Background: an optimization exercise with open tools, aiming at a short achievable clock period and few clock cycles. Do not read the settings as production practice. The RTL was checked by simulation tests, not by an equivalence proof against the original design. Power figures rest on the tool's default switching activity, not on a simulated workload.

File: design/flow/config.mk
export PLATFORM = sky130hd
export DESIGN_NAME = cpu_8096_core
export DESIGN_NICKNAME = cpu_8096_core
export VERILOG_FILES = /design/flow/design.v
export SDC_FILE = /design/flow/constraint.sdc
export NUM_CORES = 4
export LEC_CHECK = 0
export CAP_MARGIN = 20
export CORE_MARGIN = 2
export CORE_UTILIZATION = 30
export SLEW_MARGIN = 20
File: design/flow/run.sh
#!/bin/bash
# synth_recipe.tcl (not shown) runs the flow's synth.tcl, then flattens the netlist and writes it again
# the make line also repeats each setting of config.mk as NAME=value (left out here)
make -C /OpenROAD-flow-scripts/flow DESIGN_CONFIG=/design/flow/config.mk WORK_HOME=/design/flow/orfs CLKGATE_MAP_FILE= SYNTH_SCRIPT=/design/flow/synth_recipe.tcl finish
File: design/flow/design.v
package carbon_arch_pkg;
  localparam int unsigned CARBON_TIER_LADDER_Z80 = 0;
  localparam int unsigned CARBON_TIER_LADDER_AM95 = 1;
  typedef enum logic [7:0] {
    CARBON_Z80_DERIVED_TIER_P0_I8080 = 8'd0,
    CARBON_Z80_DERIVED_TIER_P1_I8085 = 8'd1,
    CARBON_Z80_DERIVED_TIER_P2_Z80 = 8'd2,
    CARBON_Z80_DERIVED_TIER_P3_Z180 = 8'd3,
    CARBON_Z80_DERIVED_TIER_P4_EZ80 = 8'd4,
    CARBON_Z80_DERIVED_TIER_P5_Z280 = 8'd5,
    CARBON_Z80_DERIVED_TIER_P6_Z380 = 8'd6,
    CARBON_Z80_DERIVED_TIER_P7_Z480 = 8'd7,
    CARBON_Z80_DERIVED_TIER_P8_RESERVED = 8'd8,
    CARBON_Z80_DERIVED_TIER_P9_RESERVED = 8'd9,
    CARBON_Z80_DERIVED_TIER_P10_RESERVED = 8'd10,
    CARBON_Z80_DERIVED_TIER_P11_RESERVED = 8'd11,
    CARBON_Z80_DERIVED_TIER_P12_RESERVED = 8'd12,
    CARBON_Z80_DERIVED_TIER_P13_RESERVED = 8'd13,
    CARBON_Z80_DERIVED_TIER_P14_RESERVED = 8'd14,
    CARBON_Z80_DERIVED_TIER_P15_RESERVED = 8'd15
  } carbon_z80_derived_tier_e;
  typedef enum logic [7:0] {
    CARBON_AM95XX_FPU_TIER_P0_AM9511 = 8'd0,
    CARBON_AM95XX_FPU_TIER_P1_AM9512_PLUS = 8'd1,
    CARBON_AM95XX_FPU_TIER_P2_AM9513 = 8'd2,
    CARBON_AM95XX_FPU_TIER_P3_AM9514 = 8'd3,
    CARBON_AM95XX_FPU_TIER_P4_AM9515 = 8'd4,
    CARBON_AM95XX_FPU_TIER_P5_RESERVED = 8'd5,
    CARBON_AM95XX_FPU_TIER_P6_RESERVED = 8'd6,
    CARBON_AM95XX_FPU_TIER_P7_RESERVED = 8'd7,
    CARBON_AM95XX_FPU_TIER_P8_RESERVED = 8'd8,
    CARBON_AM95XX_FPU_TIER_P9_RESERVED = 8'd9,
    CARBON_AM95XX_FPU_TIER_P10_RESERVED = 8'd10,
    CARBON_AM95XX_FPU_TIER_P11_RESERVED = 8'd11,
    CARBON_AM95XX_FPU_TIER_P12_RESERVED = 8'd12,
    CARBON_AM95XX_FPU_TIER_P13_RESERVED = 8'd13,
    CARBON_AM95XX_FPU_TIER_P14_RESERVED = 8'd14,
    CARBON_AM95XX_FPU_TIER_P15_RESERVED = 8'd15
  } carbon_am95xx_fpu_tier_e;
  localparam int unsigned CARBON_PROFILE_CPU_ONLY = 0;
  localparam int unsigned CARBON_PROFILE_MCU = 1;
  localparam int unsigned CARBON_PROFILE_SOC_RETRO = 2;
  localparam int unsigned CARBON_PROFILE_SOC_WORKSTATION = 3;
  localparam int unsigned CARBON_MODEFLAGS_WIDTH_BITS = 8;
  localparam int unsigned CARBON_MODEFLAG_STRICT_BIT = 0;
  localparam logic [7:0] CARBON_MODEFLAG_STRICT_MASK = 8'h01;
  localparam int unsigned CARBON_MODEFLAG_INTMASK_BIT = 1;
  localparam logic [7:0] CARBON_MODEFLAG_INTMASK_MASK = 8'h02;
  localparam int unsigned CARBON_MODESTACK_MIN_DEPTH = 4;
  localparam int unsigned CARBON_MODESTACK_RECOMMENDED_DEPTH = 16;
  localparam int unsigned CARBON_MEM_ATTR_WIDTH_BITS = 8;
  localparam int unsigned CARBON_MEM_ATTR_CACHEABLE_BIT = 0;
  localparam logic [7:0] CARBON_MEM_ATTR_CACHEABLE_BIT_MASK = 8'h01;
  localparam int unsigned CARBON_MEM_ATTR_ORDERED_BIT = 1;
  localparam logic [7:0] CARBON_MEM_ATTR_ORDERED_BIT_MASK = 8'h02;
  localparam int unsigned CARBON_MEM_ATTR_IO_SPACE_BIT = 2;
  localparam logic [7:0] CARBON_MEM_ATTR_IO_SPACE_BIT_MASK = 8'h04;
  localparam int unsigned CARBON_MEM_ATTR_ACQUIRE_BIT = 3;
  localparam logic [7:0] CARBON_MEM_ATTR_ACQUIRE_BIT_MASK = 8'h08;
  localparam int unsigned CARBON_MEM_ATTR_RELEASE_BIT = 4;
  localparam logic [7:0] CARBON_MEM_ATTR_RELEASE_BIT_MASK = 8'h10;
  localparam int unsigned CARBON_FABRIC_IF = 0;
  localparam int unsigned CARBON_CSR_IF = 1;
  localparam int unsigned CARBON_IRQ_IF = 2;
  localparam int unsigned CARBON_DBG_IF = 3;
  localparam int unsigned CARBON_CAI_IF = 4;
  localparam int unsigned CARBON_EXTIF_LEGACY_RC2014 = 0;
  localparam int unsigned CARBON_EXTIF_LEGACY_S100 = 1;
  localparam int unsigned CARBON_EXTIF_SOC_MEM_GENERIC = 16;
  localparam int unsigned CARBON_EXTIF_SOC_PERIPH_GENERIC = 17;
  localparam int unsigned CARBON_FMT_BINARY16 = 0;
  localparam int unsigned CARBON_FMT_BINARY16_WIDTH_BITS = 16;
  localparam int unsigned CARBON_FMT_BINARY16_EXP_BITS = 5;
  localparam int unsigned CARBON_FMT_BINARY16_FRAC_BITS = 10;
  localparam int unsigned CARBON_FMT_BINARY16_BIAS = 15;
  localparam int unsigned CARBON_FMT_BFLOAT16 = 1;
  localparam int unsigned CARBON_FMT_BFLOAT16_WIDTH_BITS = 16;
  localparam int unsigned CARBON_FMT_BFLOAT16_EXP_BITS = 8;
  localparam int unsigned CARBON_FMT_BFLOAT16_FRAC_BITS = 7;
  localparam int unsigned CARBON_FMT_BFLOAT16_BIAS = 127;
  localparam int unsigned CARBON_FMT_BINARY32 = 2;
  localparam int unsigned CARBON_FMT_BINARY32_WIDTH_BITS = 32;
  localparam int unsigned CARBON_FMT_BINARY32_EXP_BITS = 8;
  localparam int unsigned CARBON_FMT_BINARY32_FRAC_BITS = 23;
  localparam int unsigned CARBON_FMT_BINARY32_BIAS = 127;
  localparam int unsigned CARBON_FMT_BINARY64 = 3;
  localparam int unsigned CARBON_FMT_BINARY64_WIDTH_BITS = 64;
  localparam int unsigned CARBON_FMT_BINARY64_EXP_BITS = 11;
  localparam int unsigned CARBON_FMT_BINARY64_FRAC_BITS = 52;
  localparam int unsigned CARBON_FMT_BINARY64_BIAS = 1023;
  localparam int unsigned CARBON_RND_RN = 0;
  localparam int unsigned CARBON_RND_RZ = 1;
  localparam int unsigned CARBON_RND_RP = 2;
  localparam int unsigned CARBON_RND_RM = 3;
  localparam int unsigned CARBON_CPUID_LEAF_VENDOR = 32'h00000000;
  localparam int unsigned CARBON_CPUID_LEAF_ID = 32'h00000001;
  localparam int unsigned CARBON_CPUID_LEAF_DISCOVERY = 32'h00000002;
  localparam int unsigned CARBON_CPUID_LEAF_FEATURES0 = 32'h00000003;
  localparam int unsigned CARBON_CPUID_LEAF_DEVICE_TABLE = 32'h00000004;
  localparam int unsigned CARBON_CPUID_LEAF_FEATURES1 = 32'h00000005;
  localparam int unsigned CARBON_CPUID_LEAF_FEATURES2 = 32'h00000006;
  localparam int unsigned CARBON_CPUID_LEAF_CACHE0 = 32'h00000010;
  localparam int unsigned CARBON_CPUID_LEAF_TOPOLOGY = 32'h00000011;
  localparam int unsigned CARBON_CPUID_LEAF_ACCEL0 = 32'h00000020;
  localparam int unsigned CARBON_CPUID_LEAF_ERRATA0 = 32'h00000030;
  localparam int unsigned CARBON_CARBON_DISCOVERY_TABLE_V1_VERSION = 1;
  localparam int unsigned CARBON_CARBON_DISCOVERY_TABLE_V1_SIZE_BYTES = 64;
  localparam int unsigned CARBON_CARBON_DISCOVERY_TABLE_V1_POINTER_BITS = 64;
  localparam int unsigned CARBON_CARBON_DISCOVERY_TABLE_V1_OFF_SIGNATURE = 0;
  localparam int unsigned CARBON_CARBON_DISCOVERY_TABLE_V1_OFF_TABLE_VERSION = 4;
  localparam int unsigned CARBON_CARBON_DISCOVERY_TABLE_V1_OFF_TABLE_SIZE = 6;
  localparam int unsigned CARBON_CARBON_DISCOVERY_TABLE_V1_OFF_CPU_LADDER_ID = 8;
  localparam int unsigned CARBON_CARBON_DISCOVERY_TABLE_V1_OFF_FPU_LADDER_ID = 9;
  localparam int unsigned CARBON_CARBON_DISCOVERY_TABLE_V1_OFF_PRESENTED_CPU_TIER = 10;
  localparam int unsigned CARBON_CARBON_DISCOVERY_TABLE_V1_OFF_PRESENTED_FPU_TIER = 11;
  localparam int unsigned CARBON_CARBON_DISCOVERY_TABLE_V1_OFF_PROFILE_ID = 12;
  localparam int unsigned CARBON_CARBON_DISCOVERY_TABLE_V1_OFF_RESERVED0 = 13;
  localparam int unsigned CARBON_CARBON_DISCOVERY_TABLE_V1_OFF_TOPOLOGY_TABLE_PTR = 16;
  localparam int unsigned CARBON_CARBON_DISCOVERY_TABLE_V1_OFF_BDT_PTR = 24;
  localparam int unsigned CARBON_CARBON_DISCOVERY_TABLE_V1_OFF_LIMITS_TABLE_PTR = 32;
  localparam int unsigned CARBON_CARBON_DISCOVERY_TABLE_V1_OFF_CPU_FEATURE_BITMAP_PTR = 40;
  localparam int unsigned CARBON_CARBON_DISCOVERY_TABLE_V1_OFF_FPU_FEATURE_BITMAP_PTR = 48;
  localparam int unsigned CARBON_CARBON_DISCOVERY_TABLE_V1_OFF_PERIPHERAL_FEATURE_BITMAP_PTR = 56;
  localparam int unsigned CARBON_FEATURE_BITMAP_WORD_BITS = 32;
  localparam int unsigned CARBON_FEATURE_BITMAP_WORDS = 4;
  localparam int unsigned CARBON_CARBON_LIMITS_TABLE_V1_VERSION = 1;
  localparam int unsigned CARBON_CARBON_LIMITS_TABLE_V1_SIZE_BYTES = 32;
  localparam int unsigned CARBON_CARBON_LIMITS_TABLE_V1_OFF_QUEUE_SUBMIT_DEPTH = 0;
  localparam int unsigned CARBON_CARBON_LIMITS_TABLE_V1_OFF_QUEUE_COMPLETE_DEPTH = 4;
  localparam int unsigned CARBON_CARBON_LIMITS_TABLE_V1_OFF_CONTEXTS = 8;
  localparam int unsigned CARBON_CARBON_LIMITS_TABLE_V1_OFF_VECTOR_LANES = 10;
  localparam int unsigned CARBON_CARBON_LIMITS_TABLE_V1_OFF_TENSOR_RANK = 12;
  localparam int unsigned CARBON_CARBON_LIMITS_TABLE_V1_OFF_RESERVED0 = 14;
  localparam int unsigned CARBON_CARBON_LIMITS_TABLE_V1_OFF_MAX_CORES = 16;
  localparam int unsigned CARBON_CARBON_LIMITS_TABLE_V1_OFF_MAX_THREADS = 18;
  localparam int unsigned CARBON_CARBON_LIMITS_TABLE_V1_OFF_RESERVED1 = 20;
  localparam int unsigned CARBON_FEAT_MODE_SWITCH_BIT = 0;
  localparam int unsigned CARBON_FEAT_MODE_SWITCH_WORD = 0;
  localparam logic [31:0] CARBON_FEAT_MODE_SWITCH_MASK = (32'h1 << 0);
  localparam int unsigned CARBON_FEAT_CSR_NAMESPACE_BIT = 1;
  localparam int unsigned CARBON_FEAT_CSR_NAMESPACE_WORD = 0;
  localparam logic [31:0] CARBON_FEAT_CSR_NAMESPACE_MASK = (32'h1 << 1);
  localparam int unsigned CARBON_FEAT_FABRIC_BIT = 2;
  localparam int unsigned CARBON_FEAT_FABRIC_WORD = 0;
  localparam logic [31:0] CARBON_FEAT_FABRIC_MASK = (32'h1 << 2);
  localparam int unsigned CARBON_FEAT_CPUID_BIT = 3;
  localparam int unsigned CARBON_FEAT_CPUID_WORD = 0;
  localparam logic [31:0] CARBON_FEAT_CPUID_MASK = (32'h1 << 3);
  localparam int unsigned CARBON_FEAT_CAPS_BIT = 4;
  localparam int unsigned CARBON_FEAT_CAPS_WORD = 0;
  localparam logic [31:0] CARBON_FEAT_CAPS_MASK = (32'h1 << 4);
  localparam int unsigned CARBON_Z85_UNDOC_Z80_BIT = 5;
  localparam int unsigned CARBON_Z85_UNDOC_Z80_WORD = 0;
  localparam logic [31:0] CARBON_Z85_UNDOC_Z80_MASK = (32'h1 << 5);
  localparam int unsigned CARBON_Z90_Z180_CLASS_BIT = 6;
  localparam int unsigned CARBON_Z90_Z180_CLASS_WORD = 0;
  localparam logic [31:0] CARBON_Z90_Z180_CLASS_MASK = (32'h1 << 6);
  localparam int unsigned CARBON_Z380_32BIT_EXTENDED_BIT = 7;
  localparam int unsigned CARBON_Z380_32BIT_EXTENDED_WORD = 0;
  localparam logic [31:0] CARBON_Z380_32BIT_EXTENDED_MASK = (32'h1 << 7);
  localparam int unsigned CARBON_Z480_NATIVE_64_BIT = 8;
  localparam int unsigned CARBON_Z480_NATIVE_64_WORD = 0;
  localparam logic [31:0] CARBON_Z480_NATIVE_64_MASK = (32'h1 << 8);
  localparam int unsigned CARBON_AM9512_IEEE_PLUS_BIT = 0;
  localparam int unsigned CARBON_AM9512_IEEE_PLUS_WORD = 0;
  localparam logic [31:0] CARBON_AM9512_IEEE_PLUS_MASK = (32'h1 << 0);
  localparam int unsigned CARBON_AM9513_ASYNC_SCALAR_BIT = 1;
  localparam int unsigned CARBON_AM9513_ASYNC_SCALAR_WORD = 0;
  localparam logic [31:0] CARBON_AM9513_ASYNC_SCALAR_MASK = (32'h1 << 1);
  localparam int unsigned CARBON_AM9514_VECTOR_BIT = 2;
  localparam int unsigned CARBON_AM9514_VECTOR_WORD = 0;
  localparam logic [31:0] CARBON_AM9514_VECTOR_MASK = (32'h1 << 2);
  localparam int unsigned CARBON_AM9515_TENSOR_BIT = 3;
  localparam int unsigned CARBON_AM9515_TENSOR_WORD = 0;
  localparam logic [31:0] CARBON_AM9515_TENSOR_MASK = (32'h1 << 3);
  localparam int unsigned CARBON_FEAT_CAI_BIT = 0;
  localparam int unsigned CARBON_FEAT_CAI_WORD = 0;
  localparam logic [31:0] CARBON_FEAT_CAI_MASK = (32'h1 << 0);
  localparam int unsigned CARBON_FEAT_BDT_BIT = 1;
  localparam int unsigned CARBON_FEAT_BDT_WORD = 0;
  localparam logic [31:0] CARBON_FEAT_BDT_MASK = (32'h1 << 1);
  localparam int unsigned CARBON_FEAT_DEVICE_MODEL_BIT = 2;
  localparam int unsigned CARBON_FEAT_DEVICE_MODEL_WORD = 0;
  localparam logic [31:0] CARBON_FEAT_DEVICE_MODEL_MASK = (32'h1 << 2);
  localparam int unsigned CARBON_NON_COHERENT_DMA_BASELINE_BIT = 3;
  localparam int unsigned CARBON_NON_COHERENT_DMA_BASELINE_WORD = 0;
  localparam logic [31:0] CARBON_NON_COHERENT_DMA_BASELINE_MASK = (32'h1 << 3);
  localparam int unsigned CARBON_COHERENT_DMA_OPTIONAL_BIT = 4;
  localparam int unsigned CARBON_COHERENT_DMA_OPTIONAL_WORD = 0;
  localparam logic [31:0] CARBON_COHERENT_DMA_OPTIONAL_MASK = (32'h1 << 4);
  localparam int unsigned CARBON_TOPOLOGY_HEADER_V1_VERSION = 1;
  localparam int unsigned CARBON_TOPOLOGY_HEADER_V1_SIZE_BYTES = 16;
  localparam int unsigned CARBON_TOPOLOGY_HEADER_V1_OFF_SIGNATURE = 0;
  localparam int unsigned CARBON_TOPOLOGY_HEADER_V1_OFF_HEADER_VERSION = 4;
  localparam int unsigned CARBON_TOPOLOGY_HEADER_V1_OFF_HEADER_SIZE = 6;
  localparam int unsigned CARBON_TOPOLOGY_HEADER_V1_OFF_ENTRY_SIZE = 8;
  localparam int unsigned CARBON_TOPOLOGY_HEADER_V1_OFF_ENTRY_COUNT = 10;
  localparam int unsigned CARBON_TOPOLOGY_HEADER_V1_OFF_TOTAL_SIZE = 12;
  localparam int unsigned CARBON_TOPOLOGY_ENTRY_V1_VERSION = 1;
  localparam int unsigned CARBON_TOPOLOGY_ENTRY_V1_SIZE_BYTES = 32;
  localparam int unsigned CARBON_TOPOLOGY_ENTRY_V1_OFF_SOCKET_ID = 0;
  localparam int unsigned CARBON_TOPOLOGY_ENTRY_V1_OFF_CLUSTER_ID = 2;
  localparam int unsigned CARBON_TOPOLOGY_ENTRY_V1_OFF_CORE_ID = 4;
  localparam int unsigned CARBON_TOPOLOGY_ENTRY_V1_OFF_THREAD_ID = 6;
  localparam int unsigned CARBON_TOPOLOGY_ENTRY_V1_OFF_CACHE_L1_ID = 8;
  localparam int unsigned CARBON_TOPOLOGY_ENTRY_V1_OFF_CACHE_L2_ID = 10;
  localparam int unsigned CARBON_TOPOLOGY_ENTRY_V1_OFF_CACHE_L3_ID = 12;
  localparam int unsigned CARBON_TOPOLOGY_ENTRY_V1_OFF_COHERENCE_DOMAIN_ID = 14;
  localparam int unsigned CARBON_TOPOLOGY_ENTRY_V1_OFF_NUMA_NODE_ID = 16;
  localparam int unsigned CARBON_TOPOLOGY_ENTRY_V1_OFF_RESERVED0 = 18;
  localparam int unsigned CARBON_CSR_ID = 32'h00000000;
  localparam int unsigned CARBON_CSR_TIER = 32'h00000001;
  localparam int unsigned CARBON_CSR_MODEFLAGS = 32'h00000002;
  localparam int unsigned CARBON_CSR_TIME = 32'h00000010;
  localparam int unsigned CARBON_CSR_TIME_HI = 32'h00000011;
  localparam int unsigned CARBON_CSR_CAUSE = 32'h00000020;
  localparam int unsigned CARBON_CSR_EPC = 32'h00000021;
  localparam int unsigned CARBON_CSR_IE = 32'h00000030;
  localparam int unsigned CARBON_CSR_IP = 32'h00000031;
  localparam int unsigned CARBON_CSR_TRACE_CTL = 32'h00000040;
  localparam int unsigned CARBON_CSR_CPUID_LEAF = 32'h00000050;
  localparam int unsigned CARBON_CSR_CPUID_SUBLEAF = 32'h00000051;
  localparam int unsigned CARBON_CSR_CPUID_DATA0_LO = 32'h00000060;
  localparam int unsigned CARBON_CSR_CPUID_DATA0_HI = 32'h00000061;
  localparam int unsigned CARBON_CSR_CPUID_DATA1_LO = 32'h00000062;
  localparam int unsigned CARBON_CSR_CPUID_DATA1_HI = 32'h00000063;
  localparam int unsigned CARBON_CSR_CPUID_DATA2_LO = 32'h00000064;
  localparam int unsigned CARBON_CSR_CPUID_DATA2_HI = 32'h00000065;
  localparam int unsigned CARBON_CSR_CPUID_DATA3_LO = 32'h00000066;
  localparam int unsigned CARBON_CSR_CPUID_DATA3_HI = 32'h00000067;
  localparam int unsigned CARBON_CSR_DBG_CTRL = 32'h00000070;
  localparam int unsigned CARBON_CSR_DBG_STEP = 32'h00000071;
  localparam int unsigned CARBON_CSR_DBG_STATUS = 32'h00000072;
  localparam int unsigned CARBON_CSR_Z90_MMU_WIN0_BASE = 32'h00a10000;
  localparam int unsigned CARBON_CSR_Z90_MMU_WIN0_MASK = 32'h00a10004;
  localparam int unsigned CARBON_CSR_Z90_MMU_WIN1_BASE = 32'h00a10008;
  localparam int unsigned CARBON_CSR_Z90_MMU_WIN1_MASK = 32'h00a1000c;
  localparam int unsigned CARBON_CSR_Z90_CACHE_CTL = 32'h00a10010;
  localparam int unsigned CARBON_CSR_Z90_ATOMIC_CTL = 32'h00a10014;
  localparam int unsigned CARBON_CSR_Z90_ATOMIC_STATUS = 32'h00a10018;
  localparam int unsigned CARBON_CSR_8097_ID = 32'h00a30000;
  localparam int unsigned CARBON_CSR_8097_TIER = 32'h00a30004;
  localparam int unsigned CARBON_CSR_8097_MODEFLAGS = 32'h00a30008;
  localparam int unsigned CARBON_CSR_8097_STATUS = 32'h00a3000c;
  localparam int unsigned CARBON_CSR_8097_CTRL_WORD = 32'h00a30010;
  localparam int unsigned CARBON_CSR_8097_STATUS_WORD = 32'h00a30014;
  localparam int unsigned CARBON_CSR_8097_MEM_ADDR_LO = 32'h00a30018;
  localparam int unsigned CARBON_CSR_8097_MEM_ADDR_HI = 32'h00a3001c;
  localparam int unsigned CARBON_CSR_8097_PUSH_LO = 32'h00a30020;
  localparam int unsigned CARBON_CSR_8097_PUSH_HI = 32'h00a30024;
  localparam int unsigned CARBON_CSR_8097_POP_LO = 32'h00a30028;
  localparam int unsigned CARBON_CSR_8097_POP_HI = 32'h00a3002c;
  localparam int unsigned CARBON_CSR_8097_CMD = 32'h00a30030;
  localparam int unsigned CARBON_CSR_8097_RF_INDEX = 32'h00a30034;
  localparam int unsigned CARBON_CSR_8097_RF_DATA_LO = 32'h00a30038;
  localparam int unsigned CARBON_CSR_8097_RF_DATA_HI = 32'h00a3003c;
  localparam int unsigned CARBON_CSR_8097_RF_OP = 32'h00a30040;
  localparam int unsigned CARBON_CSR_AM9513_ID = 32'h00700000;
  localparam int unsigned CARBON_CSR_AM9513_CTRL = 32'h00700004;
  localparam int unsigned CARBON_CSR_AM9513_STATUS = 32'h00700008;
  localparam int unsigned CARBON_CSR_AM9513_MODE = 32'h0070000c;
  localparam int unsigned CARBON_CSR_AM9513_CTX_SEL = 32'h00700010;
  localparam int unsigned CARBON_CSR_AM9513_CTX_RM = 32'h00700014;
  localparam int unsigned CARBON_CSR_AM9513_CTX_FLAGS = 32'h00700018;
  localparam int unsigned CARBON_CSR_AM9513_CTX_FLAGS_CLR = 32'h0070001c;
  localparam int unsigned CARBON_CSR_AM9513_RF_INDEX = 32'h00700020;
  localparam int unsigned CARBON_CSR_AM9513_RF_DATA_LO = 32'h00700024;
  localparam int unsigned CARBON_CSR_AM9513_RF_DATA_HI = 32'h00700028;
  localparam int unsigned CARBON_CSR_AM9513_CAI_COMP_BASE_LO = 32'h00700030;
  localparam int unsigned CARBON_CSR_AM9513_CAI_COMP_BASE_HI = 32'h00700034;
  localparam int unsigned CARBON_CSR_AM9513_CAI_COMP_RING_MASK = 32'h00700038;
  localparam int unsigned CARBON_CSR_AM9513_CAI_IRQ_ENABLE = 32'h0070003c;
  localparam int unsigned CARBON_CSR_AM9513_LEGACY_CTRL = 32'h00700040;
  localparam int unsigned CARBON_CSR_AM9513_LEGACY_STATUS = 32'h00700044;
  localparam int unsigned CARBON_CSR_AM9513_LEGACY_PUSH_LO = 32'h00700048;
  localparam int unsigned CARBON_CSR_AM9513_LEGACY_PUSH_HI = 32'h0070004c;
  localparam int unsigned CARBON_CSR_AM9513_LEGACY_POP_LO = 32'h00700050;
  localparam int unsigned CARBON_CSR_AM9513_LEGACY_POP_HI = 32'h00700054;
  localparam int unsigned CARBON_CSR_AM9513_LEGACY_OP = 32'h00700058;
  localparam int unsigned CARBON_CSR_CARBONIO_ID = 32'h00300000;
  localparam int unsigned CARBON_CSR_CARBONIO_STATUS = 32'h00300001;
  localparam int unsigned CARBON_CSR_CARBONIO_CTRL = 32'h00300002;
  localparam int unsigned CARBON_CSR_CARBONIO_MODE = 32'h00300003;
  localparam int unsigned CARBON_CSR_CARBONIO_FEATURE0 = 32'h00300004;
  localparam int unsigned CARBON_CSR_CARBONIO_FEATURE1 = 32'h00300005;
  localparam int unsigned CARBON_CSR_CARBONIO_QUEUE_SUBMIT_BASE_LO = 32'h00300010;
  localparam int unsigned CARBON_CSR_CARBONIO_QUEUE_SUBMIT_BASE_HI = 32'h00300011;
  localparam int unsigned CARBON_CSR_CARBONIO_QUEUE_SUBMIT_MASK = 32'h00300012;
  localparam int unsigned CARBON_CSR_CARBONIO_QUEUE_DOORBELL = 32'h00300013;
  localparam int unsigned CARBON_CSR_CARBONIO_QUEUE_COMP_BASE_LO = 32'h00300014;
  localparam int unsigned CARBON_CSR_CARBONIO_QUEUE_COMP_BASE_HI = 32'h00300015;
  localparam int unsigned CARBON_CSR_CARBONIO_QUEUE_COMP_MASK = 32'h00300016;
  localparam int unsigned CARBON_CSR_CARBONIO_QUEUE_COMP_DOORBELL = 32'h00300017;
  localparam int unsigned CARBON_CSR_CARBONIO_QUEUE_STATUS = 32'h00300018;
  localparam int unsigned CARBON_CSR_CARBONIO_PERF0 = 32'h00300020;
  localparam int unsigned CARBON_CSR_CARBONIO_PERF1 = 32'h00300021;
  localparam int unsigned CARBON_CSR_CARBONIO_UART_CFG = 32'h00300030;
  localparam int unsigned CARBON_CSR_CARBONIO_UART_STATUS = 32'h00300031;
  localparam int unsigned CARBON_CSR_CARBONIO_UART_RX_COUNT = 32'h00300032;
  localparam int unsigned CARBON_CSR_CARBONIO_UART_TX_COUNT = 32'h00300033;
  localparam int unsigned CARBON_CSR_CARBONIO_UART_TX_WDATA = 32'h00300034;
  localparam int unsigned CARBON_CSR_CARBONIO_UART_RX_RDATA = 32'h00300035;
  localparam int unsigned CARBON_CSR_CARBONIO_UART_WATERMARKS = 32'h00300036;
  localparam int unsigned CARBON_CSR_CARBONIO_UART_TS_LO = 32'h00300037;
  localparam int unsigned CARBON_CSR_CARBONIO_UART_TS_HI = 32'h00300038;
  localparam int unsigned CARBON_CSR_CARBONIO_PIO_IN = 32'h00300040;
  localparam int unsigned CARBON_CSR_CARBONIO_PIO_OUT = 32'h00300041;
  localparam int unsigned CARBON_CSR_CARBONIO_PIO_DIR = 32'h00300042;
  localparam int unsigned CARBON_CSR_CARBONIO_PIO_EDGE_RDATA = 32'h00300043;
  localparam int unsigned CARBON_CSR_CARBONIO_PIO_EDGE_COUNT = 32'h00300044;
  localparam int unsigned CARBON_CSR_CARBONIO_PIO_FILTER_CFG = 32'h00300045;
  localparam int unsigned CARBON_CSR_CARBONIO_PIO_MATCH_CFG = 32'h00300046;
  localparam int unsigned CARBON_CSR_CARBONIO_TICK_LO = 32'h00300050;
  localparam int unsigned CARBON_CSR_CARBONIO_TICK_HI = 32'h00300051;
  localparam int unsigned CARBON_CSR_CARBONIO_TIMER0_LOAD = 32'h00300052;
  localparam int unsigned CARBON_CSR_CARBONIO_TIMER0_VALUE = 32'h00300053;
  localparam int unsigned CARBON_CSR_CARBONIO_TIMER0_CTRL = 32'h00300054;
  localparam int unsigned CARBON_CSR_CARBONIO_TIMER0_STATUS = 32'h00300055;
  localparam int unsigned CARBON_CSR_CARBONIO_TIMER1_LOAD = 32'h00300056;
  localparam int unsigned CARBON_CSR_CARBONIO_TIMER1_VALUE = 32'h00300057;
  localparam int unsigned CARBON_CSR_CARBONIO_TIMER1_CTRL = 32'h00300058;
  localparam int unsigned CARBON_CSR_CARBONIO_TIMER1_STATUS = 32'h00300059;
  localparam int unsigned CARBON_CSR_CARBONIO_IRQ_ENABLE = 32'h00300060;
  localparam int unsigned CARBON_CSR_CARBONIO_IRQ_PENDING = 32'h00300061;
  localparam int unsigned CARBON_CSR_CARBONIO_IRQ_MASK = 32'h00300062;
  localparam int unsigned CARBON_CSR_CARBONPIC_ID = 32'h00310000;
  localparam int unsigned CARBON_CSR_CARBONPIC_STATUS = 32'h00310001;
  localparam int unsigned CARBON_CSR_CARBONPIC_CTRL = 32'h00310002;
  localparam int unsigned CARBON_CSR_CARBONPIC_MODE = 32'h00310003;
  localparam int unsigned CARBON_CSR_CARBONPIC_FEATURE0 = 32'h00310004;
  localparam int unsigned CARBON_CSR_CARBONPIC_FEATURE1 = 32'h00310005;
  localparam int unsigned CARBON_CSR_CARBONPIC_SRC_INDEX = 32'h00310020;
  localparam int unsigned CARBON_CSR_CARBONPIC_SRC_PRIORITY = 32'h00310021;
  localparam int unsigned CARBON_CSR_CARBONPIC_SRC_TARGETS = 32'h00310022;
  localparam int unsigned CARBON_CSR_CARBONPIC_SRC_ENABLE = 32'h00310023;
  localparam int unsigned CARBON_CSR_CARBONPIC_SRC_PENDING = 32'h00310024;
  localparam int unsigned CARBON_CSR_CARBONPIC_GLOBAL_PENDING = 32'h00310025;
  localparam int unsigned CARBON_CSR_CARBONDMA_ID = 32'h00600000;
  localparam int unsigned CARBON_CSR_CARBONDMA_STATUS = 32'h00600001;
  localparam int unsigned CARBON_CSR_CARBONDMA_CTRL = 32'h00600002;
  localparam int unsigned CARBON_CSR_CARBONDMA_MODE = 32'h00600003;
  localparam int unsigned CARBON_CSR_CARBONDMA_FEATURE0 = 32'h00600004;
  localparam int unsigned CARBON_CSR_CARBONDMA_FEATURE1 = 32'h00600005;
  localparam int unsigned CARBON_CSR_CARBONDMA_QUEUE_SUBMIT_BASE_LO = 32'h00600010;
  localparam int unsigned CARBON_CSR_CARBONDMA_QUEUE_SUBMIT_BASE_HI = 32'h00600011;
  localparam int unsigned CARBON_CSR_CARBONDMA_QUEUE_SUBMIT_MASK = 32'h00600012;
  localparam int unsigned CARBON_CSR_CARBONDMA_QUEUE_DOORBELL = 32'h00600013;
  localparam int unsigned CARBON_CSR_CARBONDMA_QUEUE_COMP_BASE_LO = 32'h00600014;
  localparam int unsigned CARBON_CSR_CARBONDMA_QUEUE_COMP_BASE_HI = 32'h00600015;
  localparam int unsigned CARBON_CSR_CARBONDMA_QUEUE_COMP_MASK = 32'h00600016;
  localparam int unsigned CARBON_CSR_CARBONDMA_QUEUE_COMP_DOORBELL = 32'h00600017;
  localparam int unsigned CARBON_CSR_CARBONDMA_QUEUE_STATUS = 32'h00600018;
  localparam int unsigned CARBON_CSR_CARBONDMA_CH_SEL = 32'h00600020;
  localparam int unsigned CARBON_CSR_CARBONDMA_CH_SRC_LO = 32'h00600021;
  localparam int unsigned CARBON_CSR_CARBONDMA_CH_SRC_HI = 32'h00600022;
  localparam int unsigned CARBON_CSR_CARBONDMA_CH_DST_LO = 32'h00600023;
  localparam int unsigned CARBON_CSR_CARBONDMA_CH_DST_HI = 32'h00600024;
  localparam int unsigned CARBON_CSR_CARBONDMA_CH_LEN = 32'h00600025;
  localparam int unsigned CARBON_CSR_CARBONDMA_CH_CTRL = 32'h00600026;
  localparam int unsigned CARBON_CSR_CARBONDMA_CH_STATUS = 32'h00600027;
  localparam int unsigned CARBON_CSR_CARBONDMA_CH_ATTR = 32'h00600028;
  localparam int unsigned CARBON_CSR_CARBONDMA_CH_FILL = 32'h00600029;
  localparam int unsigned CARBON_FABRIC_XACT_READ = 0;
  localparam int unsigned CARBON_FABRIC_XACT_WRITE = 1;
  localparam int unsigned CARBON_FABRIC_XACT_ATOMIC = 2;
  localparam int unsigned CARBON_FABRIC_XACT_MESSAGE = 3;
  localparam int unsigned CARBON_FABRIC_XACT_DMA_DESC = 4;
  localparam int unsigned CARBON_FABRIC_ATTR_WIDTH_BITS = 16;
  localparam int unsigned CARBON_MEM_ATTR_CACHEABLE_LSB = 0;
  localparam int unsigned CARBON_MEM_ATTR_CACHEABLE_WIDTH = 1;
  localparam logic [15:0] CARBON_MEM_ATTR_CACHEABLE_MASK = 16'h0001;
  localparam int unsigned CARBON_MEM_ATTR_ORDERED_LSB = 1;
  localparam int unsigned CARBON_MEM_ATTR_ORDERED_WIDTH = 1;
  localparam logic [15:0] CARBON_MEM_ATTR_ORDERED_MASK = 16'h0002;
  localparam int unsigned CARBON_MEM_ATTR_IO_SPACE_LSB = 2;
  localparam int unsigned CARBON_MEM_ATTR_IO_SPACE_WIDTH = 1;
  localparam logic [15:0] CARBON_MEM_ATTR_IO_SPACE_MASK = 16'h0004;
  localparam int unsigned CARBON_MEM_ATTR_ACQUIRE_LSB = 3;
  localparam int unsigned CARBON_MEM_ATTR_ACQUIRE_WIDTH = 1;
  localparam logic [15:0] CARBON_MEM_ATTR_ACQUIRE_MASK = 16'h0008;
  localparam int unsigned CARBON_MEM_ATTR_RELEASE_LSB = 4;
  localparam int unsigned CARBON_MEM_ATTR_RELEASE_WIDTH = 1;
  localparam logic [15:0] CARBON_MEM_ATTR_RELEASE_MASK = 16'h0010;
  localparam int unsigned CARBON_FABRIC_ATTR_BURST_HINT_LSB = 5;
  localparam int unsigned CARBON_FABRIC_ATTR_BURST_HINT_WIDTH = 3;
  localparam logic [15:0] CARBON_FABRIC_ATTR_BURST_HINT_MASK = 16'h00e0;
  localparam int unsigned CARBON_FABRIC_ATTR_QOS_LSB = 8;
  localparam int unsigned CARBON_FABRIC_ATTR_QOS_WIDTH = 4;
  localparam logic [15:0] CARBON_FABRIC_ATTR_QOS_MASK = 16'h0f00;
  localparam int unsigned CARBON_FABRIC_RESP_OK = 0;
  localparam int unsigned CARBON_FABRIC_RESP_DECODE_ERR = 1;
  localparam int unsigned CARBON_FABRIC_RESP_ACCESS_FAULT = 2;
  localparam int unsigned CARBON_FABRIC_RESP_TIMEOUT = 3;
  localparam int unsigned CARBON_FABRIC_RESP_ECC_ERR = 4;
  localparam int unsigned CARBON_AM95_SCALAR = 0;
  localparam int unsigned CARBON_AM95_VECTOR = 1;
  localparam int unsigned CARBON_AM95_TENSOR = 2;
  localparam int unsigned CARBON_DMA_COPY = 3;
  localparam int unsigned CARBON_DMA_FILL = 4;
  localparam int unsigned CARBON_UART_STREAM = 5;
  localparam int unsigned CARBON_CAI_SUBMIT_DESC_V1_VERSION = 1;
  localparam int unsigned CARBON_CAI_SUBMIT_DESC_V1_SIZE_BYTES = 64;
  localparam int unsigned CARBON_CAI_SUBMIT_DESC_V1_OFF_DESC_VERSION = 0;
  localparam int unsigned CARBON_CAI_SUBMIT_DESC_V1_OFF_DESC_SIZE_DW = 2;
  localparam int unsigned CARBON_CAI_SUBMIT_DESC_V1_OFF_OPCODE = 4;
  localparam int unsigned CARBON_CAI_SUBMIT_DESC_V1_OFF_FLAGS = 8;
  localparam int unsigned CARBON_CAI_SUBMIT_DESC_V1_OFF_CONTEXT_ID = 12;
  localparam int unsigned CARBON_CAI_SUBMIT_DESC_V1_OFF_OPERAND_COUNT = 14;
  localparam int unsigned CARBON_CAI_SUBMIT_DESC_V1_OFF_TAG = 16;
  localparam int unsigned CARBON_CAI_SUBMIT_DESC_V1_OFF_OPCODE_GROUP = 20;
  localparam int unsigned CARBON_CAI_SUBMIT_DESC_V1_OFF_FORMAT_PRIMARY = 21;
  localparam int unsigned CARBON_CAI_SUBMIT_DESC_V1_OFF_FORMAT_AUX = 22;
  localparam int unsigned CARBON_CAI_SUBMIT_DESC_V1_OFF_FORMAT_FLAGS = 23;
  localparam int unsigned CARBON_CAI_SUBMIT_DESC_V1_OFF_OPERANDS_PTR = 24;
  localparam int unsigned CARBON_CAI_SUBMIT_DESC_V1_OFF_RESULT_PTR = 32;
  localparam int unsigned CARBON_CAI_SUBMIT_DESC_V1_OFF_RESULT_LEN = 40;
  localparam int unsigned CARBON_CAI_SUBMIT_DESC_V1_OFF_RESULT_STRIDE = 44;
  localparam int unsigned CARBON_CAI_SUBMIT_DESC_V1_OFF_TENSOR_DESC_PTR = 48;
  localparam int unsigned CARBON_CAI_SUBMIT_DESC_V1_OFF_TENSOR_DESC_LEN = 56;
  localparam int unsigned CARBON_CAI_SUBMIT_DESC_V1_OFF_TENSOR_RANK = 58;
  localparam int unsigned CARBON_CAI_SUBMIT_DESC_V1_OFF_TENSOR_DESC_FLAGS = 59;
  localparam int unsigned CARBON_CAI_SUBMIT_DESC_V1_OFF_RESERVED2 = 60;
  localparam int unsigned CARBON_CAI_OPERAND_DESC_V1_VERSION = 1;
  localparam int unsigned CARBON_CAI_OPERAND_DESC_V1_SIZE_BYTES = 32;
  localparam int unsigned CARBON_CAI_OPERAND_DESC_V1_OFF_PTR = 0;
  localparam int unsigned CARBON_CAI_OPERAND_DESC_V1_OFF_LEN = 8;
  localparam int unsigned CARBON_CAI_OPERAND_DESC_V1_OFF_STRIDE = 12;
  localparam int unsigned CARBON_CAI_OPERAND_DESC_V1_OFF_FLAGS = 16;
  localparam int unsigned CARBON_CAI_OPERAND_DESC_V1_OFF_RESERVED0 = 20;
  localparam int unsigned CARBON_CAI_OPERAND_DESC_V1_OFF_RESERVED1 = 24;
  localparam int unsigned CARBON_CAI_TENSOR_DESC_V1_VERSION = 1;
  localparam int unsigned CARBON_CAI_TENSOR_DESC_V1_SIZE_BYTES = 64;
  localparam int unsigned CARBON_CAI_TENSOR_DESC_V1_OFF_DESC_VERSION = 0;
  localparam int unsigned CARBON_CAI_TENSOR_DESC_V1_OFF_DESC_SIZE_DW = 2;
  localparam int unsigned CARBON_CAI_TENSOR_DESC_V1_OFF_RANK = 4;
  localparam int unsigned CARBON_CAI_TENSOR_DESC_V1_OFF_ELEM_FORMAT = 5;
  localparam int unsigned CARBON_CAI_TENSOR_DESC_V1_OFF_RESERVED0 = 6;
  localparam int unsigned CARBON_CAI_TENSOR_DESC_V1_OFF_FLAGS = 8;
  localparam int unsigned CARBON_CAI_TENSOR_DESC_V1_OFF_SHAPE0 = 12;
  localparam int unsigned CARBON_CAI_TENSOR_DESC_V1_OFF_SHAPE1 = 16;
  localparam int unsigned CARBON_CAI_TENSOR_DESC_V1_OFF_SHAPE2 = 20;
  localparam int unsigned CARBON_CAI_TENSOR_DESC_V1_OFF_SHAPE3 = 24;
  localparam int unsigned CARBON_CAI_TENSOR_DESC_V1_OFF_STRIDE0 = 28;
  localparam int unsigned CARBON_CAI_TENSOR_DESC_V1_OFF_STRIDE1 = 32;
  localparam int unsigned CARBON_CAI_TENSOR_DESC_V1_OFF_STRIDE2 = 36;
  localparam int unsigned CARBON_CAI_TENSOR_DESC_V1_OFF_STRIDE3 = 40;
  localparam int unsigned CARBON_CAI_TENSOR_DESC_V1_OFF_RESERVED1 = 44;
  localparam int unsigned CARBON_CAI_TENSOR_DESC_V1_OFF_RESERVED2 = 48;
  localparam int unsigned CARBON_CAI_TENSOR_DESC_V1_OFF_RESERVED3 = 56;
  localparam int unsigned CARBON_CAI_COMP_REC_V1_VERSION = 1;
  localparam int unsigned CARBON_CAI_COMP_REC_V1_SIZE_BYTES = 16;
  localparam int unsigned CARBON_CAI_COMP_REC_V1_OFF_TAG = 0;
  localparam int unsigned CARBON_CAI_COMP_REC_V1_OFF_STATUS = 4;
  localparam int unsigned CARBON_CAI_COMP_REC_V1_OFF_EXT_STATUS = 6;
  localparam int unsigned CARBON_CAI_COMP_REC_V1_OFF_BYTES_WRITTEN = 8;
  localparam int unsigned CARBON_CAI_COMP_REC_V1_OFF_RESERVED0 = 12;
  localparam int unsigned CARBON_CAI_STATUS_OK = 0;
  localparam int unsigned CARBON_CAI_STATUS_INVALID_OP = 1;
  localparam int unsigned CARBON_CAI_STATUS_FAULT = 2;
  localparam int unsigned CARBON_CAI_STATUS_TIMEOUT = 3;
  localparam int unsigned CARBON_CAI_STATUS_UNSUPPORTED = 4;
  localparam int unsigned CARBON_DEVCLASS_CPU = 1;
  localparam int unsigned CARBON_DEVCLASS_ACCEL = 2;
  localparam int unsigned CARBON_DEVCLASS_UART = 16;
  localparam int unsigned CARBON_DEVCLASS_PIO = 18;
  localparam int unsigned CARBON_DEVCLASS_TIMER = 19;
  localparam int unsigned CARBON_DEVCLASS_PIC = 20;
  localparam int unsigned CARBON_DEVCLASS_DMA = 32;
  localparam int unsigned CARBON_DEVCLASS_STORAGE = 48;
  localparam int unsigned CARBON_BDT_HEADER_V1_VERSION = 1;
  localparam int unsigned CARBON_BDT_HEADER_V1_SIZE_BYTES = 16;
  localparam int unsigned CARBON_BDT_HEADER_V1_OFF_SIGNATURE = 0;
  localparam int unsigned CARBON_BDT_HEADER_V1_OFF_HEADER_VERSION = 4;
  localparam int unsigned CARBON_BDT_HEADER_V1_OFF_HEADER_SIZE = 6;
  localparam int unsigned CARBON_BDT_HEADER_V1_OFF_ENTRY_SIZE = 8;
  localparam int unsigned CARBON_BDT_HEADER_V1_OFF_ENTRY_COUNT = 10;
  localparam int unsigned CARBON_BDT_HEADER_V1_OFF_TOTAL_SIZE = 12;
  localparam int unsigned CARBON_BDT_ENTRY_V1_VERSION = 1;
  localparam int unsigned CARBON_BDT_ENTRY_V1_SIZE_BYTES = 64;
  localparam int unsigned CARBON_BDT_ENTRY_V1_OFF_DESC_VERSION = 0;
  localparam int unsigned CARBON_BDT_ENTRY_V1_OFF_DESC_SIZE_BYTES = 2;
  localparam int unsigned CARBON_BDT_ENTRY_V1_OFF_CLASS_ID = 4;
  localparam int unsigned CARBON_BDT_ENTRY_V1_OFF_SUBCLASS_ID = 6;
  localparam int unsigned CARBON_BDT_ENTRY_V1_OFF_INSTANCE_ID = 8;
  localparam int unsigned CARBON_BDT_ENTRY_V1_OFF_DEVICE_VERSION = 10;
  localparam int unsigned CARBON_BDT_ENTRY_V1_OFF_CAPS0 = 12;
  localparam int unsigned CARBON_BDT_ENTRY_V1_OFF_CAPS1 = 16;
  localparam int unsigned CARBON_BDT_ENTRY_V1_OFF_IRQ_ROUTE_OFFSET = 20;
  localparam int unsigned CARBON_BDT_ENTRY_V1_OFF_IRQ_ROUTE_COUNT = 22;
  localparam int unsigned CARBON_BDT_ENTRY_V1_OFF_MMIO_BASE = 24;
  localparam int unsigned CARBON_BDT_ENTRY_V1_OFF_MMIO_SIZE = 32;
  localparam int unsigned CARBON_BDT_ENTRY_V1_OFF_IO_PORT_BASE = 36;
  localparam int unsigned CARBON_BDT_ENTRY_V1_OFF_IO_PORT_SIZE = 40;
  localparam int unsigned CARBON_BDT_ENTRY_V1_OFF_BLOCK_SECTOR_SIZE = 42;
  localparam int unsigned CARBON_BDT_ENTRY_V1_OFF_CAI_QUEUE_COUNT = 44;
  localparam int unsigned CARBON_BDT_ENTRY_V1_OFF_CAI_DOORBELL_OFFSET = 46;
  localparam int unsigned CARBON_BDT_ENTRY_V1_OFF_RESERVED0 = 48;
  localparam int unsigned CARBON_BDT_IRQ_ROUTE_V1_ENTRY_SIZE_BYTES = 8;
  localparam int unsigned CARBON_BDT_IRQ_ROUTE_V1_OFF_DOMAIN_ID = 0;
  localparam int unsigned CARBON_BDT_IRQ_ROUTE_V1_OFF_IRQ_LINE = 2;
  localparam int unsigned CARBON_BDT_IRQ_ROUTE_V1_OFF_FLAGS = 4;
  localparam int unsigned CARBON_BDT_IRQ_ROUTE_V1_OFF_RESERVED0 = 6;
  localparam int unsigned CARBON_DEVICE_CAP_DESC_V1_VERSION = 1;
  localparam int unsigned CARBON_DEVICE_CAP_DESC_V1_SIZE_BYTES = 64;
  localparam int unsigned CARBON_DEVICE_CAP_DESC_V1_OFF_DESC_VERSION = 0;
  localparam int unsigned CARBON_DEVICE_CAP_DESC_V1_OFF_DESC_SIZE_BYTES = 2;
  localparam int unsigned CARBON_DEVICE_CAP_DESC_V1_OFF_CLASS_ID = 4;
  localparam int unsigned CARBON_DEVICE_CAP_DESC_V1_OFF_SUBCLASS_ID = 6;
  localparam int unsigned CARBON_DEVICE_CAP_DESC_V1_OFF_VENDOR_ID = 8;
  localparam int unsigned CARBON_DEVICE_CAP_DESC_V1_OFF_DEVICE_ID = 10;
  localparam int unsigned CARBON_DEVICE_CAP_DESC_V1_OFF_INSTANCE_ID = 12;
  localparam int unsigned CARBON_DEVICE_CAP_DESC_V1_OFF_REVISION_ID = 14;
  localparam int unsigned CARBON_DEVICE_CAP_DESC_V1_OFF_COMPAT_FLAGS = 16;
  localparam int unsigned CARBON_DEVICE_CAP_DESC_V1_OFF_TURBO_FLAGS = 20;
  localparam int unsigned CARBON_DEVICE_CAP_DESC_V1_OFF_FEATURE_WORD0 = 24;
  localparam int unsigned CARBON_DEVICE_CAP_DESC_V1_OFF_FEATURE_WORD1 = 28;
  localparam int unsigned CARBON_DEVICE_CAP_DESC_V1_OFF_CSR_BASE = 32;
  localparam int unsigned CARBON_DEVICE_CAP_DESC_V1_OFF_COMPAT_IO_BASE = 40;
  localparam int unsigned CARBON_DEVICE_CAP_DESC_V1_OFF_MMIO_BASE = 48;
  localparam int unsigned CARBON_DEVICE_CAP_DESC_V1_OFF_MMIO_SIZE = 56;
  localparam int unsigned CARBON_DEVICE_CAP_DESC_V1_OFF_QUEUE_COUNT = 60;
  localparam int unsigned CARBON_DEVICE_CAP_DESC_V1_OFF_IRQ_COUNT = 62;
  localparam int unsigned CARBON_DEVFEAT_COMPAT_POLLING_BIT = 0;
  localparam logic [31:0] CARBON_DEVFEAT_COMPAT_POLLING_MASK = 32'h00000001;
  localparam int unsigned CARBON_DEVFEAT_COMPAT_IRQ_BIT = 1;
  localparam logic [31:0] CARBON_DEVFEAT_COMPAT_IRQ_MASK = 32'h00000002;
  localparam int unsigned CARBON_DEVFEAT_COMPAT_PORT_IO_BIT = 2;
  localparam logic [31:0] CARBON_DEVFEAT_COMPAT_PORT_IO_MASK = 32'h00000004;
  localparam int unsigned CARBON_DEVFEAT_COMPAT_MMIO_BIT = 3;
  localparam logic [31:0] CARBON_DEVFEAT_COMPAT_MMIO_MASK = 32'h00000008;
  localparam int unsigned CARBON_DEVFEAT_COMPAT_WAIT_BIT = 4;
  localparam logic [31:0] CARBON_DEVFEAT_COMPAT_WAIT_MASK = 32'h00000010;
  localparam int unsigned CARBON_DEVFEAT_TURBO_QUEUE_BIT = 0;
  localparam logic [31:0] CARBON_DEVFEAT_TURBO_QUEUE_MASK = 32'h00000001;
  localparam int unsigned CARBON_DEVFEAT_TURBO_DMA_BIT = 1;
  localparam logic [31:0] CARBON_DEVFEAT_TURBO_DMA_MASK = 32'h00000002;
  localparam int unsigned CARBON_DEVFEAT_TURBO_TIMESTAMPS_BIT = 2;
  localparam logic [31:0] CARBON_DEVFEAT_TURBO_TIMESTAMPS_MASK = 32'h00000004;
  localparam int unsigned CARBON_DEVFEAT_TURBO_PERF_BIT = 3;
  localparam logic [31:0] CARBON_DEVFEAT_TURBO_PERF_MASK = 32'h00000008;
  localparam int unsigned CARBON_DEVFEAT_TURBO_WATERMARK_IRQ_BIT = 4;
  localparam logic [31:0] CARBON_DEVFEAT_TURBO_WATERMARK_IRQ_MASK = 32'h00000010;
  localparam int unsigned CARBON_DEVFEAT_FIELD_RX_FIFO_DEPTH_WORD = 0;
  localparam int unsigned CARBON_DEVFEAT_FIELD_RX_FIFO_DEPTH_LSB = 0;
  localparam int unsigned CARBON_DEVFEAT_FIELD_RX_FIFO_DEPTH_WIDTH = 8;
  localparam logic [31:0] CARBON_DEVFEAT_FIELD_RX_FIFO_DEPTH_MASK = 32'h000000ff;
  localparam int unsigned CARBON_DEVFEAT_FIELD_TX_FIFO_DEPTH_WORD = 0;
  localparam int unsigned CARBON_DEVFEAT_FIELD_TX_FIFO_DEPTH_LSB = 8;
  localparam int unsigned CARBON_DEVFEAT_FIELD_TX_FIFO_DEPTH_WIDTH = 8;
  localparam logic [31:0] CARBON_DEVFEAT_FIELD_TX_FIFO_DEPTH_MASK = 32'h0000ff00;
  localparam int unsigned CARBON_DEVFEAT_FIELD_DMA_CHANNELS_WORD = 0;
  localparam int unsigned CARBON_DEVFEAT_FIELD_DMA_CHANNELS_LSB = 16;
  localparam int unsigned CARBON_DEVFEAT_FIELD_DMA_CHANNELS_WIDTH = 8;
  localparam logic [31:0] CARBON_DEVFEAT_FIELD_DMA_CHANNELS_MASK = 32'h00ff0000;
  localparam int unsigned CARBON_DEVFEAT_FIELD_TIMER_COUNT_WORD = 0;
  localparam int unsigned CARBON_DEVFEAT_FIELD_TIMER_COUNT_LSB = 24;
  localparam int unsigned CARBON_DEVFEAT_FIELD_TIMER_COUNT_WIDTH = 8;
  localparam logic [31:0] CARBON_DEVFEAT_FIELD_TIMER_COUNT_MASK = 32'hff000000;
  localparam int unsigned CARBON_DEVFEAT_FIELD_TIMESTAMP_BITS_WORD = 1;
  localparam int unsigned CARBON_DEVFEAT_FIELD_TIMESTAMP_BITS_LSB = 0;
  localparam int unsigned CARBON_DEVFEAT_FIELD_TIMESTAMP_BITS_WIDTH = 8;
  localparam logic [31:0] CARBON_DEVFEAT_FIELD_TIMESTAMP_BITS_MASK = 32'h000000ff;
  localparam int unsigned CARBON_DEVFEAT_FIELD_QUEUE_COUNT_WORD = 1;
  localparam int unsigned CARBON_DEVFEAT_FIELD_QUEUE_COUNT_LSB = 8;
  localparam int unsigned CARBON_DEVFEAT_FIELD_QUEUE_COUNT_WIDTH = 8;
  localparam logic [31:0] CARBON_DEVFEAT_FIELD_QUEUE_COUNT_MASK = 32'h0000ff00;
  localparam int unsigned CARBON_DEVFEAT_FIELD_QUEUE_DEPTH_WORD = 1;
  localparam int unsigned CARBON_DEVFEAT_FIELD_QUEUE_DEPTH_LSB = 16;
  localparam int unsigned CARBON_DEVFEAT_FIELD_QUEUE_DEPTH_WIDTH = 16;
  localparam logic [31:0] CARBON_DEVFEAT_FIELD_QUEUE_DEPTH_MASK = 32'hffff0000;
  localparam int unsigned CARBON_DEVCSR_ID = 0;
  localparam int unsigned CARBON_DEVCSR_STATUS = 1;
  localparam int unsigned CARBON_DEVCSR_CTRL = 2;
  localparam int unsigned CARBON_DEVCSR_MODE = 3;
  localparam int unsigned CARBON_DEVCSR_FEATURE0 = 4;
  localparam int unsigned CARBON_DEVCSR_FEATURE1 = 5;
  localparam int unsigned CARBON_DEVCSR_QUEUE_SUBMIT_BASE_LO = 16;
  localparam int unsigned CARBON_DEVCSR_QUEUE_SUBMIT_BASE_HI = 17;
  localparam int unsigned CARBON_DEVCSR_QUEUE_SUBMIT_MASK = 18;
  localparam int unsigned CARBON_DEVCSR_QUEUE_DOORBELL = 19;
  localparam int unsigned CARBON_DEVCSR_QUEUE_COMP_BASE_LO = 20;
  localparam int unsigned CARBON_DEVCSR_QUEUE_COMP_BASE_HI = 21;
  localparam int unsigned CARBON_DEVCSR_QUEUE_COMP_MASK = 22;
  localparam int unsigned CARBON_DEVCSR_QUEUE_COMP_DOORBELL = 23;
  localparam int unsigned CARBON_DEVCSR_QUEUE_STATUS = 24;
  localparam int unsigned CARBON_DEVCSR_PERF0 = 32;
  localparam int unsigned CARBON_DEVCSR_PERF1 = 33;
  localparam int unsigned CARBON_TURBO_SUBMIT_DESC_V1_VERSION = 1;
  localparam int unsigned CARBON_TURBO_SUBMIT_DESC_V1_SIZE_BYTES = 32;
  localparam int unsigned CARBON_TURBO_SUBMIT_DESC_V1_OFF_DESC_VERSION = 0;
  localparam int unsigned CARBON_TURBO_SUBMIT_DESC_V1_OFF_DESC_SIZE_DW = 2;
  localparam int unsigned CARBON_TURBO_SUBMIT_DESC_V1_OFF_QUEUE_ID = 4;
  localparam int unsigned CARBON_TURBO_SUBMIT_DESC_V1_OFF_OPCODE = 6;
  localparam int unsigned CARBON_TURBO_SUBMIT_DESC_V1_OFF_FLAGS = 8;
  localparam int unsigned CARBON_TURBO_SUBMIT_DESC_V1_OFF_TAG = 12;
  localparam int unsigned CARBON_TURBO_SUBMIT_DESC_V1_OFF_DATA_PTR = 16;
  localparam int unsigned CARBON_TURBO_SUBMIT_DESC_V1_OFF_DATA_LEN = 24;
  localparam int unsigned CARBON_TURBO_SUBMIT_DESC_V1_OFF_DATA_STRIDE = 28;
  localparam int unsigned CARBON_TURBO_COMP_REC_V1_VERSION = 1;
  localparam int unsigned CARBON_TURBO_COMP_REC_V1_SIZE_BYTES = 16;
  localparam int unsigned CARBON_TURBO_COMP_REC_V1_OFF_TAG = 0;
  localparam int unsigned CARBON_TURBO_COMP_REC_V1_OFF_STATUS = 4;
  localparam int unsigned CARBON_TURBO_COMP_REC_V1_OFF_EXT_STATUS = 6;
  localparam int unsigned CARBON_TURBO_COMP_REC_V1_OFF_BYTES_WRITTEN = 8;
  localparam int unsigned CARBON_TURBO_COMP_REC_V1_OFF_RESERVED0 = 12;
  localparam int unsigned CARBON_TURBO_STATUS_OK = 0;
  localparam int unsigned CARBON_TURBO_STATUS_INVALID = 1;
  localparam int unsigned CARBON_TURBO_STATUS_FAULT = 2;
  localparam int unsigned CARBON_TURBO_STATUS_BUSY = 3;
  localparam int unsigned CARBON_TURBO_STATUS_UNSUPPORTED = 4;
  localparam logic [7:0] CARBON_Z90_OPPAGE_P0_PREFIX0 = 8'hed;
  localparam logic [7:0] CARBON_Z90_OPPAGE_P0_PREFIX1 = 8'hf0;
  localparam logic [7:0] CARBON_Z90_OPPAGE_P1_PREFIX0 = 8'hed;
  localparam logic [7:0] CARBON_Z90_OPPAGE_P1_PREFIX1 = 8'hf1;
  localparam int unsigned CARBON_Z90_P0_MAJOR_REG = 0;
  localparam int unsigned CARBON_Z90_P0_MAJOR_ALU = 1;
  localparam int unsigned CARBON_Z90_P0_MAJOR_SYS = 15;
  localparam int unsigned CARBON_Z90_P0_SUB_MOV = 0;
  localparam int unsigned CARBON_Z90_P0_SUB_XCHG = 1;
  localparam int unsigned CARBON_Z90_P0_SUB_ADD = 0;
  localparam int unsigned CARBON_Z90_P0_SUB_SUB = 1;
  localparam int unsigned CARBON_Z90_P0_SUB_AND = 2;
  localparam int unsigned CARBON_Z90_P0_SUB_OR = 3;
  localparam int unsigned CARBON_Z90_P0_SUB_XOR = 4;
  localparam int unsigned CARBON_Z90_P0_SUB_CMP = 5;
  localparam int unsigned CARBON_Z90_P0_SUB_MODEUP = 0;
  localparam int unsigned CARBON_Z90_P0_SUB_RETMD = 1;
  localparam int unsigned CARBON_Z90_P0_SUB_CAI_CFG = 8;
  localparam int unsigned CARBON_Z90_P0_SUB_CAI_SUBMIT = 9;
  localparam int unsigned CARBON_Z90_P1_OP_LD16 = 1;
  localparam int unsigned CARBON_Z90_P1_OP_ST16 = 2;
  localparam int unsigned CARBON_Z90_P1_OP_LEA = 3;
  localparam int unsigned CARBON_Z90_P1_OP_CAS16 = 4;
endpackage : carbon_arch_pkg
package cpu_8096_pkg;
  localparam int unsigned CARBON_X86_DERIVED_TIER_P0_I8086_8087 = 0;
  localparam int unsigned CARBON_X86_DERIVED_TIER_P7_X86_64 = 7;
  localparam int unsigned X96_FLAG_CF_BIT = 0;
  localparam int unsigned X96_FLAG_PF_BIT = 2;
  localparam int unsigned X96_FLAG_AF_BIT = 4;
  localparam int unsigned X96_FLAG_ZF_BIT = 6;
  localparam int unsigned X96_FLAG_SF_BIT = 7;
  localparam int unsigned X96_FLAG_TF_BIT = 8;
  localparam int unsigned X96_FLAG_IF_BIT = 9;
  localparam int unsigned X96_FLAG_DF_BIT = 10;
  localparam int unsigned X96_FLAG_OF_BIT = 11;
  localparam logic [15:0] X96_FLAGS_RESET = 16'h0002;   
  typedef struct packed {
    logic [15:0] res;
    logic        cf;
    logic        pf;
    logic        af;
    logic        zf;
    logic        sf;
    logic        of;
  } x96_alu16_t;
  function automatic logic parity_even8(input logic [7:0] v);
    parity_even8 = ~^v;
  endfunction
  function automatic logic [15:0] sext8to16(input logic [7:0] v);
    sext8to16 = {{8{v[7]}}, v};
  endfunction
  function automatic x96_alu16_t alu_add16(input logic [15:0] a, input logic [15:0] b);
    x96_alu16_t o;
    logic [16:0] sum;
    begin
      sum   = {1'b0, a} + {1'b0, b};
      o.res = sum[15:0];
      o.cf  = sum[16];
      o.af  = (a[3:0] + b[3:0]) > 5'h0F;
      o.sf  = o.res[15];
      o.zf  = (o.res == 16'h0000);
      o.pf  = parity_even8(o.res[7:0]);
      o.of  = (~(a[15] ^ b[15])) & (a[15] ^ o.res[15]);
      alu_add16 = o;
    end
  endfunction
  function automatic x96_alu16_t alu_sub16(input logic [15:0] a, input logic [15:0] b);
    x96_alu16_t o;
    logic [16:0] diff;
    begin
      diff  = {1'b0, a} - {1'b0, b};
      o.res = diff[15:0];
      o.cf  = diff[16];   
      o.af  = (a[3:0] < b[3:0]);
      o.sf  = o.res[15];
      o.zf  = (o.res == 16'h0000);
      o.pf  = parity_even8(o.res[7:0]);
      o.of  = (a[15] ^ b[15]) & (a[15] ^ o.res[15]);
      alu_sub16 = o;
    end
  endfunction
  function automatic x96_alu16_t alu_and16(input logic [15:0] a, input logic [15:0] b);
    x96_alu16_t o;
    begin
      o.res = a & b;
      o.cf  = 1'b0;
      o.of  = 1'b0;
      o.af  = 1'b0;
      o.sf  = o.res[15];
      o.zf  = (o.res == 16'h0000);
      o.pf  = parity_even8(o.res[7:0]);
      alu_and16 = o;
    end
  endfunction
  function automatic x96_alu16_t alu_or16(input logic [15:0] a, input logic [15:0] b);
    x96_alu16_t o;
    begin
      o.res = a | b;
      o.cf  = 1'b0;
      o.of  = 1'b0;
      o.af  = 1'b0;
      o.sf  = o.res[15];
      o.zf  = (o.res == 16'h0000);
      o.pf  = parity_even8(o.res[7:0]);
      alu_or16 = o;
    end
  endfunction
  function automatic x96_alu16_t alu_xor16(input logic [15:0] a, input logic [15:0] b);
    x96_alu16_t o;
    begin
      o.res = a ^ b;
      o.cf  = 1'b0;
      o.of  = 1'b0;
      o.af  = 1'b0;
      o.sf  = o.res[15];
      o.zf  = (o.res == 16'h0000);
      o.pf  = parity_even8(o.res[7:0]);
      alu_xor16 = o;
    end
  endfunction
endpackage : cpu_8096_pkg
import carbon_arch_pkg::*;
import cpu_8096_pkg::*;
module cpu_8096_core #(
    parameter int unsigned MODESTACK_DEPTH = carbon_arch_pkg::CARBON_MODESTACK_RECOMMENDED_DEPTH,
    parameter int unsigned PREFETCH_DEPTH  = 6
) (
    input  logic        clk,
    input  logic        rst_n,
    output logic        mem_req_valid,
    input  logic        mem_req_ready,
    output logic        mem_req_write,
    output logic [19:0] mem_req_addr,
    output logic [7:0]  mem_req_wdata,
    input  logic        mem_rsp_valid,
    output logic        mem_rsp_ready,
    input  logic [7:0]  mem_rsp_rdata,
    output logic        halted
);
  localparam int unsigned FAB_ADDR_W = 20;
  localparam int unsigned FAB_DATA_W = 8;
  localparam int unsigned FAB_STRB_W = 1;
  localparam int unsigned FAB_OP_W   = 1;
  localparam int unsigned FAB_SIZE_W = 1;
  localparam int unsigned FAB_ATTR_W = CARBON_FABRIC_ATTR_WIDTH_BITS;
  localparam int unsigned FAB_ID_W   = 1;
  localparam int unsigned FAB_CODE_W = 1;
  localparam int unsigned CSR_DATA_W = 32;
  localparam int unsigned CSR_PRIV_W = 2;
  logic                  csri_req_valid, csri_req_ready, csri_req_write;
  logic [31:0]           csri_req_addr;
  logic [CSR_DATA_W-1:0] csri_req_wdata;
  logic [CSR_PRIV_W-1:0] csri_req_priv;
  logic                  csri_rsp_valid, csri_rsp_ready, csri_rsp_fault, csri_rsp_side_effect;
  logic [CSR_DATA_W-1:0] csri_rsp_rdata;
  assign csri_req_valid = 1'b0;
  assign csri_req_write = 1'b0;
  assign csri_req_addr  = '0;
  assign csri_req_wdata = '0;
  assign csri_req_priv  = '0;
  assign csri_rsp_ready = 1'b1;
  logic dbgi_halt_req, dbgi_run_req, dbgi_step_req;
  logic dbgi_halt_ack, dbgi_step_ack, dbgi_bp_ready, dbgi_trace_valid, dbgi_trace_ready;
  logic [127:0] dbgi_trace_data;
  assign dbgi_halt_req = 1'b0;
  assign dbgi_run_req  = 1'b0;
  assign dbgi_step_req = 1'b0;
  logic       irqi_irq_ack;
  logic [4:0] irqi_irq_ack_vector;
  logic                  io_req_valid, io_rsp_ready;
  logic [FAB_OP_W-1:0]   io_req_op;
  logic [FAB_ADDR_W-1:0] io_req_addr;
  logic [FAB_DATA_W-1:0] io_req_wdata;
  logic [FAB_STRB_W-1:0] io_req_wstrb;
  logic [FAB_SIZE_W-1:0] io_req_size;
  logic [FAB_ATTR_W-1:0] io_req_attr;
  logic [FAB_ID_W-1:0]   io_req_id;
  logic [FAB_OP_W-1:0]   mem_req_op;
  logic [FAB_STRB_W-1:0] mem_req_wstrb;
  logic [FAB_SIZE_W-1:0] mem_req_size;
  logic [FAB_ATTR_W-1:0] mem_req_attr;
  logic [FAB_ID_W-1:0]   mem_req_id;
  logic [FAB_CODE_W-1:0] mem_rsp_code;
  assign mem_rsp_code  = '0;
  assign mem_req_write = mem_req_op[0];
  localparam int unsigned PF_HEAD_W  = (PREFETCH_DEPTH < 2) ? 1 : $clog2(PREFETCH_DEPTH);
  localparam int unsigned PF_COUNT_W = (PREFETCH_DEPTH < 2) ? 1 : $clog2(PREFETCH_DEPTH + 1);
  localparam int unsigned MD_SP_W =
      (MODESTACK_DEPTH < 2) ? 1 : $clog2(MODESTACK_DEPTH + 1);
  localparam logic [FAB_ATTR_W-1:0] MEM_ATTR =
      FAB_ATTR_W'(CARBON_MEM_ATTR_CACHEABLE_MASK);
  assign io_req_valid = 1'b0;
  assign io_req_op    = '0;
  assign io_req_addr  = '0;
  assign io_req_wdata = '0;
  assign io_req_wstrb = '0;
  assign io_req_size  = '0;
  assign io_req_attr  = FAB_ATTR_W'(CARBON_MEM_ATTR_ORDERED_MASK | CARBON_MEM_ATTR_IO_SPACE_MASK);
  assign io_req_id    = '0;
  assign io_rsp_ready = 1'b0;
  assign irqi_irq_ack = 1'b0;
  assign irqi_irq_ack_vector = '0;
  logic halt_debug_q;
  logic halt_instr_q;
  logic halt_trap_q;
  logic step_token_q;
  logic step_ack_pulse_q;
  wire core_halted = halt_debug_q || halt_instr_q || halt_trap_q;
  assign dbgi_halt_ack    = core_halted;
  assign halted           = core_halted;
  assign dbgi_step_ack    = step_ack_pulse_q;
  assign dbgi_bp_ready    = 1'b1;
  assign dbgi_trace_valid = 1'b0;
  assign dbgi_trace_data  = '0;
  assign dbgi_trace_ready = 1'b1;
  logic csr_rsp_valid_q;
  logic [CSR_DATA_W-1:0] csr_rsp_rdata_q;
  logic csr_rsp_fault_q;
  logic csr_rsp_side_q;
  assign csri_req_ready       = !csr_rsp_valid_q;
  assign csri_rsp_valid       = csr_rsp_valid_q;
  assign csri_rsp_rdata       = csr_rsp_rdata_q;
  assign csri_rsp_fault       = csr_rsp_fault_q;
  assign csri_rsp_side_effect = csr_rsp_side_q;
  wire csr_req_fire = csri_req_valid && csri_req_ready;
  wire csr_rsp_fire = csri_rsp_valid && csri_rsp_ready;
  localparam logic [31:0] X96_CAUSE_ILLEGAL_INSN        = 32'h0000_0001;
  localparam logic [31:0] X96_CAUSE_BUS_FAULT           = 32'h0000_0002;
  localparam logic [31:0] X96_CAUSE_MODESTACK_OVERFLOW  = 32'h0000_0010;
  localparam logic [31:0] X96_CAUSE_MODESTACK_UNDERFLOW = 32'h0000_0011;
  localparam logic [31:0] X96_CAUSE_MODEUP_INVALID      = 32'h0000_0012;
  localparam logic [31:0] X96_CAUSE_TURBO_DENIED        = 32'h0000_0020;
  localparam logic [31:0] X96_CAUSE_UNIMPL_TIER         = 32'h0000_0030;
  localparam logic [31:0] X96_CAUSE_INTN                = 32'h0000_0100;  
  typedef enum logic [7:0] {
    ST_RESET = 8'd0,
    ST_BOUNDARY = 8'd1,
    ST_GET_BYTE = 8'd2,
    ST_DECODE_OP = 8'd3,
    ST_SYS_GET_SUB = 8'd10,
    ST_SYS_MODEUP_TIER = 8'd11,
    ST_SYS_MODEUP_IP_LO = 8'd12,
    ST_SYS_MODEUP_IP_HI = 8'd13,
    ST_SYS_MODEUP_EXEC = 8'd14,
    ST_SYS_RETMD_EXEC = 8'd15,
    ST_TURBO_GET_SUB = 8'd20,
    ST_TURBO_B0 = 8'd21,
    ST_TURBO_B1 = 8'd22,
    ST_TURBO_IMM_LO = 8'd23,
    ST_TURBO_IMM_HI = 8'd24,
    ST_TURBO_EXEC = 8'd25,
    ST_MOV_IMM_LO = 8'd30,
    ST_MOV_IMM_HI = 8'd31,
    ST_MOV_IMM_EXEC = 8'd32,
    ST_REL8 = 8'd40,
    ST_REL16_LO = 8'd41,
    ST_REL16_HI = 8'd42,
    ST_JMP_REL16_EXEC = 8'd43,
    ST_CALL_PUSH_LO = 8'd44,
    ST_CALL_PUSH_HI = 8'd45,
    ST_CALL_SETIP = 8'd46,
    ST_RET_POP_LO = 8'd47,
    ST_RET_POP_HI = 8'd48,
    ST_RET_SETIP = 8'd49,
    ST_PUSH_LO = 8'd60,
    ST_PUSH_HI = 8'd61,
    ST_POP_LO = 8'd62,
    ST_POP_HI = 8'd63,
    ST_POP_COMMIT = 8'd64,
    ST_MODRM = 8'd80,
    ST_DISP8 = 8'd81,
    ST_DISP16_LO = 8'd82,
    ST_DISP16_HI = 8'd83,
    ST_EA_READY = 8'd84,
    ST_MEM_RD_LO = 8'd85,
    ST_MEM_RD_HI = 8'd86,
    ST_MEM_RD_DONE = 8'd87,
    ST_MEM_WR_LO = 8'd88,
    ST_MEM_WR_HI = 8'd89,
    ST_MEM_WR_DONE = 8'd90,
    ST_RM_EXEC = 8'd91,
    ST_STR_START = 8'd110,
    ST_STR_RD_LO = 8'd111,
    ST_STR_RD_HI = 8'd112,
    ST_STR_WR_LO = 8'd113,
    ST_STR_WR_HI = 8'd114,
    ST_STR_UPDATE = 8'd115,
    ST_BUS_REQ = 8'd200,
    ST_BUS_RSP = 8'd201,
    ST_TRAP = 8'd250
  } state_e;
  state_e state_q;
  state_e state_after_get_q;
  state_e state_after_bus_q;
  logic [15:0] gpr_q [8];   
  logic [15:0] cs_q, ds_q, es_q, ss_q;
  logic [15:0] ip_q;
  logic [15:0] flags_q;
  logic [15:0] tr_q [16];
  logic [7:0] tier_q;
  logic [7:0] modeflags_q;
  logic [MD_SP_W-1:0] md_sp_q;
  logic [7:0]  md_tier_q  [MODESTACK_DEPTH];
  logic [7:0]  md_flags_q [MODESTACK_DEPTH];
  logic [15:0] md_ip_q    [MODESTACK_DEPTH];
  logic [7:0] pf_q [PREFETCH_DEPTH];
  logic [PF_COUNT_W-1:0] pf_count_q;
  logic [19:0] pf_phys_base_q;
  logic [63:0] cycle_q;
  logic [31:0] csr_cause_q;
  logic [31:0] csr_epc_q;
  typedef enum logic [2:0] {
    DEST_NONE   = 3'd0,
    DEST_PF     = 3'd1,
    DEST_TMP_LO = 3'd2,
    DEST_TMP_HI = 3'd3
  } bus_dest_e;
  logic [FAB_OP_W-1:0]   bus_op_q;
  logic [FAB_ADDR_W-1:0] bus_addr_q;
  logic [FAB_DATA_W-1:0] bus_wdata_q;
  logic [FAB_STRB_W-1:0] bus_wstrb_q;
  logic [FAB_SIZE_W-1:0] bus_size_q;
  logic [FAB_ATTR_W-1:0] bus_attr_q;
  logic [FAB_ID_W-1:0]   bus_id_q;
  bus_dest_e             bus_dest_q;
  logic [7:0] tmp_lo8_q;
  logic [7:0] tmp_hi8_q;
  wire bus_req_fire = mem_req_valid && mem_req_ready;
  wire bus_rsp_fire = mem_rsp_valid && mem_rsp_ready;
  assign mem_req_valid = (state_q == ST_BUS_REQ);
  assign mem_req_op    = bus_op_q;
  assign mem_req_addr  = bus_addr_q;
  assign mem_req_wdata = bus_wdata_q;
  assign mem_req_wstrb = bus_wstrb_q;
  assign mem_req_size  = bus_size_q;
  assign mem_req_attr  = bus_attr_q;
  assign mem_req_id    = bus_id_q;
  assign mem_rsp_ready = (state_q == ST_BUS_RSP);
  logic [7:0]  fetch_byte_q;
  logic [7:0]  op_q;
  logic        rep_prefix_q;
  logic [7:0]  sys_subop_q;
  logic [7:0]  turbo_subop_q;
  logic [3:0]  reg_sel_q;
  logic [15:0] imm16_q;
  logic [15:0] disp16_q;
  logic [15:0] stack_val_q;
  logic [15:0] stack_sp_tmp_q;
  logic [3:0]  pop_dest_q;  
  logic [7:0]  modrm_q;
  logic [1:0]  mod_q;
  logic [2:0]  reg_q;
  logic [2:0]  rm_q;
  logic        rm_is_reg_q;
  logic [15:0] ea_off_q;
  logic [19:0] ea_phys_q;
  logic [15:0] mem_word_q;
  logic [15:0] store_word_q;
  logic [19:0] store_phys_q;
  typedef enum logic [3:0] {
    RMOP_NONE = 4'd0,
    RMOP_MOV  = 4'd1,
    RMOP_ADD  = 4'd2,
    RMOP_SUB  = 4'd3,
    RMOP_CMP  = 4'd4,
    RMOP_AND  = 4'd5,
    RMOP_OR   = 4'd6,
    RMOP_XOR  = 4'd7,
    RMOP_TEST = 4'd8,
    RMOP_MOV_SREG_TO_RM = 4'd9,
    RMOP_MOV_RM_TO_SREG = 4'd10
  } rmop_e;
  rmop_e rmop_q;
  logic  rm_dir_reg_is_dst_q;
  logic [1:0]  str_kind_q;  
  logic [1:0]  str_size_q;  
  logic        str_rep_q;
  logic [15:0] str_count_q;
  logic [15:0] str_src_off_q;
  logic [15:0] str_dst_off_q;
  wire tier_p7 = (tier_q == 8'(CARBON_X86_DERIVED_TIER_P7_X86_64));
  wire turbo_allowed = tier_p7 && !modeflags_q[CARBON_MODEFLAG_STRICT_BIT];
  function automatic logic [19:0] phys_addr(input logic [15:0] seg, input logic [15:0] off);
    logic [20:0] sum;
    begin
      sum = {seg, 4'b0000} + {5'b0, off};
      phys_addr = sum[19:0];
    end
  endfunction
  function automatic logic [15:0] flags_apply(input logic [15:0] oldf, input cpu_8096_pkg::x96_alu16_t o, input logic write_cf);
    logic [15:0] f;
    begin
      f = oldf;
      if (write_cf) f[X96_FLAG_CF_BIT] = o.cf;
      f[X96_FLAG_PF_BIT] = o.pf;
      f[X96_FLAG_AF_BIT] = o.af;
      f[X96_FLAG_ZF_BIT] = o.zf;
      f[X96_FLAG_SF_BIT] = o.sf;
      f[X96_FLAG_OF_BIT] = o.of;
      f[1] = 1'b1;
      flags_apply = f;
    end
  endfunction
  function automatic logic jcc_take(input logic [3:0] cc);
    logic cf, pf, zf, sf, of;
    begin
      cf = flags_q[X96_FLAG_CF_BIT];
      pf = flags_q[X96_FLAG_PF_BIT];
      zf = flags_q[X96_FLAG_ZF_BIT];
      sf = flags_q[X96_FLAG_SF_BIT];
      of = flags_q[X96_FLAG_OF_BIT];
      unique case (cc)
        4'h0: jcc_take = of;
        4'h1: jcc_take = !of;
        4'h2: jcc_take = cf;
        4'h3: jcc_take = !cf;
        4'h4: jcc_take = zf;
        4'h5: jcc_take = !zf;
        4'h6: jcc_take = cf || zf;
        4'h7: jcc_take = (!cf) && (!zf);
        4'h8: jcc_take = sf;
        4'h9: jcc_take = !sf;
        4'hA: jcc_take = pf;
        4'hB: jcc_take = !pf;
        4'hC: jcc_take = (sf != of);
        4'hD: jcc_take = (sf == of);
        4'hE: jcc_take = zf || (sf != of);
        default: jcc_take = (!zf) && (sf == of);
      endcase
    end
  endfunction
  integer i;
  cpu_8096_pkg::x96_alu16_t o;
  always_ff @(posedge clk or negedge rst_n) begin
    if (!rst_n) begin
      csr_rsp_valid_q <= 1'b0;
      csr_rsp_rdata_q <= '0;
      csr_rsp_fault_q <= 1'b0;
      csr_rsp_side_q  <= 1'b0;
      halt_debug_q <= 1'b0;
      halt_instr_q <= 1'b0;
      halt_trap_q  <= 1'b0;
      step_token_q <= 1'b0;
      step_ack_pulse_q <= 1'b0;
      tier_q <= 8'(CARBON_X86_DERIVED_TIER_P0_I8086_8087);
      modeflags_q <= 8'(CARBON_MODEFLAG_STRICT_MASK);
      md_sp_q <= '0;
      for (i = 0; i < MODESTACK_DEPTH; i++) begin
        md_tier_q[i]  <= 8'h00;
        md_flags_q[i] <= 8'h00;
        md_ip_q[i]    <= 16'h0000;
      end
      for (i = 0; i < 8; i++) gpr_q[i] <= 16'h0000;
      gpr_q[4] <= 16'hFFFE;  
      for (i = 0; i < 16; i++) tr_q[i] <= 16'h0000;
      cs_q <= 16'h0000;
      ds_q <= 16'h0000;
      es_q <= 16'h0000;
      ss_q <= 16'h0000;
      ip_q <= 16'h0000;
      flags_q <= X96_FLAGS_RESET;
      for (i = 0; i < PREFETCH_DEPTH; i++) pf_q[i] <= 8'h00;
      pf_count_q <= '0;
      pf_phys_base_q <= 20'h00000;
      cycle_q <= 64'd0;
      csr_cause_q <= '0;
      csr_epc_q   <= '0;
      bus_op_q   <= '0;
      bus_addr_q <= '0;
      bus_wdata_q <= '0;
      bus_wstrb_q <= '0;
      bus_size_q <= '0;
      bus_attr_q <= MEM_ATTR;
      bus_id_q <= '0;
      bus_dest_q <= DEST_NONE;
      tmp_lo8_q <= 8'h00;
      tmp_hi8_q <= 8'h00;
      fetch_byte_q <= 8'h00;
      op_q <= 8'h00;
      rep_prefix_q <= 1'b0;
      sys_subop_q <= 8'h00;
      turbo_subop_q <= 8'h00;
      reg_sel_q <= 4'h0;
      imm16_q <= 16'h0000;
      disp16_q <= 16'h0000;
      stack_val_q <= 16'h0000;
      stack_sp_tmp_q <= 16'h0000;
      pop_dest_q <= 4'h0;
      modrm_q <= 8'h00;
      mod_q <= 2'b00;
      reg_q <= 3'd0;
      rm_q <= 3'd0;
      rm_is_reg_q <= 1'b0;
      ea_off_q <= 16'h0000;
      ea_phys_q <= 20'h00000;
      mem_word_q <= 16'h0000;
      store_word_q <= 16'h0000;
      store_phys_q <= 20'h00000;
      rmop_q <= RMOP_NONE;
      rm_dir_reg_is_dst_q <= 1'b0;
      str_kind_q <= 2'd0;
      str_size_q <= 2'd0;
      str_rep_q <= 1'b0;
      str_count_q <= 16'h0000;
      str_src_off_q <= 16'h0000;
      str_dst_off_q <= 16'h0000;
      state_q <= ST_RESET;
      state_after_get_q <= ST_DECODE_OP;
      state_after_bus_q <= ST_BOUNDARY;
    end else begin
      cycle_q <= cycle_q + 64'd1;
      step_ack_pulse_q <= 1'b0;
      if (dbgi_halt_req) halt_debug_q <= 1'b1;
      if (dbgi_run_req) begin
        halt_debug_q <= 1'b0;
        halt_instr_q <= 1'b0;
      end
      if (dbgi_step_req && core_halted && !step_token_q) begin
        step_token_q <= 1'b1;
      end
      if (csr_rsp_fire) csr_rsp_valid_q <= 1'b0;
      if (csr_req_fire) begin
        csr_rsp_valid_q <= 1'b1;
        csr_rsp_fault_q <= 1'b0;
        csr_rsp_side_q  <= csri_req_write;
        csr_rsp_rdata_q <= '0;
        unique case (csri_req_addr)
          CARBON_CSR_ID: begin
            if (!csri_req_write) csr_rsp_rdata_q <= 32'h3830_3936;  
            else csr_rsp_fault_q <= 1'b1;
          end
          CARBON_CSR_TIER: begin
            if (!csri_req_write) csr_rsp_rdata_q[7:0] <= tier_q;
            else csr_rsp_fault_q <= 1'b1;
          end
          CARBON_CSR_MODEFLAGS: begin
            if (!csri_req_write) begin
              csr_rsp_rdata_q[7:0] <= modeflags_q;
            end else begin
              if ((csri_req_wdata[7:0] & 8'hFC) != 8'h00) begin
                csr_rsp_fault_q <= 1'b1;
              end else if (csri_req_priv < CSR_PRIV_W'(1)) begin
                csr_rsp_fault_q <= 1'b1;
              end else begin
                modeflags_q <= csri_req_wdata[7:0];
              end
            end
          end
          CARBON_CSR_TIME: begin
            if (!csri_req_write) csr_rsp_rdata_q <= cycle_q[31:0];
            else csr_rsp_fault_q <= 1'b1;
          end
          CARBON_CSR_TIME_HI: begin
            if (!csri_req_write) csr_rsp_rdata_q <= cycle_q[63:32];
            else csr_rsp_fault_q <= 1'b1;
          end
          CARBON_CSR_CAUSE: begin
            if (!csri_req_write) csr_rsp_rdata_q <= csr_cause_q;
            else csr_rsp_fault_q <= 1'b1;
          end
          CARBON_CSR_EPC: begin
            if (!csri_req_write) csr_rsp_rdata_q <= csr_epc_q;
            else begin
              if (csri_req_priv < CSR_PRIV_W'(1)) csr_rsp_fault_q <= 1'b1;
              else csr_epc_q <= csri_req_wdata;
            end
          end
          CARBON_CSR_DBG_CTRL: begin
            if (!csri_req_write) begin
              csr_rsp_rdata_q[0] <= halt_debug_q;
              csr_rsp_rdata_q[1] <= halt_instr_q;
              csr_rsp_rdata_q[2] <= halt_trap_q;
            end else begin
              if (csri_req_priv < CSR_PRIV_W'(1)) begin
                csr_rsp_fault_q <= 1'b1;
              end else begin
                if (csri_req_wdata[0]) halt_debug_q <= 1'b1;
                if (csri_req_wdata[4]) halt_debug_q <= 1'b0;
              end
            end
          end
          CARBON_CSR_DBG_STEP: begin
            if (!csri_req_write) csr_rsp_fault_q <= 1'b1;
            else if (csri_req_priv < CSR_PRIV_W'(1)) csr_rsp_fault_q <= 1'b1;
            else step_token_q <= 1'b1;
          end
          CARBON_CSR_DBG_STATUS: begin
            if (!csri_req_write) csr_rsp_rdata_q[0] <= core_halted;
            else csr_rsp_fault_q <= 1'b1;
          end
          default: begin
            csr_rsp_fault_q <= 1'b1;
          end
        endcase
      end
      if (!core_halted) begin
        unique case (state_q)
          ST_RESET: begin
            pf_phys_base_q <= phys_addr(cs_q, ip_q);
            pf_count_q <= '0;
            state_q <= ST_BOUNDARY;
          end
          ST_BOUNDARY: begin
            if (step_token_q && !halt_debug_q && !halt_trap_q && !halt_instr_q) begin
              halt_debug_q <= 1'b1;
              step_token_q <= 1'b0;
              step_ack_pulse_q <= 1'b1;
            end else if (step_token_q && halt_debug_q && !halt_trap_q && !halt_instr_q) begin
              halt_debug_q <= 1'b0;
            end else begin
              state_after_get_q <= ST_DECODE_OP;
              state_q <= ST_GET_BYTE;
            end
          end
          ST_GET_BYTE: begin
            if (pf_count_q == 0) begin
              bus_op_q <= FAB_OP_W'(CARBON_FABRIC_XACT_READ);
              bus_addr_q <= FAB_ADDR_W'({{(FAB_ADDR_W-20){1'b0}}, pf_phys_base_q});
              bus_wdata_q <= '0;
              bus_wstrb_q <= '0;
              bus_size_q <= '0;
              bus_attr_q <= MEM_ATTR;
              bus_id_q <= '0;
              bus_dest_q <= DEST_PF;
              state_after_bus_q <= ST_GET_BYTE;
              state_q <= ST_BUS_REQ;
            end else begin
              logic [15:0] ip_next;
              fetch_byte_q <= pf_q[0];
              for (i = 0; i < (PREFETCH_DEPTH - 1); i++) begin
                pf_q[i] <= pf_q[i+1];
              end
              pf_count_q <= pf_count_q - PF_COUNT_W'(1);
              ip_next = ip_q + 16'd1;
              ip_q <= ip_next;
              pf_phys_base_q <= phys_addr(cs_q, ip_next);
              state_q <= state_after_get_q;
            end
          end
          ST_DECODE_OP: begin
            op_q <= fetch_byte_q;
            unique case (fetch_byte_q)
              8'hF3: begin
                rep_prefix_q <= 1'b1;
                state_q <= ST_BOUNDARY;
              end
              8'h62: begin
                rep_prefix_q <= 1'b0;
                state_after_get_q <= ST_SYS_GET_SUB;
                state_q <= ST_GET_BYTE;
              end
              8'h63: begin
                rep_prefix_q <= 1'b0;
                if (!turbo_allowed) begin
                  halt_trap_q <= 1'b1;
                  csr_cause_q <= X96_CAUSE_TURBO_DENIED;
                  csr_epc_q <= {cs_q, ip_q};
                  state_q <= ST_TRAP;
                end else begin
                  state_after_get_q <= ST_TURBO_GET_SUB;
                  state_q <= ST_GET_BYTE;
                end
              end
              8'h90: begin  
                rep_prefix_q <= 1'b0;
                state_q <= ST_BOUNDARY;
              end
              8'hF4: begin  
                rep_prefix_q <= 1'b0;
                halt_instr_q <= 1'b1;
                state_q <= ST_BOUNDARY;
              end
              8'hB8,8'hB9,8'hBA,8'hBB,8'hBC,8'hBD,8'hBE,8'hBF: begin
                rep_prefix_q <= 1'b0;
                reg_sel_q <= {1'b0, fetch_byte_q[2:0]};
                state_after_get_q <= ST_MOV_IMM_LO;
                state_q <= ST_GET_BYTE;
              end
              8'h40,8'h41,8'h42,8'h43,8'h44,8'h45,8'h46,8'h47: begin
                rep_prefix_q <= 1'b0;
                o = cpu_8096_pkg::alu_add16(gpr_q[fetch_byte_q[2:0]], 16'd1);
                gpr_q[fetch_byte_q[2:0]] <= o.res;
                flags_q <= flags_apply(flags_q, o, 1'b0);
                state_q <= ST_BOUNDARY;
              end
              8'h48,8'h49,8'h4A,8'h4B,8'h4C,8'h4D,8'h4E,8'h4F: begin
                rep_prefix_q <= 1'b0;
                o = cpu_8096_pkg::alu_sub16(gpr_q[fetch_byte_q[2:0]], 16'd1);
                gpr_q[fetch_byte_q[2:0]] <= o.res;
                flags_q <= flags_apply(flags_q, o, 1'b0);
                state_q <= ST_BOUNDARY;
              end
              8'h50,8'h51,8'h52,8'h53,8'h54,8'h55,8'h56,8'h57: begin
                rep_prefix_q <= 1'b0;
                stack_val_q <= gpr_q[fetch_byte_q[2:0]];
                stack_sp_tmp_q <= gpr_q[4] - 16'd2;
                state_q <= ST_PUSH_LO;
              end
              8'h58,8'h59,8'h5A,8'h5B,8'h5C,8'h5D,8'h5E,8'h5F: begin
                rep_prefix_q <= 1'b0;
                pop_dest_q <= {1'b0, fetch_byte_q[2:0]};
                state_q <= ST_POP_LO;
              end
              8'h06: begin rep_prefix_q <= 1'b0; stack_val_q <= es_q; stack_sp_tmp_q <= gpr_q[4] - 16'd2; state_q <= ST_PUSH_LO; end
              8'h0E: begin rep_prefix_q <= 1'b0; stack_val_q <= cs_q; stack_sp_tmp_q <= gpr_q[4] - 16'd2; state_q <= ST_PUSH_LO; end
              8'h16: begin rep_prefix_q <= 1'b0; stack_val_q <= ss_q; stack_sp_tmp_q <= gpr_q[4] - 16'd2; state_q <= ST_PUSH_LO; end
              8'h1E: begin rep_prefix_q <= 1'b0; stack_val_q <= ds_q; stack_sp_tmp_q <= gpr_q[4] - 16'd2; state_q <= ST_PUSH_LO; end
              8'h07: begin rep_prefix_q <= 1'b0; pop_dest_q <= 4'h8; state_q <= ST_POP_LO; end
              8'h17: begin rep_prefix_q <= 1'b0; pop_dest_q <= 4'hA; state_q <= ST_POP_LO; end
              8'h1F: begin rep_prefix_q <= 1'b0; pop_dest_q <= 4'hB; state_q <= ST_POP_LO; end
              8'hC3: begin
                rep_prefix_q <= 1'b0;
                pop_dest_q <= 4'hF;  
                state_q <= ST_POP_LO;
              end
              8'hCD: begin
                rep_prefix_q <= 1'b0;
                state_after_get_q <= ST_REL8;
                state_q <= ST_GET_BYTE;
              end
              8'h70,8'h71,8'h72,8'h73,8'h74,8'h75,8'h76,8'h77,
              8'h78,8'h79,8'h7A,8'h7B,8'h7C,8'h7D,8'h7E,8'h7F,
              8'hEB: begin
                state_after_get_q <= ST_REL8;
                state_q <= ST_GET_BYTE;
              end
              8'hE9,8'hE8: begin
                state_after_get_q <= ST_REL16_LO;
                state_q <= ST_GET_BYTE;
              end
              8'hA4,8'hA5,8'hAA,8'hAB: begin
                str_kind_q <= (fetch_byte_q == 8'hAA || fetch_byte_q == 8'hAB) ? 2'd1 : 2'd0;
                str_size_q <= (fetch_byte_q == 8'hA5 || fetch_byte_q == 8'hAB) ? 2'd2 : 2'd1;
                str_rep_q <= rep_prefix_q;
                str_count_q <= rep_prefix_q ? gpr_q[1] : 16'd1;  
                str_src_off_q <= gpr_q[6];  
                str_dst_off_q <= gpr_q[7];  
                rep_prefix_q <= 1'b0;
                state_q <= ST_STR_START;
              end
              8'h89: begin rep_prefix_q <= 1'b0; rmop_q <= RMOP_MOV; rm_dir_reg_is_dst_q <= 1'b0; state_after_get_q <= ST_MODRM; state_q <= ST_GET_BYTE; end
              8'h8B: begin rep_prefix_q <= 1'b0; rmop_q <= RMOP_MOV; rm_dir_reg_is_dst_q <= 1'b1; state_after_get_q <= ST_MODRM; state_q <= ST_GET_BYTE; end
              8'h01: begin rep_prefix_q <= 1'b0; rmop_q <= RMOP_ADD; rm_dir_reg_is_dst_q <= 1'b0; state_after_get_q <= ST_MODRM; state_q <= ST_GET_BYTE; end
              8'h03: begin rep_prefix_q <= 1'b0; rmop_q <= RMOP_ADD; rm_dir_reg_is_dst_q <= 1'b1; state_after_get_q <= ST_MODRM; state_q <= ST_GET_BYTE; end
              8'h29: begin rep_prefix_q <= 1'b0; rmop_q <= RMOP_SUB; rm_dir_reg_is_dst_q <= 1'b0; state_after_get_q <= ST_MODRM; state_q <= ST_GET_BYTE; end
              8'h2B: begin rep_prefix_q <= 1'b0; rmop_q <= RMOP_SUB; rm_dir_reg_is_dst_q <= 1'b1; state_after_get_q <= ST_MODRM; state_q <= ST_GET_BYTE; end
              8'h39: begin rep_prefix_q <= 1'b0; rmop_q <= RMOP_CMP; rm_dir_reg_is_dst_q <= 1'b0; state_after_get_q <= ST_MODRM; state_q <= ST_GET_BYTE; end
              8'h3B: begin rep_prefix_q <= 1'b0; rmop_q <= RMOP_CMP; rm_dir_reg_is_dst_q <= 1'b1; state_after_get_q <= ST_MODRM; state_q <= ST_GET_BYTE; end
              8'h21: begin rep_prefix_q <= 1'b0; rmop_q <= RMOP_AND; rm_dir_reg_is_dst_q <= 1'b0; state_after_get_q <= ST_MODRM; state_q <= ST_GET_BYTE; end
              8'h23: begin rep_prefix_q <= 1'b0; rmop_q <= RMOP_AND; rm_dir_reg_is_dst_q <= 1'b1; state_after_get_q <= ST_MODRM; state_q <= ST_GET_BYTE; end
              8'h09: begin rep_prefix_q <= 1'b0; rmop_q <= RMOP_OR;  rm_dir_reg_is_dst_q <= 1'b0; state_after_get_q <= ST_MODRM; state_q <= ST_GET_BYTE; end
              8'h0B: begin rep_prefix_q <= 1'b0; rmop_q <= RMOP_OR;  rm_dir_reg_is_dst_q <= 1'b1; state_after_get_q <= ST_MODRM; state_q <= ST_GET_BYTE; end
              8'h31: begin rep_prefix_q <= 1'b0; rmop_q <= RMOP_XOR; rm_dir_reg_is_dst_q <= 1'b0; state_after_get_q <= ST_MODRM; state_q <= ST_GET_BYTE; end
              8'h33: begin rep_prefix_q <= 1'b0; rmop_q <= RMOP_XOR; rm_dir_reg_is_dst_q <= 1'b1; state_after_get_q <= ST_MODRM; state_q <= ST_GET_BYTE; end
              8'h85: begin rep_prefix_q <= 1'b0; rmop_q <= RMOP_TEST; rm_dir_reg_is_dst_q <= 1'b0; state_after_get_q <= ST_MODRM; state_q <= ST_GET_BYTE; end
              8'h8C: begin rep_prefix_q <= 1'b0; rmop_q <= RMOP_MOV_SREG_TO_RM; rm_dir_reg_is_dst_q <= 1'b0; state_after_get_q <= ST_MODRM; state_q <= ST_GET_BYTE; end
              8'h8E: begin rep_prefix_q <= 1'b0; rmop_q <= RMOP_MOV_RM_TO_SREG; rm_dir_reg_is_dst_q <= 1'b0; state_after_get_q <= ST_MODRM; state_q <= ST_GET_BYTE; end
              default: begin
                halt_trap_q <= 1'b1;
                csr_cause_q <= X96_CAUSE_ILLEGAL_INSN;
                csr_epc_q <= {cs_q, ip_q};
                state_q <= ST_TRAP;
              end
            endcase
          end
          ST_MOV_IMM_LO: begin
            imm16_q[7:0] <= fetch_byte_q;
            state_after_get_q <= ST_MOV_IMM_HI;
            state_q <= ST_GET_BYTE;
          end
          ST_MOV_IMM_HI: begin
            imm16_q[15:8] <= fetch_byte_q;
            state_q <= ST_MOV_IMM_EXEC;
          end
          ST_MOV_IMM_EXEC: begin
            gpr_q[reg_sel_q[2:0]] <= imm16_q;
            state_q <= ST_BOUNDARY;
          end
          ST_SYS_GET_SUB: begin
            sys_subop_q <= fetch_byte_q;
            if (fetch_byte_q == 8'h00) begin
              state_after_get_q <= ST_SYS_MODEUP_TIER;
              state_q <= ST_GET_BYTE;
            end else if (fetch_byte_q == 8'h01) begin
              state_q <= ST_SYS_RETMD_EXEC;
            end else begin
              halt_trap_q <= 1'b1;
              csr_cause_q <= X96_CAUSE_ILLEGAL_INSN;
              csr_epc_q <= {cs_q, ip_q};
              state_q <= ST_TRAP;
            end
          end
          ST_SYS_MODEUP_TIER: begin
            imm16_q[7:0] <= fetch_byte_q;
            state_after_get_q <= ST_SYS_MODEUP_IP_LO;
            state_q <= ST_GET_BYTE;
          end
          ST_SYS_MODEUP_IP_LO: begin
            imm16_q[15:8] <= fetch_byte_q;
            state_after_get_q <= ST_SYS_MODEUP_IP_HI;
            state_q <= ST_GET_BYTE;
          end
          ST_SYS_MODEUP_IP_HI: begin
            disp16_q <= {fetch_byte_q, imm16_q[15:8]};
            state_q <= ST_SYS_MODEUP_EXEC;
          end
          ST_SYS_MODEUP_EXEC: begin
            logic [7:0] target;
            logic [15:0] entry;
            target = imm16_q[7:0];
            entry  = disp16_q;
            if (target <= tier_q) begin
              halt_trap_q <= 1'b1;
              csr_cause_q <= X96_CAUSE_MODEUP_INVALID;
              csr_epc_q <= {cs_q, ip_q};
              state_q <= ST_TRAP;
            end else if (target != 8'(CARBON_X86_DERIVED_TIER_P7_X86_64)) begin
              halt_trap_q <= 1'b1;
              csr_cause_q <= X96_CAUSE_UNIMPL_TIER;
              csr_epc_q <= {cs_q, ip_q};
              state_q <= ST_TRAP;
            end else if (md_sp_q == MD_SP_W'(MODESTACK_DEPTH)) begin
              halt_trap_q <= 1'b1;
              csr_cause_q <= X96_CAUSE_MODESTACK_OVERFLOW;
              csr_epc_q <= {cs_q, ip_q};
              state_q <= ST_TRAP;
            end else begin
              md_tier_q[md_sp_q]  <= tier_q;
              md_flags_q[md_sp_q] <= modeflags_q;
              md_ip_q[md_sp_q]    <= ip_q;   
              md_sp_q <= md_sp_q + MD_SP_W'(1);
              tier_q <= target;
              ip_q <= entry;
              pf_count_q <= '0;
              pf_phys_base_q <= phys_addr(cs_q, entry);
              state_q <= ST_BOUNDARY;
            end
          end
          ST_SYS_RETMD_EXEC: begin
            if (md_sp_q == 0) begin
              halt_trap_q <= 1'b1;
              csr_cause_q <= X96_CAUSE_MODESTACK_UNDERFLOW;
              csr_epc_q <= {cs_q, ip_q};
              state_q <= ST_TRAP;
            end else begin
              md_sp_q <= md_sp_q - MD_SP_W'(1);
              tier_q <= md_tier_q[md_sp_q - MD_SP_W'(1)];
              modeflags_q <= md_flags_q[md_sp_q - MD_SP_W'(1)];
              ip_q <= md_ip_q[md_sp_q - MD_SP_W'(1)];
              pf_count_q <= '0;
              pf_phys_base_q <= phys_addr(cs_q, md_ip_q[md_sp_q - MD_SP_W'(1)]);
              state_q <= ST_BOUNDARY;
            end
          end
          ST_TURBO_GET_SUB: begin
            turbo_subop_q <= fetch_byte_q;
            state_after_get_q <= ST_TURBO_B0;
            state_q <= ST_GET_BYTE;
          end
          ST_TURBO_B0: begin
            tmp_lo8_q <= fetch_byte_q;
            if (turbo_subop_q == 8'h00) begin
              state_after_get_q <= ST_TURBO_IMM_LO;
              state_q <= ST_GET_BYTE;
            end else begin
              state_after_get_q <= ST_TURBO_B1;
              state_q <= ST_GET_BYTE;
            end
          end
          ST_TURBO_B1: begin
            tmp_hi8_q <= fetch_byte_q;
            state_q <= ST_TURBO_EXEC;
          end
          ST_TURBO_IMM_LO: begin
            imm16_q[7:0] <= fetch_byte_q;
            state_after_get_q <= ST_TURBO_IMM_HI;
            state_q <= ST_GET_BYTE;
          end
          ST_TURBO_IMM_HI: begin
            imm16_q[15:8] <= fetch_byte_q;
            state_q <= ST_TURBO_EXEC;
          end
          ST_TURBO_EXEC: begin
            if (!turbo_allowed) begin
              halt_trap_q <= 1'b1;
              csr_cause_q <= X96_CAUSE_TURBO_DENIED;
              csr_epc_q <= {cs_q, ip_q};
              state_q <= ST_TRAP;
            end else begin
              unique case (turbo_subop_q)
                8'h00: tr_q[tmp_lo8_q[3:0]] <= imm16_q;
                8'h01: tr_q[tmp_lo8_q[3:0]] <= gpr_q[tmp_hi8_q[2:0]];
                8'h02: gpr_q[tmp_hi8_q[2:0]] <= tr_q[tmp_lo8_q[3:0]];
                8'h10: begin
                  o = cpu_8096_pkg::alu_add16(tr_q[tmp_lo8_q[3:0]], tr_q[tmp_hi8_q[3:0]]);
                  tr_q[tmp_lo8_q[3:0]] <= o.res;
                  flags_q <= flags_apply(flags_q, o, 1'b1);
                end
                default: begin
                  halt_trap_q <= 1'b1;
                  csr_cause_q <= X96_CAUSE_ILLEGAL_INSN;
                  csr_epc_q <= {cs_q, ip_q};
                  state_q <= ST_TRAP;
                end
              endcase
              state_q <= ST_BOUNDARY;
            end
          end
          ST_REL8: begin
            if (op_q == 8'hCD) begin
              halt_trap_q <= 1'b1;
              csr_cause_q <= X96_CAUSE_INTN | 32'(fetch_byte_q);
              csr_epc_q <= {cs_q, ip_q};
              state_q <= ST_TRAP;
            end else if (op_q == 8'hEB) begin
              logic [15:0] ip_new;
              ip_new = ip_q + cpu_8096_pkg::sext8to16(fetch_byte_q);
              ip_q <= ip_new;
              pf_count_q <= '0;
              pf_phys_base_q <= phys_addr(cs_q, ip_new);
              state_q <= ST_BOUNDARY;
            end else begin
              if (jcc_take(op_q[3:0])) begin
                logic [15:0] ip_new;
                ip_new = ip_q + cpu_8096_pkg::sext8to16(fetch_byte_q);
                ip_q <= ip_new;
                pf_count_q <= '0;
                pf_phys_base_q <= phys_addr(cs_q, ip_new);
              end
              state_q <= ST_BOUNDARY;
            end
          end
          ST_REL16_LO: begin
            disp16_q[7:0] <= fetch_byte_q;
            state_after_get_q <= ST_REL16_HI;
            state_q <= ST_GET_BYTE;
          end
          ST_REL16_HI: begin
            disp16_q[15:8] <= fetch_byte_q;
            if (op_q == 8'hE9) begin
              state_q <= ST_JMP_REL16_EXEC;
            end else begin
              stack_val_q <= ip_q;
              stack_sp_tmp_q <= gpr_q[4] - 16'd2;
              state_q <= ST_CALL_PUSH_LO;
            end
          end
          ST_JMP_REL16_EXEC: begin
            logic [15:0] ip_new;
            ip_new = ip_q + disp16_q;
            ip_q <= ip_new;
            pf_count_q <= '0;
            pf_phys_base_q <= phys_addr(cs_q, ip_new);
            state_q <= ST_BOUNDARY;
          end
          ST_CALL_PUSH_LO: begin
            bus_op_q <= FAB_OP_W'(CARBON_FABRIC_XACT_WRITE);
            bus_addr_q <= FAB_ADDR_W'({{(FAB_ADDR_W-20){1'b0}}, phys_addr(ss_q, stack_sp_tmp_q)});
            bus_wdata_q <= FAB_DATA_W'({{(FAB_DATA_W-8){1'b0}}, stack_val_q[7:0]});
            bus_wstrb_q <= FAB_STRB_W'({{(FAB_STRB_W-1){1'b0}}, 1'b1});
            bus_size_q <= '0;
            bus_attr_q <= MEM_ATTR;
            bus_id_q <= '0;
            bus_dest_q <= DEST_NONE;
            state_after_bus_q <= ST_CALL_PUSH_HI;
            state_q <= ST_BUS_REQ;
          end
          ST_CALL_PUSH_HI: begin
            bus_op_q <= FAB_OP_W'(CARBON_FABRIC_XACT_WRITE);
            bus_addr_q <= FAB_ADDR_W'({{(FAB_ADDR_W-20){1'b0}}, phys_addr(ss_q, stack_sp_tmp_q) + 20'd1});
            bus_wdata_q <= FAB_DATA_W'({{(FAB_DATA_W-8){1'b0}}, stack_val_q[15:8]});
            bus_wstrb_q <= FAB_STRB_W'({{(FAB_STRB_W-1){1'b0}}, 1'b1});
            bus_size_q <= '0;
            bus_attr_q <= MEM_ATTR;
            bus_id_q <= '0;
            bus_dest_q <= DEST_NONE;
            state_after_bus_q <= ST_CALL_SETIP;
            state_q <= ST_BUS_REQ;
          end
          ST_CALL_SETIP: begin
            logic [15:0] ip_new;
            gpr_q[4] <= stack_sp_tmp_q;
            ip_new = ip_q + disp16_q;
            ip_q <= ip_new;
            pf_count_q <= '0;
            pf_phys_base_q <= phys_addr(cs_q, ip_new);
            state_q <= ST_BOUNDARY;
          end
          ST_PUSH_LO: begin
            bus_op_q <= FAB_OP_W'(CARBON_FABRIC_XACT_WRITE);
            bus_addr_q <= FAB_ADDR_W'({{(FAB_ADDR_W-20){1'b0}}, phys_addr(ss_q, stack_sp_tmp_q)});
            bus_wdata_q <= FAB_DATA_W'({{(FAB_DATA_W-8){1'b0}}, stack_val_q[7:0]});
            bus_wstrb_q <= FAB_STRB_W'({{(FAB_STRB_W-1){1'b0}}, 1'b1});
            bus_size_q <= '0;
            bus_attr_q <= MEM_ATTR;
            bus_id_q <= '0;
            bus_dest_q <= DEST_NONE;
            state_after_bus_q <= ST_PUSH_HI;
            state_q <= ST_BUS_REQ;
          end
          ST_PUSH_HI: begin
            bus_op_q <= FAB_OP_W'(CARBON_FABRIC_XACT_WRITE);
            bus_addr_q <= FAB_ADDR_W'({{(FAB_ADDR_W-20){1'b0}}, phys_addr(ss_q, stack_sp_tmp_q) + 20'd1});
            bus_wdata_q <= FAB_DATA_W'({{(FAB_DATA_W-8){1'b0}}, stack_val_q[15:8]});
            bus_wstrb_q <= FAB_STRB_W'({{(FAB_STRB_W-1){1'b0}}, 1'b1});
            bus_size_q <= '0;
            bus_attr_q <= MEM_ATTR;
            bus_id_q <= '0;
            bus_dest_q <= DEST_NONE;
            gpr_q[4] <= stack_sp_tmp_q;
            state_after_bus_q <= ST_BOUNDARY;
            state_q <= ST_BUS_REQ;
          end
          ST_POP_LO: begin
            bus_op_q <= FAB_OP_W'(CARBON_FABRIC_XACT_READ);
            bus_addr_q <= FAB_ADDR_W'({{(FAB_ADDR_W-20){1'b0}}, phys_addr(ss_q, gpr_q[4])});
            bus_wdata_q <= '0;
            bus_wstrb_q <= '0;
            bus_size_q <= '0;
            bus_attr_q <= MEM_ATTR;
            bus_id_q <= '0;
            bus_dest_q <= DEST_TMP_LO;
            state_after_bus_q <= ST_POP_HI;
            state_q <= ST_BUS_REQ;
          end
          ST_POP_HI: begin
            bus_op_q <= FAB_OP_W'(CARBON_FABRIC_XACT_READ);
            bus_addr_q <= FAB_ADDR_W'({{(FAB_ADDR_W-20){1'b0}}, phys_addr(ss_q, gpr_q[4]) + 20'd1});
            bus_wdata_q <= '0;
            bus_wstrb_q <= '0;
            bus_size_q <= '0;
            bus_attr_q <= MEM_ATTR;
            bus_id_q <= '0;
            bus_dest_q <= DEST_TMP_HI;
            state_after_bus_q <= ST_POP_COMMIT;
            state_q <= ST_BUS_REQ;
          end
          ST_POP_COMMIT: begin
            logic [15:0] v;
            v = {tmp_hi8_q, tmp_lo8_q};
            gpr_q[4] <= gpr_q[4] + 16'd2;
            unique case (pop_dest_q)
              4'h8: es_q <= v;
              4'hA: ss_q <= v;
              4'hB: ds_q <= v;
              4'hF: begin
                ip_q <= v;
                pf_count_q <= '0;
                pf_phys_base_q <= phys_addr(cs_q, v);
              end
              default: gpr_q[pop_dest_q[2:0]] <= v;
            endcase
            state_q <= ST_BOUNDARY;
          end
          ST_MODRM: begin
            modrm_q <= fetch_byte_q;
            mod_q <= fetch_byte_q[7:6];
            reg_q <= fetch_byte_q[5:3];
            rm_q <= fetch_byte_q[2:0];
            if (fetch_byte_q[7:6] == 2'b01) begin
              state_after_get_q <= ST_DISP8;
              state_q <= ST_GET_BYTE;
            end else if ((fetch_byte_q[7:6] == 2'b10) || ((fetch_byte_q[7:6] == 2'b00) && (fetch_byte_q[2:0] == 3'b110))) begin
              state_after_get_q <= ST_DISP16_LO;
              state_q <= ST_GET_BYTE;
            end else begin
              disp16_q <= 16'h0000;
              state_q <= ST_EA_READY;
            end
          end
          ST_DISP8: begin
            disp16_q <= cpu_8096_pkg::sext8to16(fetch_byte_q);
            state_q <= ST_EA_READY;
          end
          ST_DISP16_LO: begin
            disp16_q[7:0] <= fetch_byte_q;
            state_after_get_q <= ST_DISP16_HI;
            state_q <= ST_GET_BYTE;
          end
          ST_DISP16_HI: begin
            disp16_q[15:8] <= fetch_byte_q;
            state_q <= ST_EA_READY;
          end
          ST_EA_READY: begin
            logic [15:0] base;
            logic use_ss;
            rm_is_reg_q <= (mod_q == 2'b11);
            use_ss = ((rm_q == 3'd2) || (rm_q == 3'd3) || ((rm_q == 3'd6) && (mod_q != 2'b00)));
            unique case (rm_q)
              3'd0: base = gpr_q[3] + gpr_q[6];  
              3'd1: base = gpr_q[3] + gpr_q[7];  
              3'd2: base = gpr_q[5] + gpr_q[6];  
              3'd3: base = gpr_q[5] + gpr_q[7];  
              3'd4: base = gpr_q[6];             
              3'd5: base = gpr_q[7];             
              3'd6: base = (mod_q == 2'b00) ? 16'h0000 : gpr_q[5];  
              default: base = gpr_q[3];           
            endcase
            ea_off_q <= base + disp16_q;
            ea_phys_q <= phys_addr(use_ss ? ss_q : ds_q, base + disp16_q);
            if (mod_q == 2'b11) begin
              state_q <= ST_RM_EXEC;
            end else begin
              if ((rmop_q == RMOP_MOV && !rm_dir_reg_is_dst_q) || (rmop_q == RMOP_MOV_SREG_TO_RM)) begin
                store_phys_q <= ea_phys_q;
                if (rmop_q == RMOP_MOV_SREG_TO_RM) begin
                  unique case (reg_q)
                    3'd0: store_word_q <= es_q;
                    3'd1: store_word_q <= cs_q;
                    3'd2: store_word_q <= ss_q;
                    default: store_word_q <= ds_q;
                  endcase
                end else begin
                  store_word_q <= gpr_q[reg_q];
                end
                state_q <= ST_MEM_WR_LO;
              end else begin
                state_q <= ST_MEM_RD_LO;
              end
            end
          end
          ST_MEM_RD_LO: begin
            bus_op_q <= FAB_OP_W'(CARBON_FABRIC_XACT_READ);
            bus_addr_q <= FAB_ADDR_W'({{(FAB_ADDR_W-20){1'b0}}, ea_phys_q});
            bus_wdata_q <= '0;
            bus_wstrb_q <= '0;
            bus_size_q <= '0;
            bus_attr_q <= MEM_ATTR;
            bus_id_q <= '0;
            bus_dest_q <= DEST_TMP_LO;
            state_after_bus_q <= ST_MEM_RD_HI;
            state_q <= ST_BUS_REQ;
          end
          ST_MEM_RD_HI: begin
            bus_op_q <= FAB_OP_W'(CARBON_FABRIC_XACT_READ);
            bus_addr_q <= FAB_ADDR_W'({{(FAB_ADDR_W-20){1'b0}}, ea_phys_q + 20'd1});
            bus_wdata_q <= '0;
            bus_wstrb_q <= '0;
            bus_size_q <= '0;
            bus_attr_q <= MEM_ATTR;
            bus_id_q <= '0;
            bus_dest_q <= DEST_TMP_HI;
            state_after_bus_q <= ST_MEM_RD_DONE;
            state_q <= ST_BUS_REQ;
          end
          ST_MEM_RD_DONE: begin
            mem_word_q <= {tmp_hi8_q, tmp_lo8_q};
            state_q <= ST_RM_EXEC;
          end
          ST_MEM_WR_LO: begin
            bus_op_q <= FAB_OP_W'(CARBON_FABRIC_XACT_WRITE);
            bus_addr_q <= FAB_ADDR_W'({{(FAB_ADDR_W-20){1'b0}}, store_phys_q});
            bus_wdata_q <= FAB_DATA_W'({{(FAB_DATA_W-8){1'b0}}, store_word_q[7:0]});
            bus_wstrb_q <= FAB_STRB_W'({{(FAB_STRB_W-1){1'b0}}, 1'b1});
            bus_size_q <= '0;
            bus_attr_q <= MEM_ATTR;
            bus_id_q <= '0;
            bus_dest_q <= DEST_NONE;
            state_after_bus_q <= ST_MEM_WR_HI;
            state_q <= ST_BUS_REQ;
          end
          ST_MEM_WR_HI: begin
            bus_op_q <= FAB_OP_W'(CARBON_FABRIC_XACT_WRITE);
            bus_addr_q <= FAB_ADDR_W'({{(FAB_ADDR_W-20){1'b0}}, store_phys_q + 20'd1});
            bus_wdata_q <= FAB_DATA_W'({{(FAB_DATA_W-8){1'b0}}, store_word_q[15:8]});
            bus_wstrb_q <= FAB_STRB_W'({{(FAB_STRB_W-1){1'b0}}, 1'b1});
            bus_size_q <= '0;
            bus_attr_q <= MEM_ATTR;
            bus_id_q <= '0;
            bus_dest_q <= DEST_NONE;
            state_after_bus_q <= ST_MEM_WR_DONE;
            state_q <= ST_BUS_REQ;
          end
          ST_MEM_WR_DONE: begin
            state_q <= ST_BOUNDARY;
          end
          ST_RM_EXEC: begin
            logic [15:0] src;
            logic [15:0] dst;
            logic wb;
            wb = 1'b0;
            if (mod_q == 2'b11) begin
              dst = rm_dir_reg_is_dst_q ? gpr_q[reg_q] : gpr_q[rm_q];
              src = rm_dir_reg_is_dst_q ? gpr_q[rm_q] : gpr_q[reg_q];
            end else begin
              dst = rm_dir_reg_is_dst_q ? gpr_q[reg_q] : mem_word_q;
              src = rm_dir_reg_is_dst_q ? mem_word_q : gpr_q[reg_q];
            end
            unique case (rmop_q)
              RMOP_MOV: begin o.res = src; wb = 1'b1; end
              RMOP_ADD: begin o = cpu_8096_pkg::alu_add16(dst, src); flags_q <= flags_apply(flags_q, o, 1'b1); wb = 1'b1; end
              RMOP_SUB: begin o = cpu_8096_pkg::alu_sub16(dst, src); flags_q <= flags_apply(flags_q, o, 1'b1); wb = 1'b1; end
              RMOP_CMP: begin o = cpu_8096_pkg::alu_sub16(dst, src); flags_q <= flags_apply(flags_q, o, 1'b1); wb = 1'b0; end
              RMOP_AND: begin o = cpu_8096_pkg::alu_and16(dst, src); flags_q <= flags_apply(flags_q, o, 1'b1); wb = 1'b1; end
              RMOP_OR:  begin o = cpu_8096_pkg::alu_or16(dst, src);  flags_q <= flags_apply(flags_q, o, 1'b1); wb = 1'b1; end
              RMOP_XOR: begin o = cpu_8096_pkg::alu_xor16(dst, src); flags_q <= flags_apply(flags_q, o, 1'b1); wb = 1'b1; end
              RMOP_TEST: begin o = cpu_8096_pkg::alu_and16(dst, src); flags_q <= flags_apply(flags_q, o, 1'b1); wb = 1'b0; end
              RMOP_MOV_SREG_TO_RM: begin
                unique case (reg_q)
                  3'd0: o.res = es_q;
                  3'd1: o.res = cs_q;
                  3'd2: o.res = ss_q;
                  default: o.res = ds_q;
                endcase
                wb = 1'b1;
              end
              RMOP_MOV_RM_TO_SREG: begin
                logic [15:0] rm_val;
                rm_val = (mod_q == 2'b11) ? gpr_q[rm_q] : mem_word_q;
                if (reg_q == 3'd0) es_q <= rm_val;
                else if (reg_q == 3'd1) cs_q <= rm_val;
                else if (reg_q == 3'd2) ss_q <= rm_val;
                else ds_q <= rm_val;
                pf_count_q <= '0;
                pf_phys_base_q <= (reg_q == 3'd1) ? phys_addr(rm_val, ip_q) : phys_addr(cs_q, ip_q);
                wb = 1'b0;
              end
              default: begin
                halt_trap_q <= 1'b1;
                csr_cause_q <= X96_CAUSE_ILLEGAL_INSN;
                csr_epc_q <= {cs_q, ip_q};
                state_q <= ST_TRAP;
              end
            endcase
            if (rmop_q == RMOP_MOV_RM_TO_SREG) begin
              state_q <= ST_BOUNDARY;
            end else if (wb) begin
              if (mod_q == 2'b11) begin
                if (rm_dir_reg_is_dst_q) gpr_q[reg_q] <= o.res;
                else gpr_q[rm_q] <= o.res;
                state_q <= ST_BOUNDARY;
              end else if (rm_dir_reg_is_dst_q) begin
                gpr_q[reg_q] <= o.res;
                state_q <= ST_BOUNDARY;
              end else begin
                store_phys_q <= ea_phys_q;
                store_word_q <= o.res;
                state_q <= ST_MEM_WR_LO;
              end
            end else begin
              state_q <= ST_BOUNDARY;
            end
          end
          ST_STR_START: begin
            if (str_count_q == 0) begin
              state_q <= ST_BOUNDARY;
            end else begin
              store_phys_q <= phys_addr(es_q, str_dst_off_q);
              if (str_kind_q == 2'd0) begin
                ea_phys_q <= phys_addr(ds_q, str_src_off_q);
                state_q <= ST_STR_RD_LO;
              end else begin
                store_word_q <= gpr_q[0];  
                state_q <= ST_STR_WR_LO;
              end
            end
          end
          ST_STR_RD_LO: begin
            bus_op_q <= FAB_OP_W'(CARBON_FABRIC_XACT_READ);
            bus_addr_q <= FAB_ADDR_W'({{(FAB_ADDR_W-20){1'b0}}, ea_phys_q});
            bus_wdata_q <= '0;
            bus_wstrb_q <= '0;
            bus_size_q <= '0;
            bus_attr_q <= MEM_ATTR;
            bus_id_q <= '0;
            bus_dest_q <= DEST_TMP_LO;
            state_after_bus_q <= (str_size_q == 2'd2) ? ST_STR_RD_HI : ST_STR_WR_LO;
            state_q <= ST_BUS_REQ;
          end
          ST_STR_RD_HI: begin
            bus_op_q <= FAB_OP_W'(CARBON_FABRIC_XACT_READ);
            bus_addr_q <= FAB_ADDR_W'({{(FAB_ADDR_W-20){1'b0}}, ea_phys_q + 20'd1});
            bus_wdata_q <= '0;
            bus_wstrb_q <= '0;
            bus_size_q <= '0;
            bus_attr_q <= MEM_ATTR;
            bus_id_q <= '0;
            bus_dest_q <= DEST_TMP_HI;
            state_after_bus_q <= ST_STR_WR_LO;
            state_q <= ST_BUS_REQ;
          end
          ST_STR_WR_LO: begin
            bus_op_q <= FAB_OP_W'(CARBON_FABRIC_XACT_WRITE);
            bus_addr_q <= FAB_ADDR_W'({{(FAB_ADDR_W-20){1'b0}}, store_phys_q});
            bus_wdata_q <= FAB_DATA_W'({{(FAB_DATA_W-8){1'b0}}, (str_kind_q == 2'd0) ? tmp_lo8_q : store_word_q[7:0]});
            bus_wstrb_q <= FAB_STRB_W'({{(FAB_STRB_W-1){1'b0}}, 1'b1});
            bus_size_q <= '0;
            bus_attr_q <= MEM_ATTR;
            bus_id_q <= '0;
            bus_dest_q <= DEST_NONE;
            state_after_bus_q <= (str_size_q == 2'd2) ? ST_STR_WR_HI : ST_STR_UPDATE;
            state_q <= ST_BUS_REQ;
          end
          ST_STR_WR_HI: begin
            bus_op_q <= FAB_OP_W'(CARBON_FABRIC_XACT_WRITE);
            bus_addr_q <= FAB_ADDR_W'({{(FAB_ADDR_W-20){1'b0}}, store_phys_q + 20'd1});
            bus_wdata_q <= FAB_DATA_W'({{(FAB_DATA_W-8){1'b0}}, (str_kind_q == 2'd0) ? tmp_hi8_q : store_word_q[15:8]});
            bus_wstrb_q <= FAB_STRB_W'({{(FAB_STRB_W-1){1'b0}}, 1'b1});
            bus_size_q <= '0;
            bus_attr_q <= MEM_ATTR;
            bus_id_q <= '0;
            bus_dest_q <= DEST_NONE;
            state_after_bus_q <= ST_STR_UPDATE;
            state_q <= ST_BUS_REQ;
          end
          ST_STR_UPDATE: begin
            logic [15:0] step;
            step = (str_size_q == 2'd2) ? 16'd2 : 16'd1;
            str_src_off_q <= str_src_off_q + step;
            str_dst_off_q <= str_dst_off_q + step;
            gpr_q[6] <= str_src_off_q + step;  
            gpr_q[7] <= str_dst_off_q + step;  
            if (str_rep_q) begin
              gpr_q[1] <= gpr_q[1] - 16'd1;  
              str_count_q <= str_count_q - 16'd1;
              if (str_count_q == 16'd1) state_q <= ST_BOUNDARY;
              else state_q <= ST_STR_START;
            end else begin
              state_q <= ST_BOUNDARY;
            end
          end
          ST_BUS_REQ: begin
            if (mem_req_ready) state_q <= ST_BUS_RSP;
          end
          ST_BUS_RSP: begin
            if (mem_rsp_valid) begin
              if (mem_rsp_code != FAB_CODE_W'(CARBON_FABRIC_RESP_OK)) begin
                halt_trap_q <= 1'b1;
                csr_cause_q <= X96_CAUSE_BUS_FAULT;
                csr_epc_q <= {cs_q, ip_q};
                state_q <= ST_TRAP;
              end else begin
                unique case (bus_dest_q)
                  DEST_PF: begin
                    if (pf_count_q != PF_COUNT_W'(PREFETCH_DEPTH)) begin
                      pf_q[pf_count_q] <= mem_rsp_rdata[7:0];
                      pf_count_q <= pf_count_q + PF_COUNT_W'(1);
                    end
                  end
                  DEST_TMP_LO: tmp_lo8_q <= mem_rsp_rdata[7:0];
                  DEST_TMP_HI: tmp_hi8_q <= mem_rsp_rdata[7:0];
                  default: begin end
                endcase
                state_q <= state_after_bus_q;
              end
            end
          end
          ST_TRAP: state_q <= ST_TRAP;
          default: begin
            halt_trap_q <= 1'b1;
            csr_cause_q <= X96_CAUSE_ILLEGAL_INSN;
            csr_epc_q <= {cs_q, ip_q};
            state_q <= ST_TRAP;
          end
        endcase
      end
    end
  end
endmodule
File: design/flow/constraint.sdc
create_clock -name core_clock -period 20.0 [get_ports {clk}]
set_input_delay 4.0000 -clock core_clock [delete_from_list [all_inputs] [get_ports {clk}]]
set_output_delay 4.0000 -clock core_clock [all_outputs]
set_load 0.01 [all_outputs]
placement.png
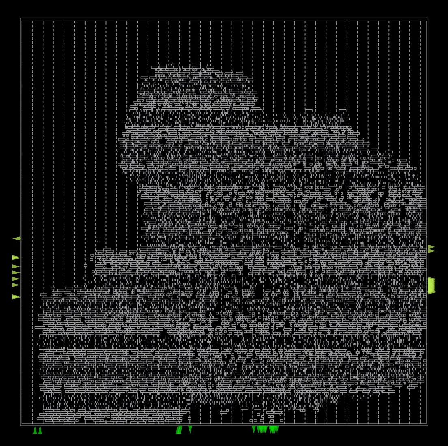
Placement Rows: 195
Finished Layout Cells: 13400
post-layout utilization of the core: 0.340
number of flip-flops and latches: 1274

wires.png
Drawn at 1 px/um.
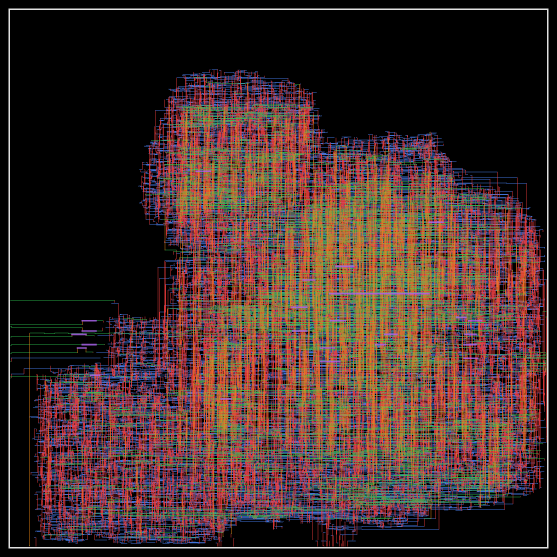
[orange] metal 4 | wire length: 36.5 mm
[purple] metal 5 | wire length: 396 um
[blue] metal 1 | wire length: 169 mm
[red] metal 2 | wire length: 177 mm
[green] metal 3 | wire length: 58.8 mm
total number of vias: 85400
routed wire length per instance: 33.1 um
global-route usage over all layers: 0.297
wire length after detailed routing: 442 mm

io_fan.png
Drawn at 1 px/um.
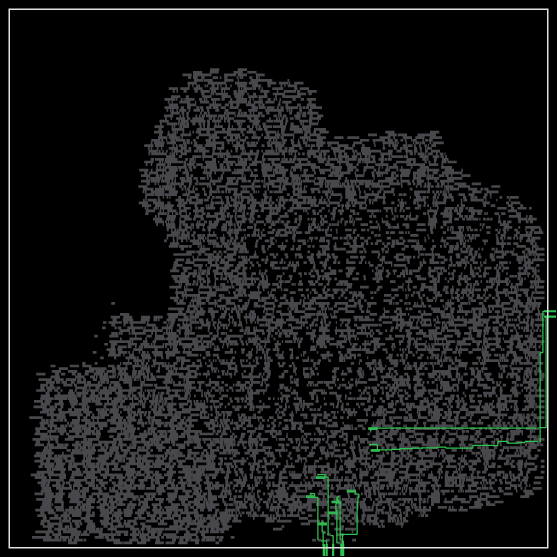
[green] mem_req_wdata | bits: 8 | direction: output | edge: 6 south, 2 east | end cells: 8 | buffers: 8 | wire: 977 um

detail.png
Region (122, 390) to (147, 415) um. Cells in grey, sequential cells in the stronger grey; small squares are vias.
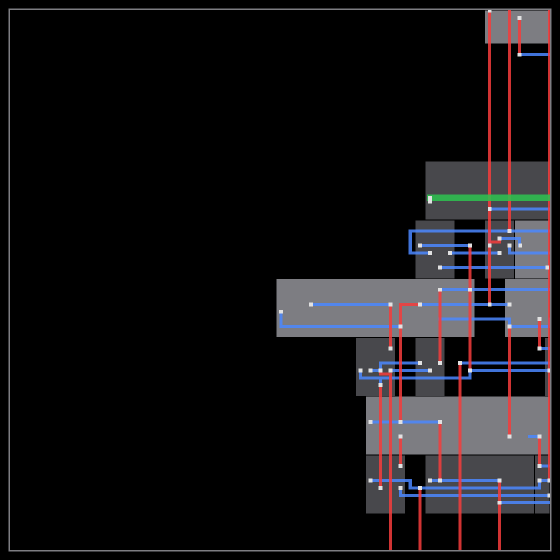
[red] metal 2
[blue] metal 1
[green] metal 3
netlist names of flops here include: tr_q (2)
cells with their middle in the window: 10
most frequent: nand2_1 (3), o21ai_0 (3), dfrtp_1 (2)
sequential cells in the window: 2

==> out/metrics.json <==
{
  "core_area": {"value": 282000, "unit": "um^2"},
  "critPathMaxFanout": {"value": 68},
  "cts_root_buf": {"value": "sky130_fd_sc_hd__clkbuf_16"},
  "async_flop_share": {"value": 0.987},
  "worstSetupStartpointType": {"value": "flop"},
  "cts-buffers-inserted": {"value": 157},
  "fin_hold_ws": {"value": 464, "unit": "ps"},
  "number_of_buffers_added_for_setup_after_cts": {"value": 0},
  "worst_path_most_repeated_cell": {"value": "sky130_fd_sc_hd__a2111oi_0"},
  "number_of_enable_type_register_cells_in_the_synthesized_netlist": {"value": 16},
  "post-route-drc-count": {"value": 0},
  "tightest_slew": {"value": 1340, "unit": "ps"},
  "result_of_the_run": {"value": "timing/DRC/antenna clean"},
  "reg2reg_depth": {"value": 19},
  "clockBufferDepth": {"value": 4},
  "ioPinCount": {"value": 44},
  "die_h": {"value": 537, "unit": "um"},
  "post_synth.cell_area_avg": {"value": 8.81, "unit": "um^2"},
  "r2r_slack": {"value": 12180, "unit": "ps"},
  "hold-path-endpoint": {"value": "fetch_byte_q[7]"},
  "max_freq": {"value": 128, "unit": "MHz"},
  "p_int": {"value": 4.64, "unit": "mW"},
  "timing.critical_path.arrival": {"value": 8580, "unit": "ps"},
  "post_drt_via_cell_ratio": {"value": 6.38},
  "htree_levels": {"value": 4},
  "postSynth.topFlopCell": {"value": "sky130_fd_sc_hd__dfrtp_1"},
  "logic_depth_of_the_worst_setup_path_including_buffers": {"value": 19},
  "hpwl": {"value": 316, "unit": "mm"},
  "first_global_vias": {"value": 78200},
  "global_route_wire_length_before_repair": {"value": 618, "unit": "mm"},
  "port-buffer-count": {"value": 43},
  "place_inst": {"value": 13100},
  "min_period_over_period": {"value": 0.391},
  "power_leakage": {"value": 41.0, "unit": "nW"},
  "tritoncts": {"value": "yes"},
  "synth.most_common_cell": {"value": "sky130_fd_sc_hd__dfrtp_1"},
  "timing.clock.skew": {"value": 141, "unit": "ps"},
  "clock_insertion_delay_worst_skew": {"value": 930, "unit": "ps"},
  "gpl.final_weighted_congestion": {"value": 1.09},
  "timing_max_transition_violations_final": {"value": 0},
  "cp_top_family": {"value": "compound AO/OA/AOI/OAI gates"},
  "postSynthCellCount": {"value": 9673},
  "sequentialPowerShare": {"value": 0.429},
  "relative_contribution_of_combinational_cells_to_total_power": {"value": 0.101},
  "synth_commonest_cells": {"value": "sky130_fd_sc_hd__dfrtp_1, sky130_fd_sc_hd__nand2_1, sky130_fd_sc_hd__o21ai_0"},
  "layout_stage_area_growth_over_the_synthesis_result": {"value": 12.8, "unit": "%"},
  "initial_core_util": {"value": 0.302},
  "syn-cell-area": {"value": 85200, "unit": "um^2"},
  "hp-class": {"value": "flop to flop"},
  "commonest_non_fill_non_tap_cell_in_the_layout": {"value": "sky130_fd_sc_hd__dfrtp_1"},
  "critical_path_required": {"value": 20760, "unit": "ps"},
  "die_area": {"value": 288000, "unit": "um^2"},
  "critical_path.cell_chain": {"value": "buf_4 > mux2i_1 > nor2_1 > a2111oi_0 > o31a_1 > inv_1 > o21ai_0 > inv_1 > ha_1 > a21oi_1 > o2111ai_1 > a211oi_1 > o21ai_0 > nand2_1 > o311ai_0 > a2111oi_0 > nor2_2 > a2111oi_0 > nor3_1"},
  "antenna_left": {"value": 0},
  "path_class": {"value": "flop to flop"},
  "top_area_cell_type_share_of_the_netlist_area": {"value": 0.364},
  "critical_path.endpoint_type": {"value": "flop"},
  "relSlewSlack": {"value": 0.109},
  "r2r-end": {"value": "gpr_q[4][15]"},
  "synth_largest_area_cell": {"value": "sky130_fd_sc_hd__dfrtp_1"},
  "cts-hold-fix-buffers": {"value": 0},
  "worst-path-buf-inv": {"value": 3},
  "ir_drop_worst_case_vdd": {"value": 0.0726, "unit": "mV"},
  "timing.max_cap.violations": {"value": 0},
  "final.min_clock_period": {"value": 7820, "unit": "ps"},
  "yosys-top-cells-area": {"value": "sky130_fd_sc_hd__dfrtp_1, sky130_fd_sc_hd__mux2_2, sky130_fd_sc_hd__o21ai_0"},
  "synthesis.yosys.warnings": {"value": 7},
  "synth.lib_cells_used.distinct": {"value": 113},
  "synth_nets": {"value": 10000},
  "power.switching": {"value": 1.80, "unit": "mW"},
  "fraction_of_the_yosys_area_taken_by_sequential_cells": {"value": 0.375},
  "antenna_violations_before_repair": {"value": 46},
  "critPathMaxStageDelay": {"value": 920, "unit": "ps"},
  "clock_power_share": {"value": 0.470},
  "power_switching_share": {"value": 0.280},
  "setup_viol": {"value": 0},
  "layout.filler_cells": {"value": 29300},
  "r2r_start": {"value": "rm_q[1]"},
  "min_path_cells": {"value": 1},
  "multi_input_logic_area": {"value": 49700, "unit": "um^2"},
  "ys_ff_latch": {"value": 1274},
  "die_width": {"value": 537, "unit": "um"},
  "drt_first_pass_iters": {"value": 17},
  "drtIter0Drc": {"value": 14800},
  "post_route_cells_drive_above_1_share": {"value": 0.146},
  "cpMaxStageDelayCell": {"value": "sky130_fd_sc_hd__nor2_2"},
  "mostFrequentLayoutCells": {"value": "sky130_fd_sc_hd__dfrtp_1, sky130_fd_sc_hd__nand2_1, sky130_fd_sc_hd__o21ai_0"},
  "globalRoute.totalOverflow": {"value": 0},
  "timing_hold_violations_final": {"value": 0},
  "postCtsResizedCells": {"value": 0},
  "clkSlewWorstSetupHoldPaths": {"value": 60, "unit": "ps"},
  "powerDensity": {"value": 67.0, "unit": "nW/um^2"},
  "layout.nets": {"value": 9814},
  "hold_start": {"value": "pf_q[0][7]"},
  "seqCellArea": {"value": 32000, "unit": "um^2"},
  "largest_net_degree_at_the_start_of_global_routing": {"value": 161},
  "setup_tns": {"value": 0, "unit": "ps"},
  "numClockSinks": {"value": 1274},
  "rsz0062_at_grt": {"value": "no"}
}
Testbench counts, summed over its fixed seeds: cycles 205,101.
-- routing by layer --
metal	global-route usage	wire length (um)	up-vias
met5	0.00247	396	-
met2	0.415	177000	6149
met4	0.193	36500	48
met1	0.381	169000	42000
li1	-	-	35500
met3	0.108	58800	1692
-- logic make-up (layout without fill, tap and decap cells) --
| group | Yosys count | in the layout | share of synthesized area |
|---|---|---|---|
| xor+xnor | 313 | 313 | 0.0322 |
| other cells | 0 | 33 | 0 |
| buf+inv | 1025 | 946 | 0.0470 |
| flops | 1274 | 1274 | 0.375 |
| mux | 735 | 735 | 0.0977 |
| compound gates | 3186 | 3186 | 0.245 |
| simple gates | 2815 | 2815 | 0.153 |
| fa+ha+maj | 325 | 325 | 0.0493 |
-- power groups by stage --
stage | Clock [mW] | Combinational [mW] | Sequential [mW]
after floorplan | 0 | 0.372 | 2.72
after global placement | 0 | 0.622 | 2.80
after detailed placement | 0 | 0.620 | 2.80
after CTS | 3.05 | 0.624 | 2.75
after global routing | 3.15 | 0.686 | 2.76
final | 3.03 | 0.650 | 2.77
-- worst max-delay path by stage --
stage | startpoint | slack (ps) | endpoint
2_1_floorplan | rm_q[1] | 12960 | ea_phys_q[18]
3_5_place_dp | rst_n | 12390 | str_count_q[8]
5_1_grt | rm_q[2] | 11740 | ea_phys_q[19]
6_report | rm_q[1] | 12180 | gpr_q[4][15]
4_1_cts | state_q[3] | 12300 | mem_req_valid
3_3_place_gp | rst_n | 12400 | str_count_q[8]
-- cell type report --
cell class,count,share of cell area
inverter,254,0.00992
clock inverter,51,0.00736
sequential,1274,0.333
timing repair buffer,416,0.0344
multi-input combinational,7374,0.517
tap,3743,0.0487
antenna,33,0.000859
clock buffer,225,0.0481
-- flip-flops by register name (all words and copies together), names as in the netlist, 20 cells and up --
register        count
md_ip_q           256
tr_q              256
gpr_q             128
md_tier_q         128
pf_q               48
bus_addr_q         20
ea_phys_q          20
pf_phys_base_q     20
store_phys_q       20
-- per-stage QoR --
| stage | cell area [um^2] | total power [mW] | setup slack [ps] |
|---|---|---|---|
| 2_1_floorplan | 85200 | 3.09 | 12960 |
| 3_3_place_gp | 90500 | 3.42 | 12400 |
| 5_1_grt | 96000 | 6.60 | 11740 |
| 4_1_cts | 95900 | 6.42 | 12300 |
| 6_report | 96100 | 6.44 | 12180 |
| 3_5_place_dp | 90600 | 3.42 | 12390 |

[afterwards: timing with drivers on the ports]
The flow's constraints put no driver on any port. The routed layout listed below was extracted and timed again, unchanged, in two steps. Step 1 (the two cells are an assumption about what drives the block):
set clk [get_ports {clk}]
set_driving_cell -lib_cell sky130_fd_sc_hd__clkbuf_16 $clk
set_driving_cell -lib_cell sky130_fd_sc_hd__buf_2 [delete_from_list [all_inputs] $clk]
Step 2, shift: input delay + t, output delay - t, t = (earliest + latest rising clock arrival at the registers) / 2. This alone moves slack from input paths to output paths. a / b / c = ideal / step 1 / step 2; a / b = the first two.
t, ns: 0.960
setup WS [ns]: 12.175 / 12.132 / 12.175
worst setup path at the end: register to register
latest minus earliest clock arrival (ns): 0.143 / 0.142
worst slew at a driven data input, ns: 0.09
After both steps this run still meets setup and hold. For this run, drivers alone change the setup slack by -0.043 ns; drivers and shift together by 0.000 ns.
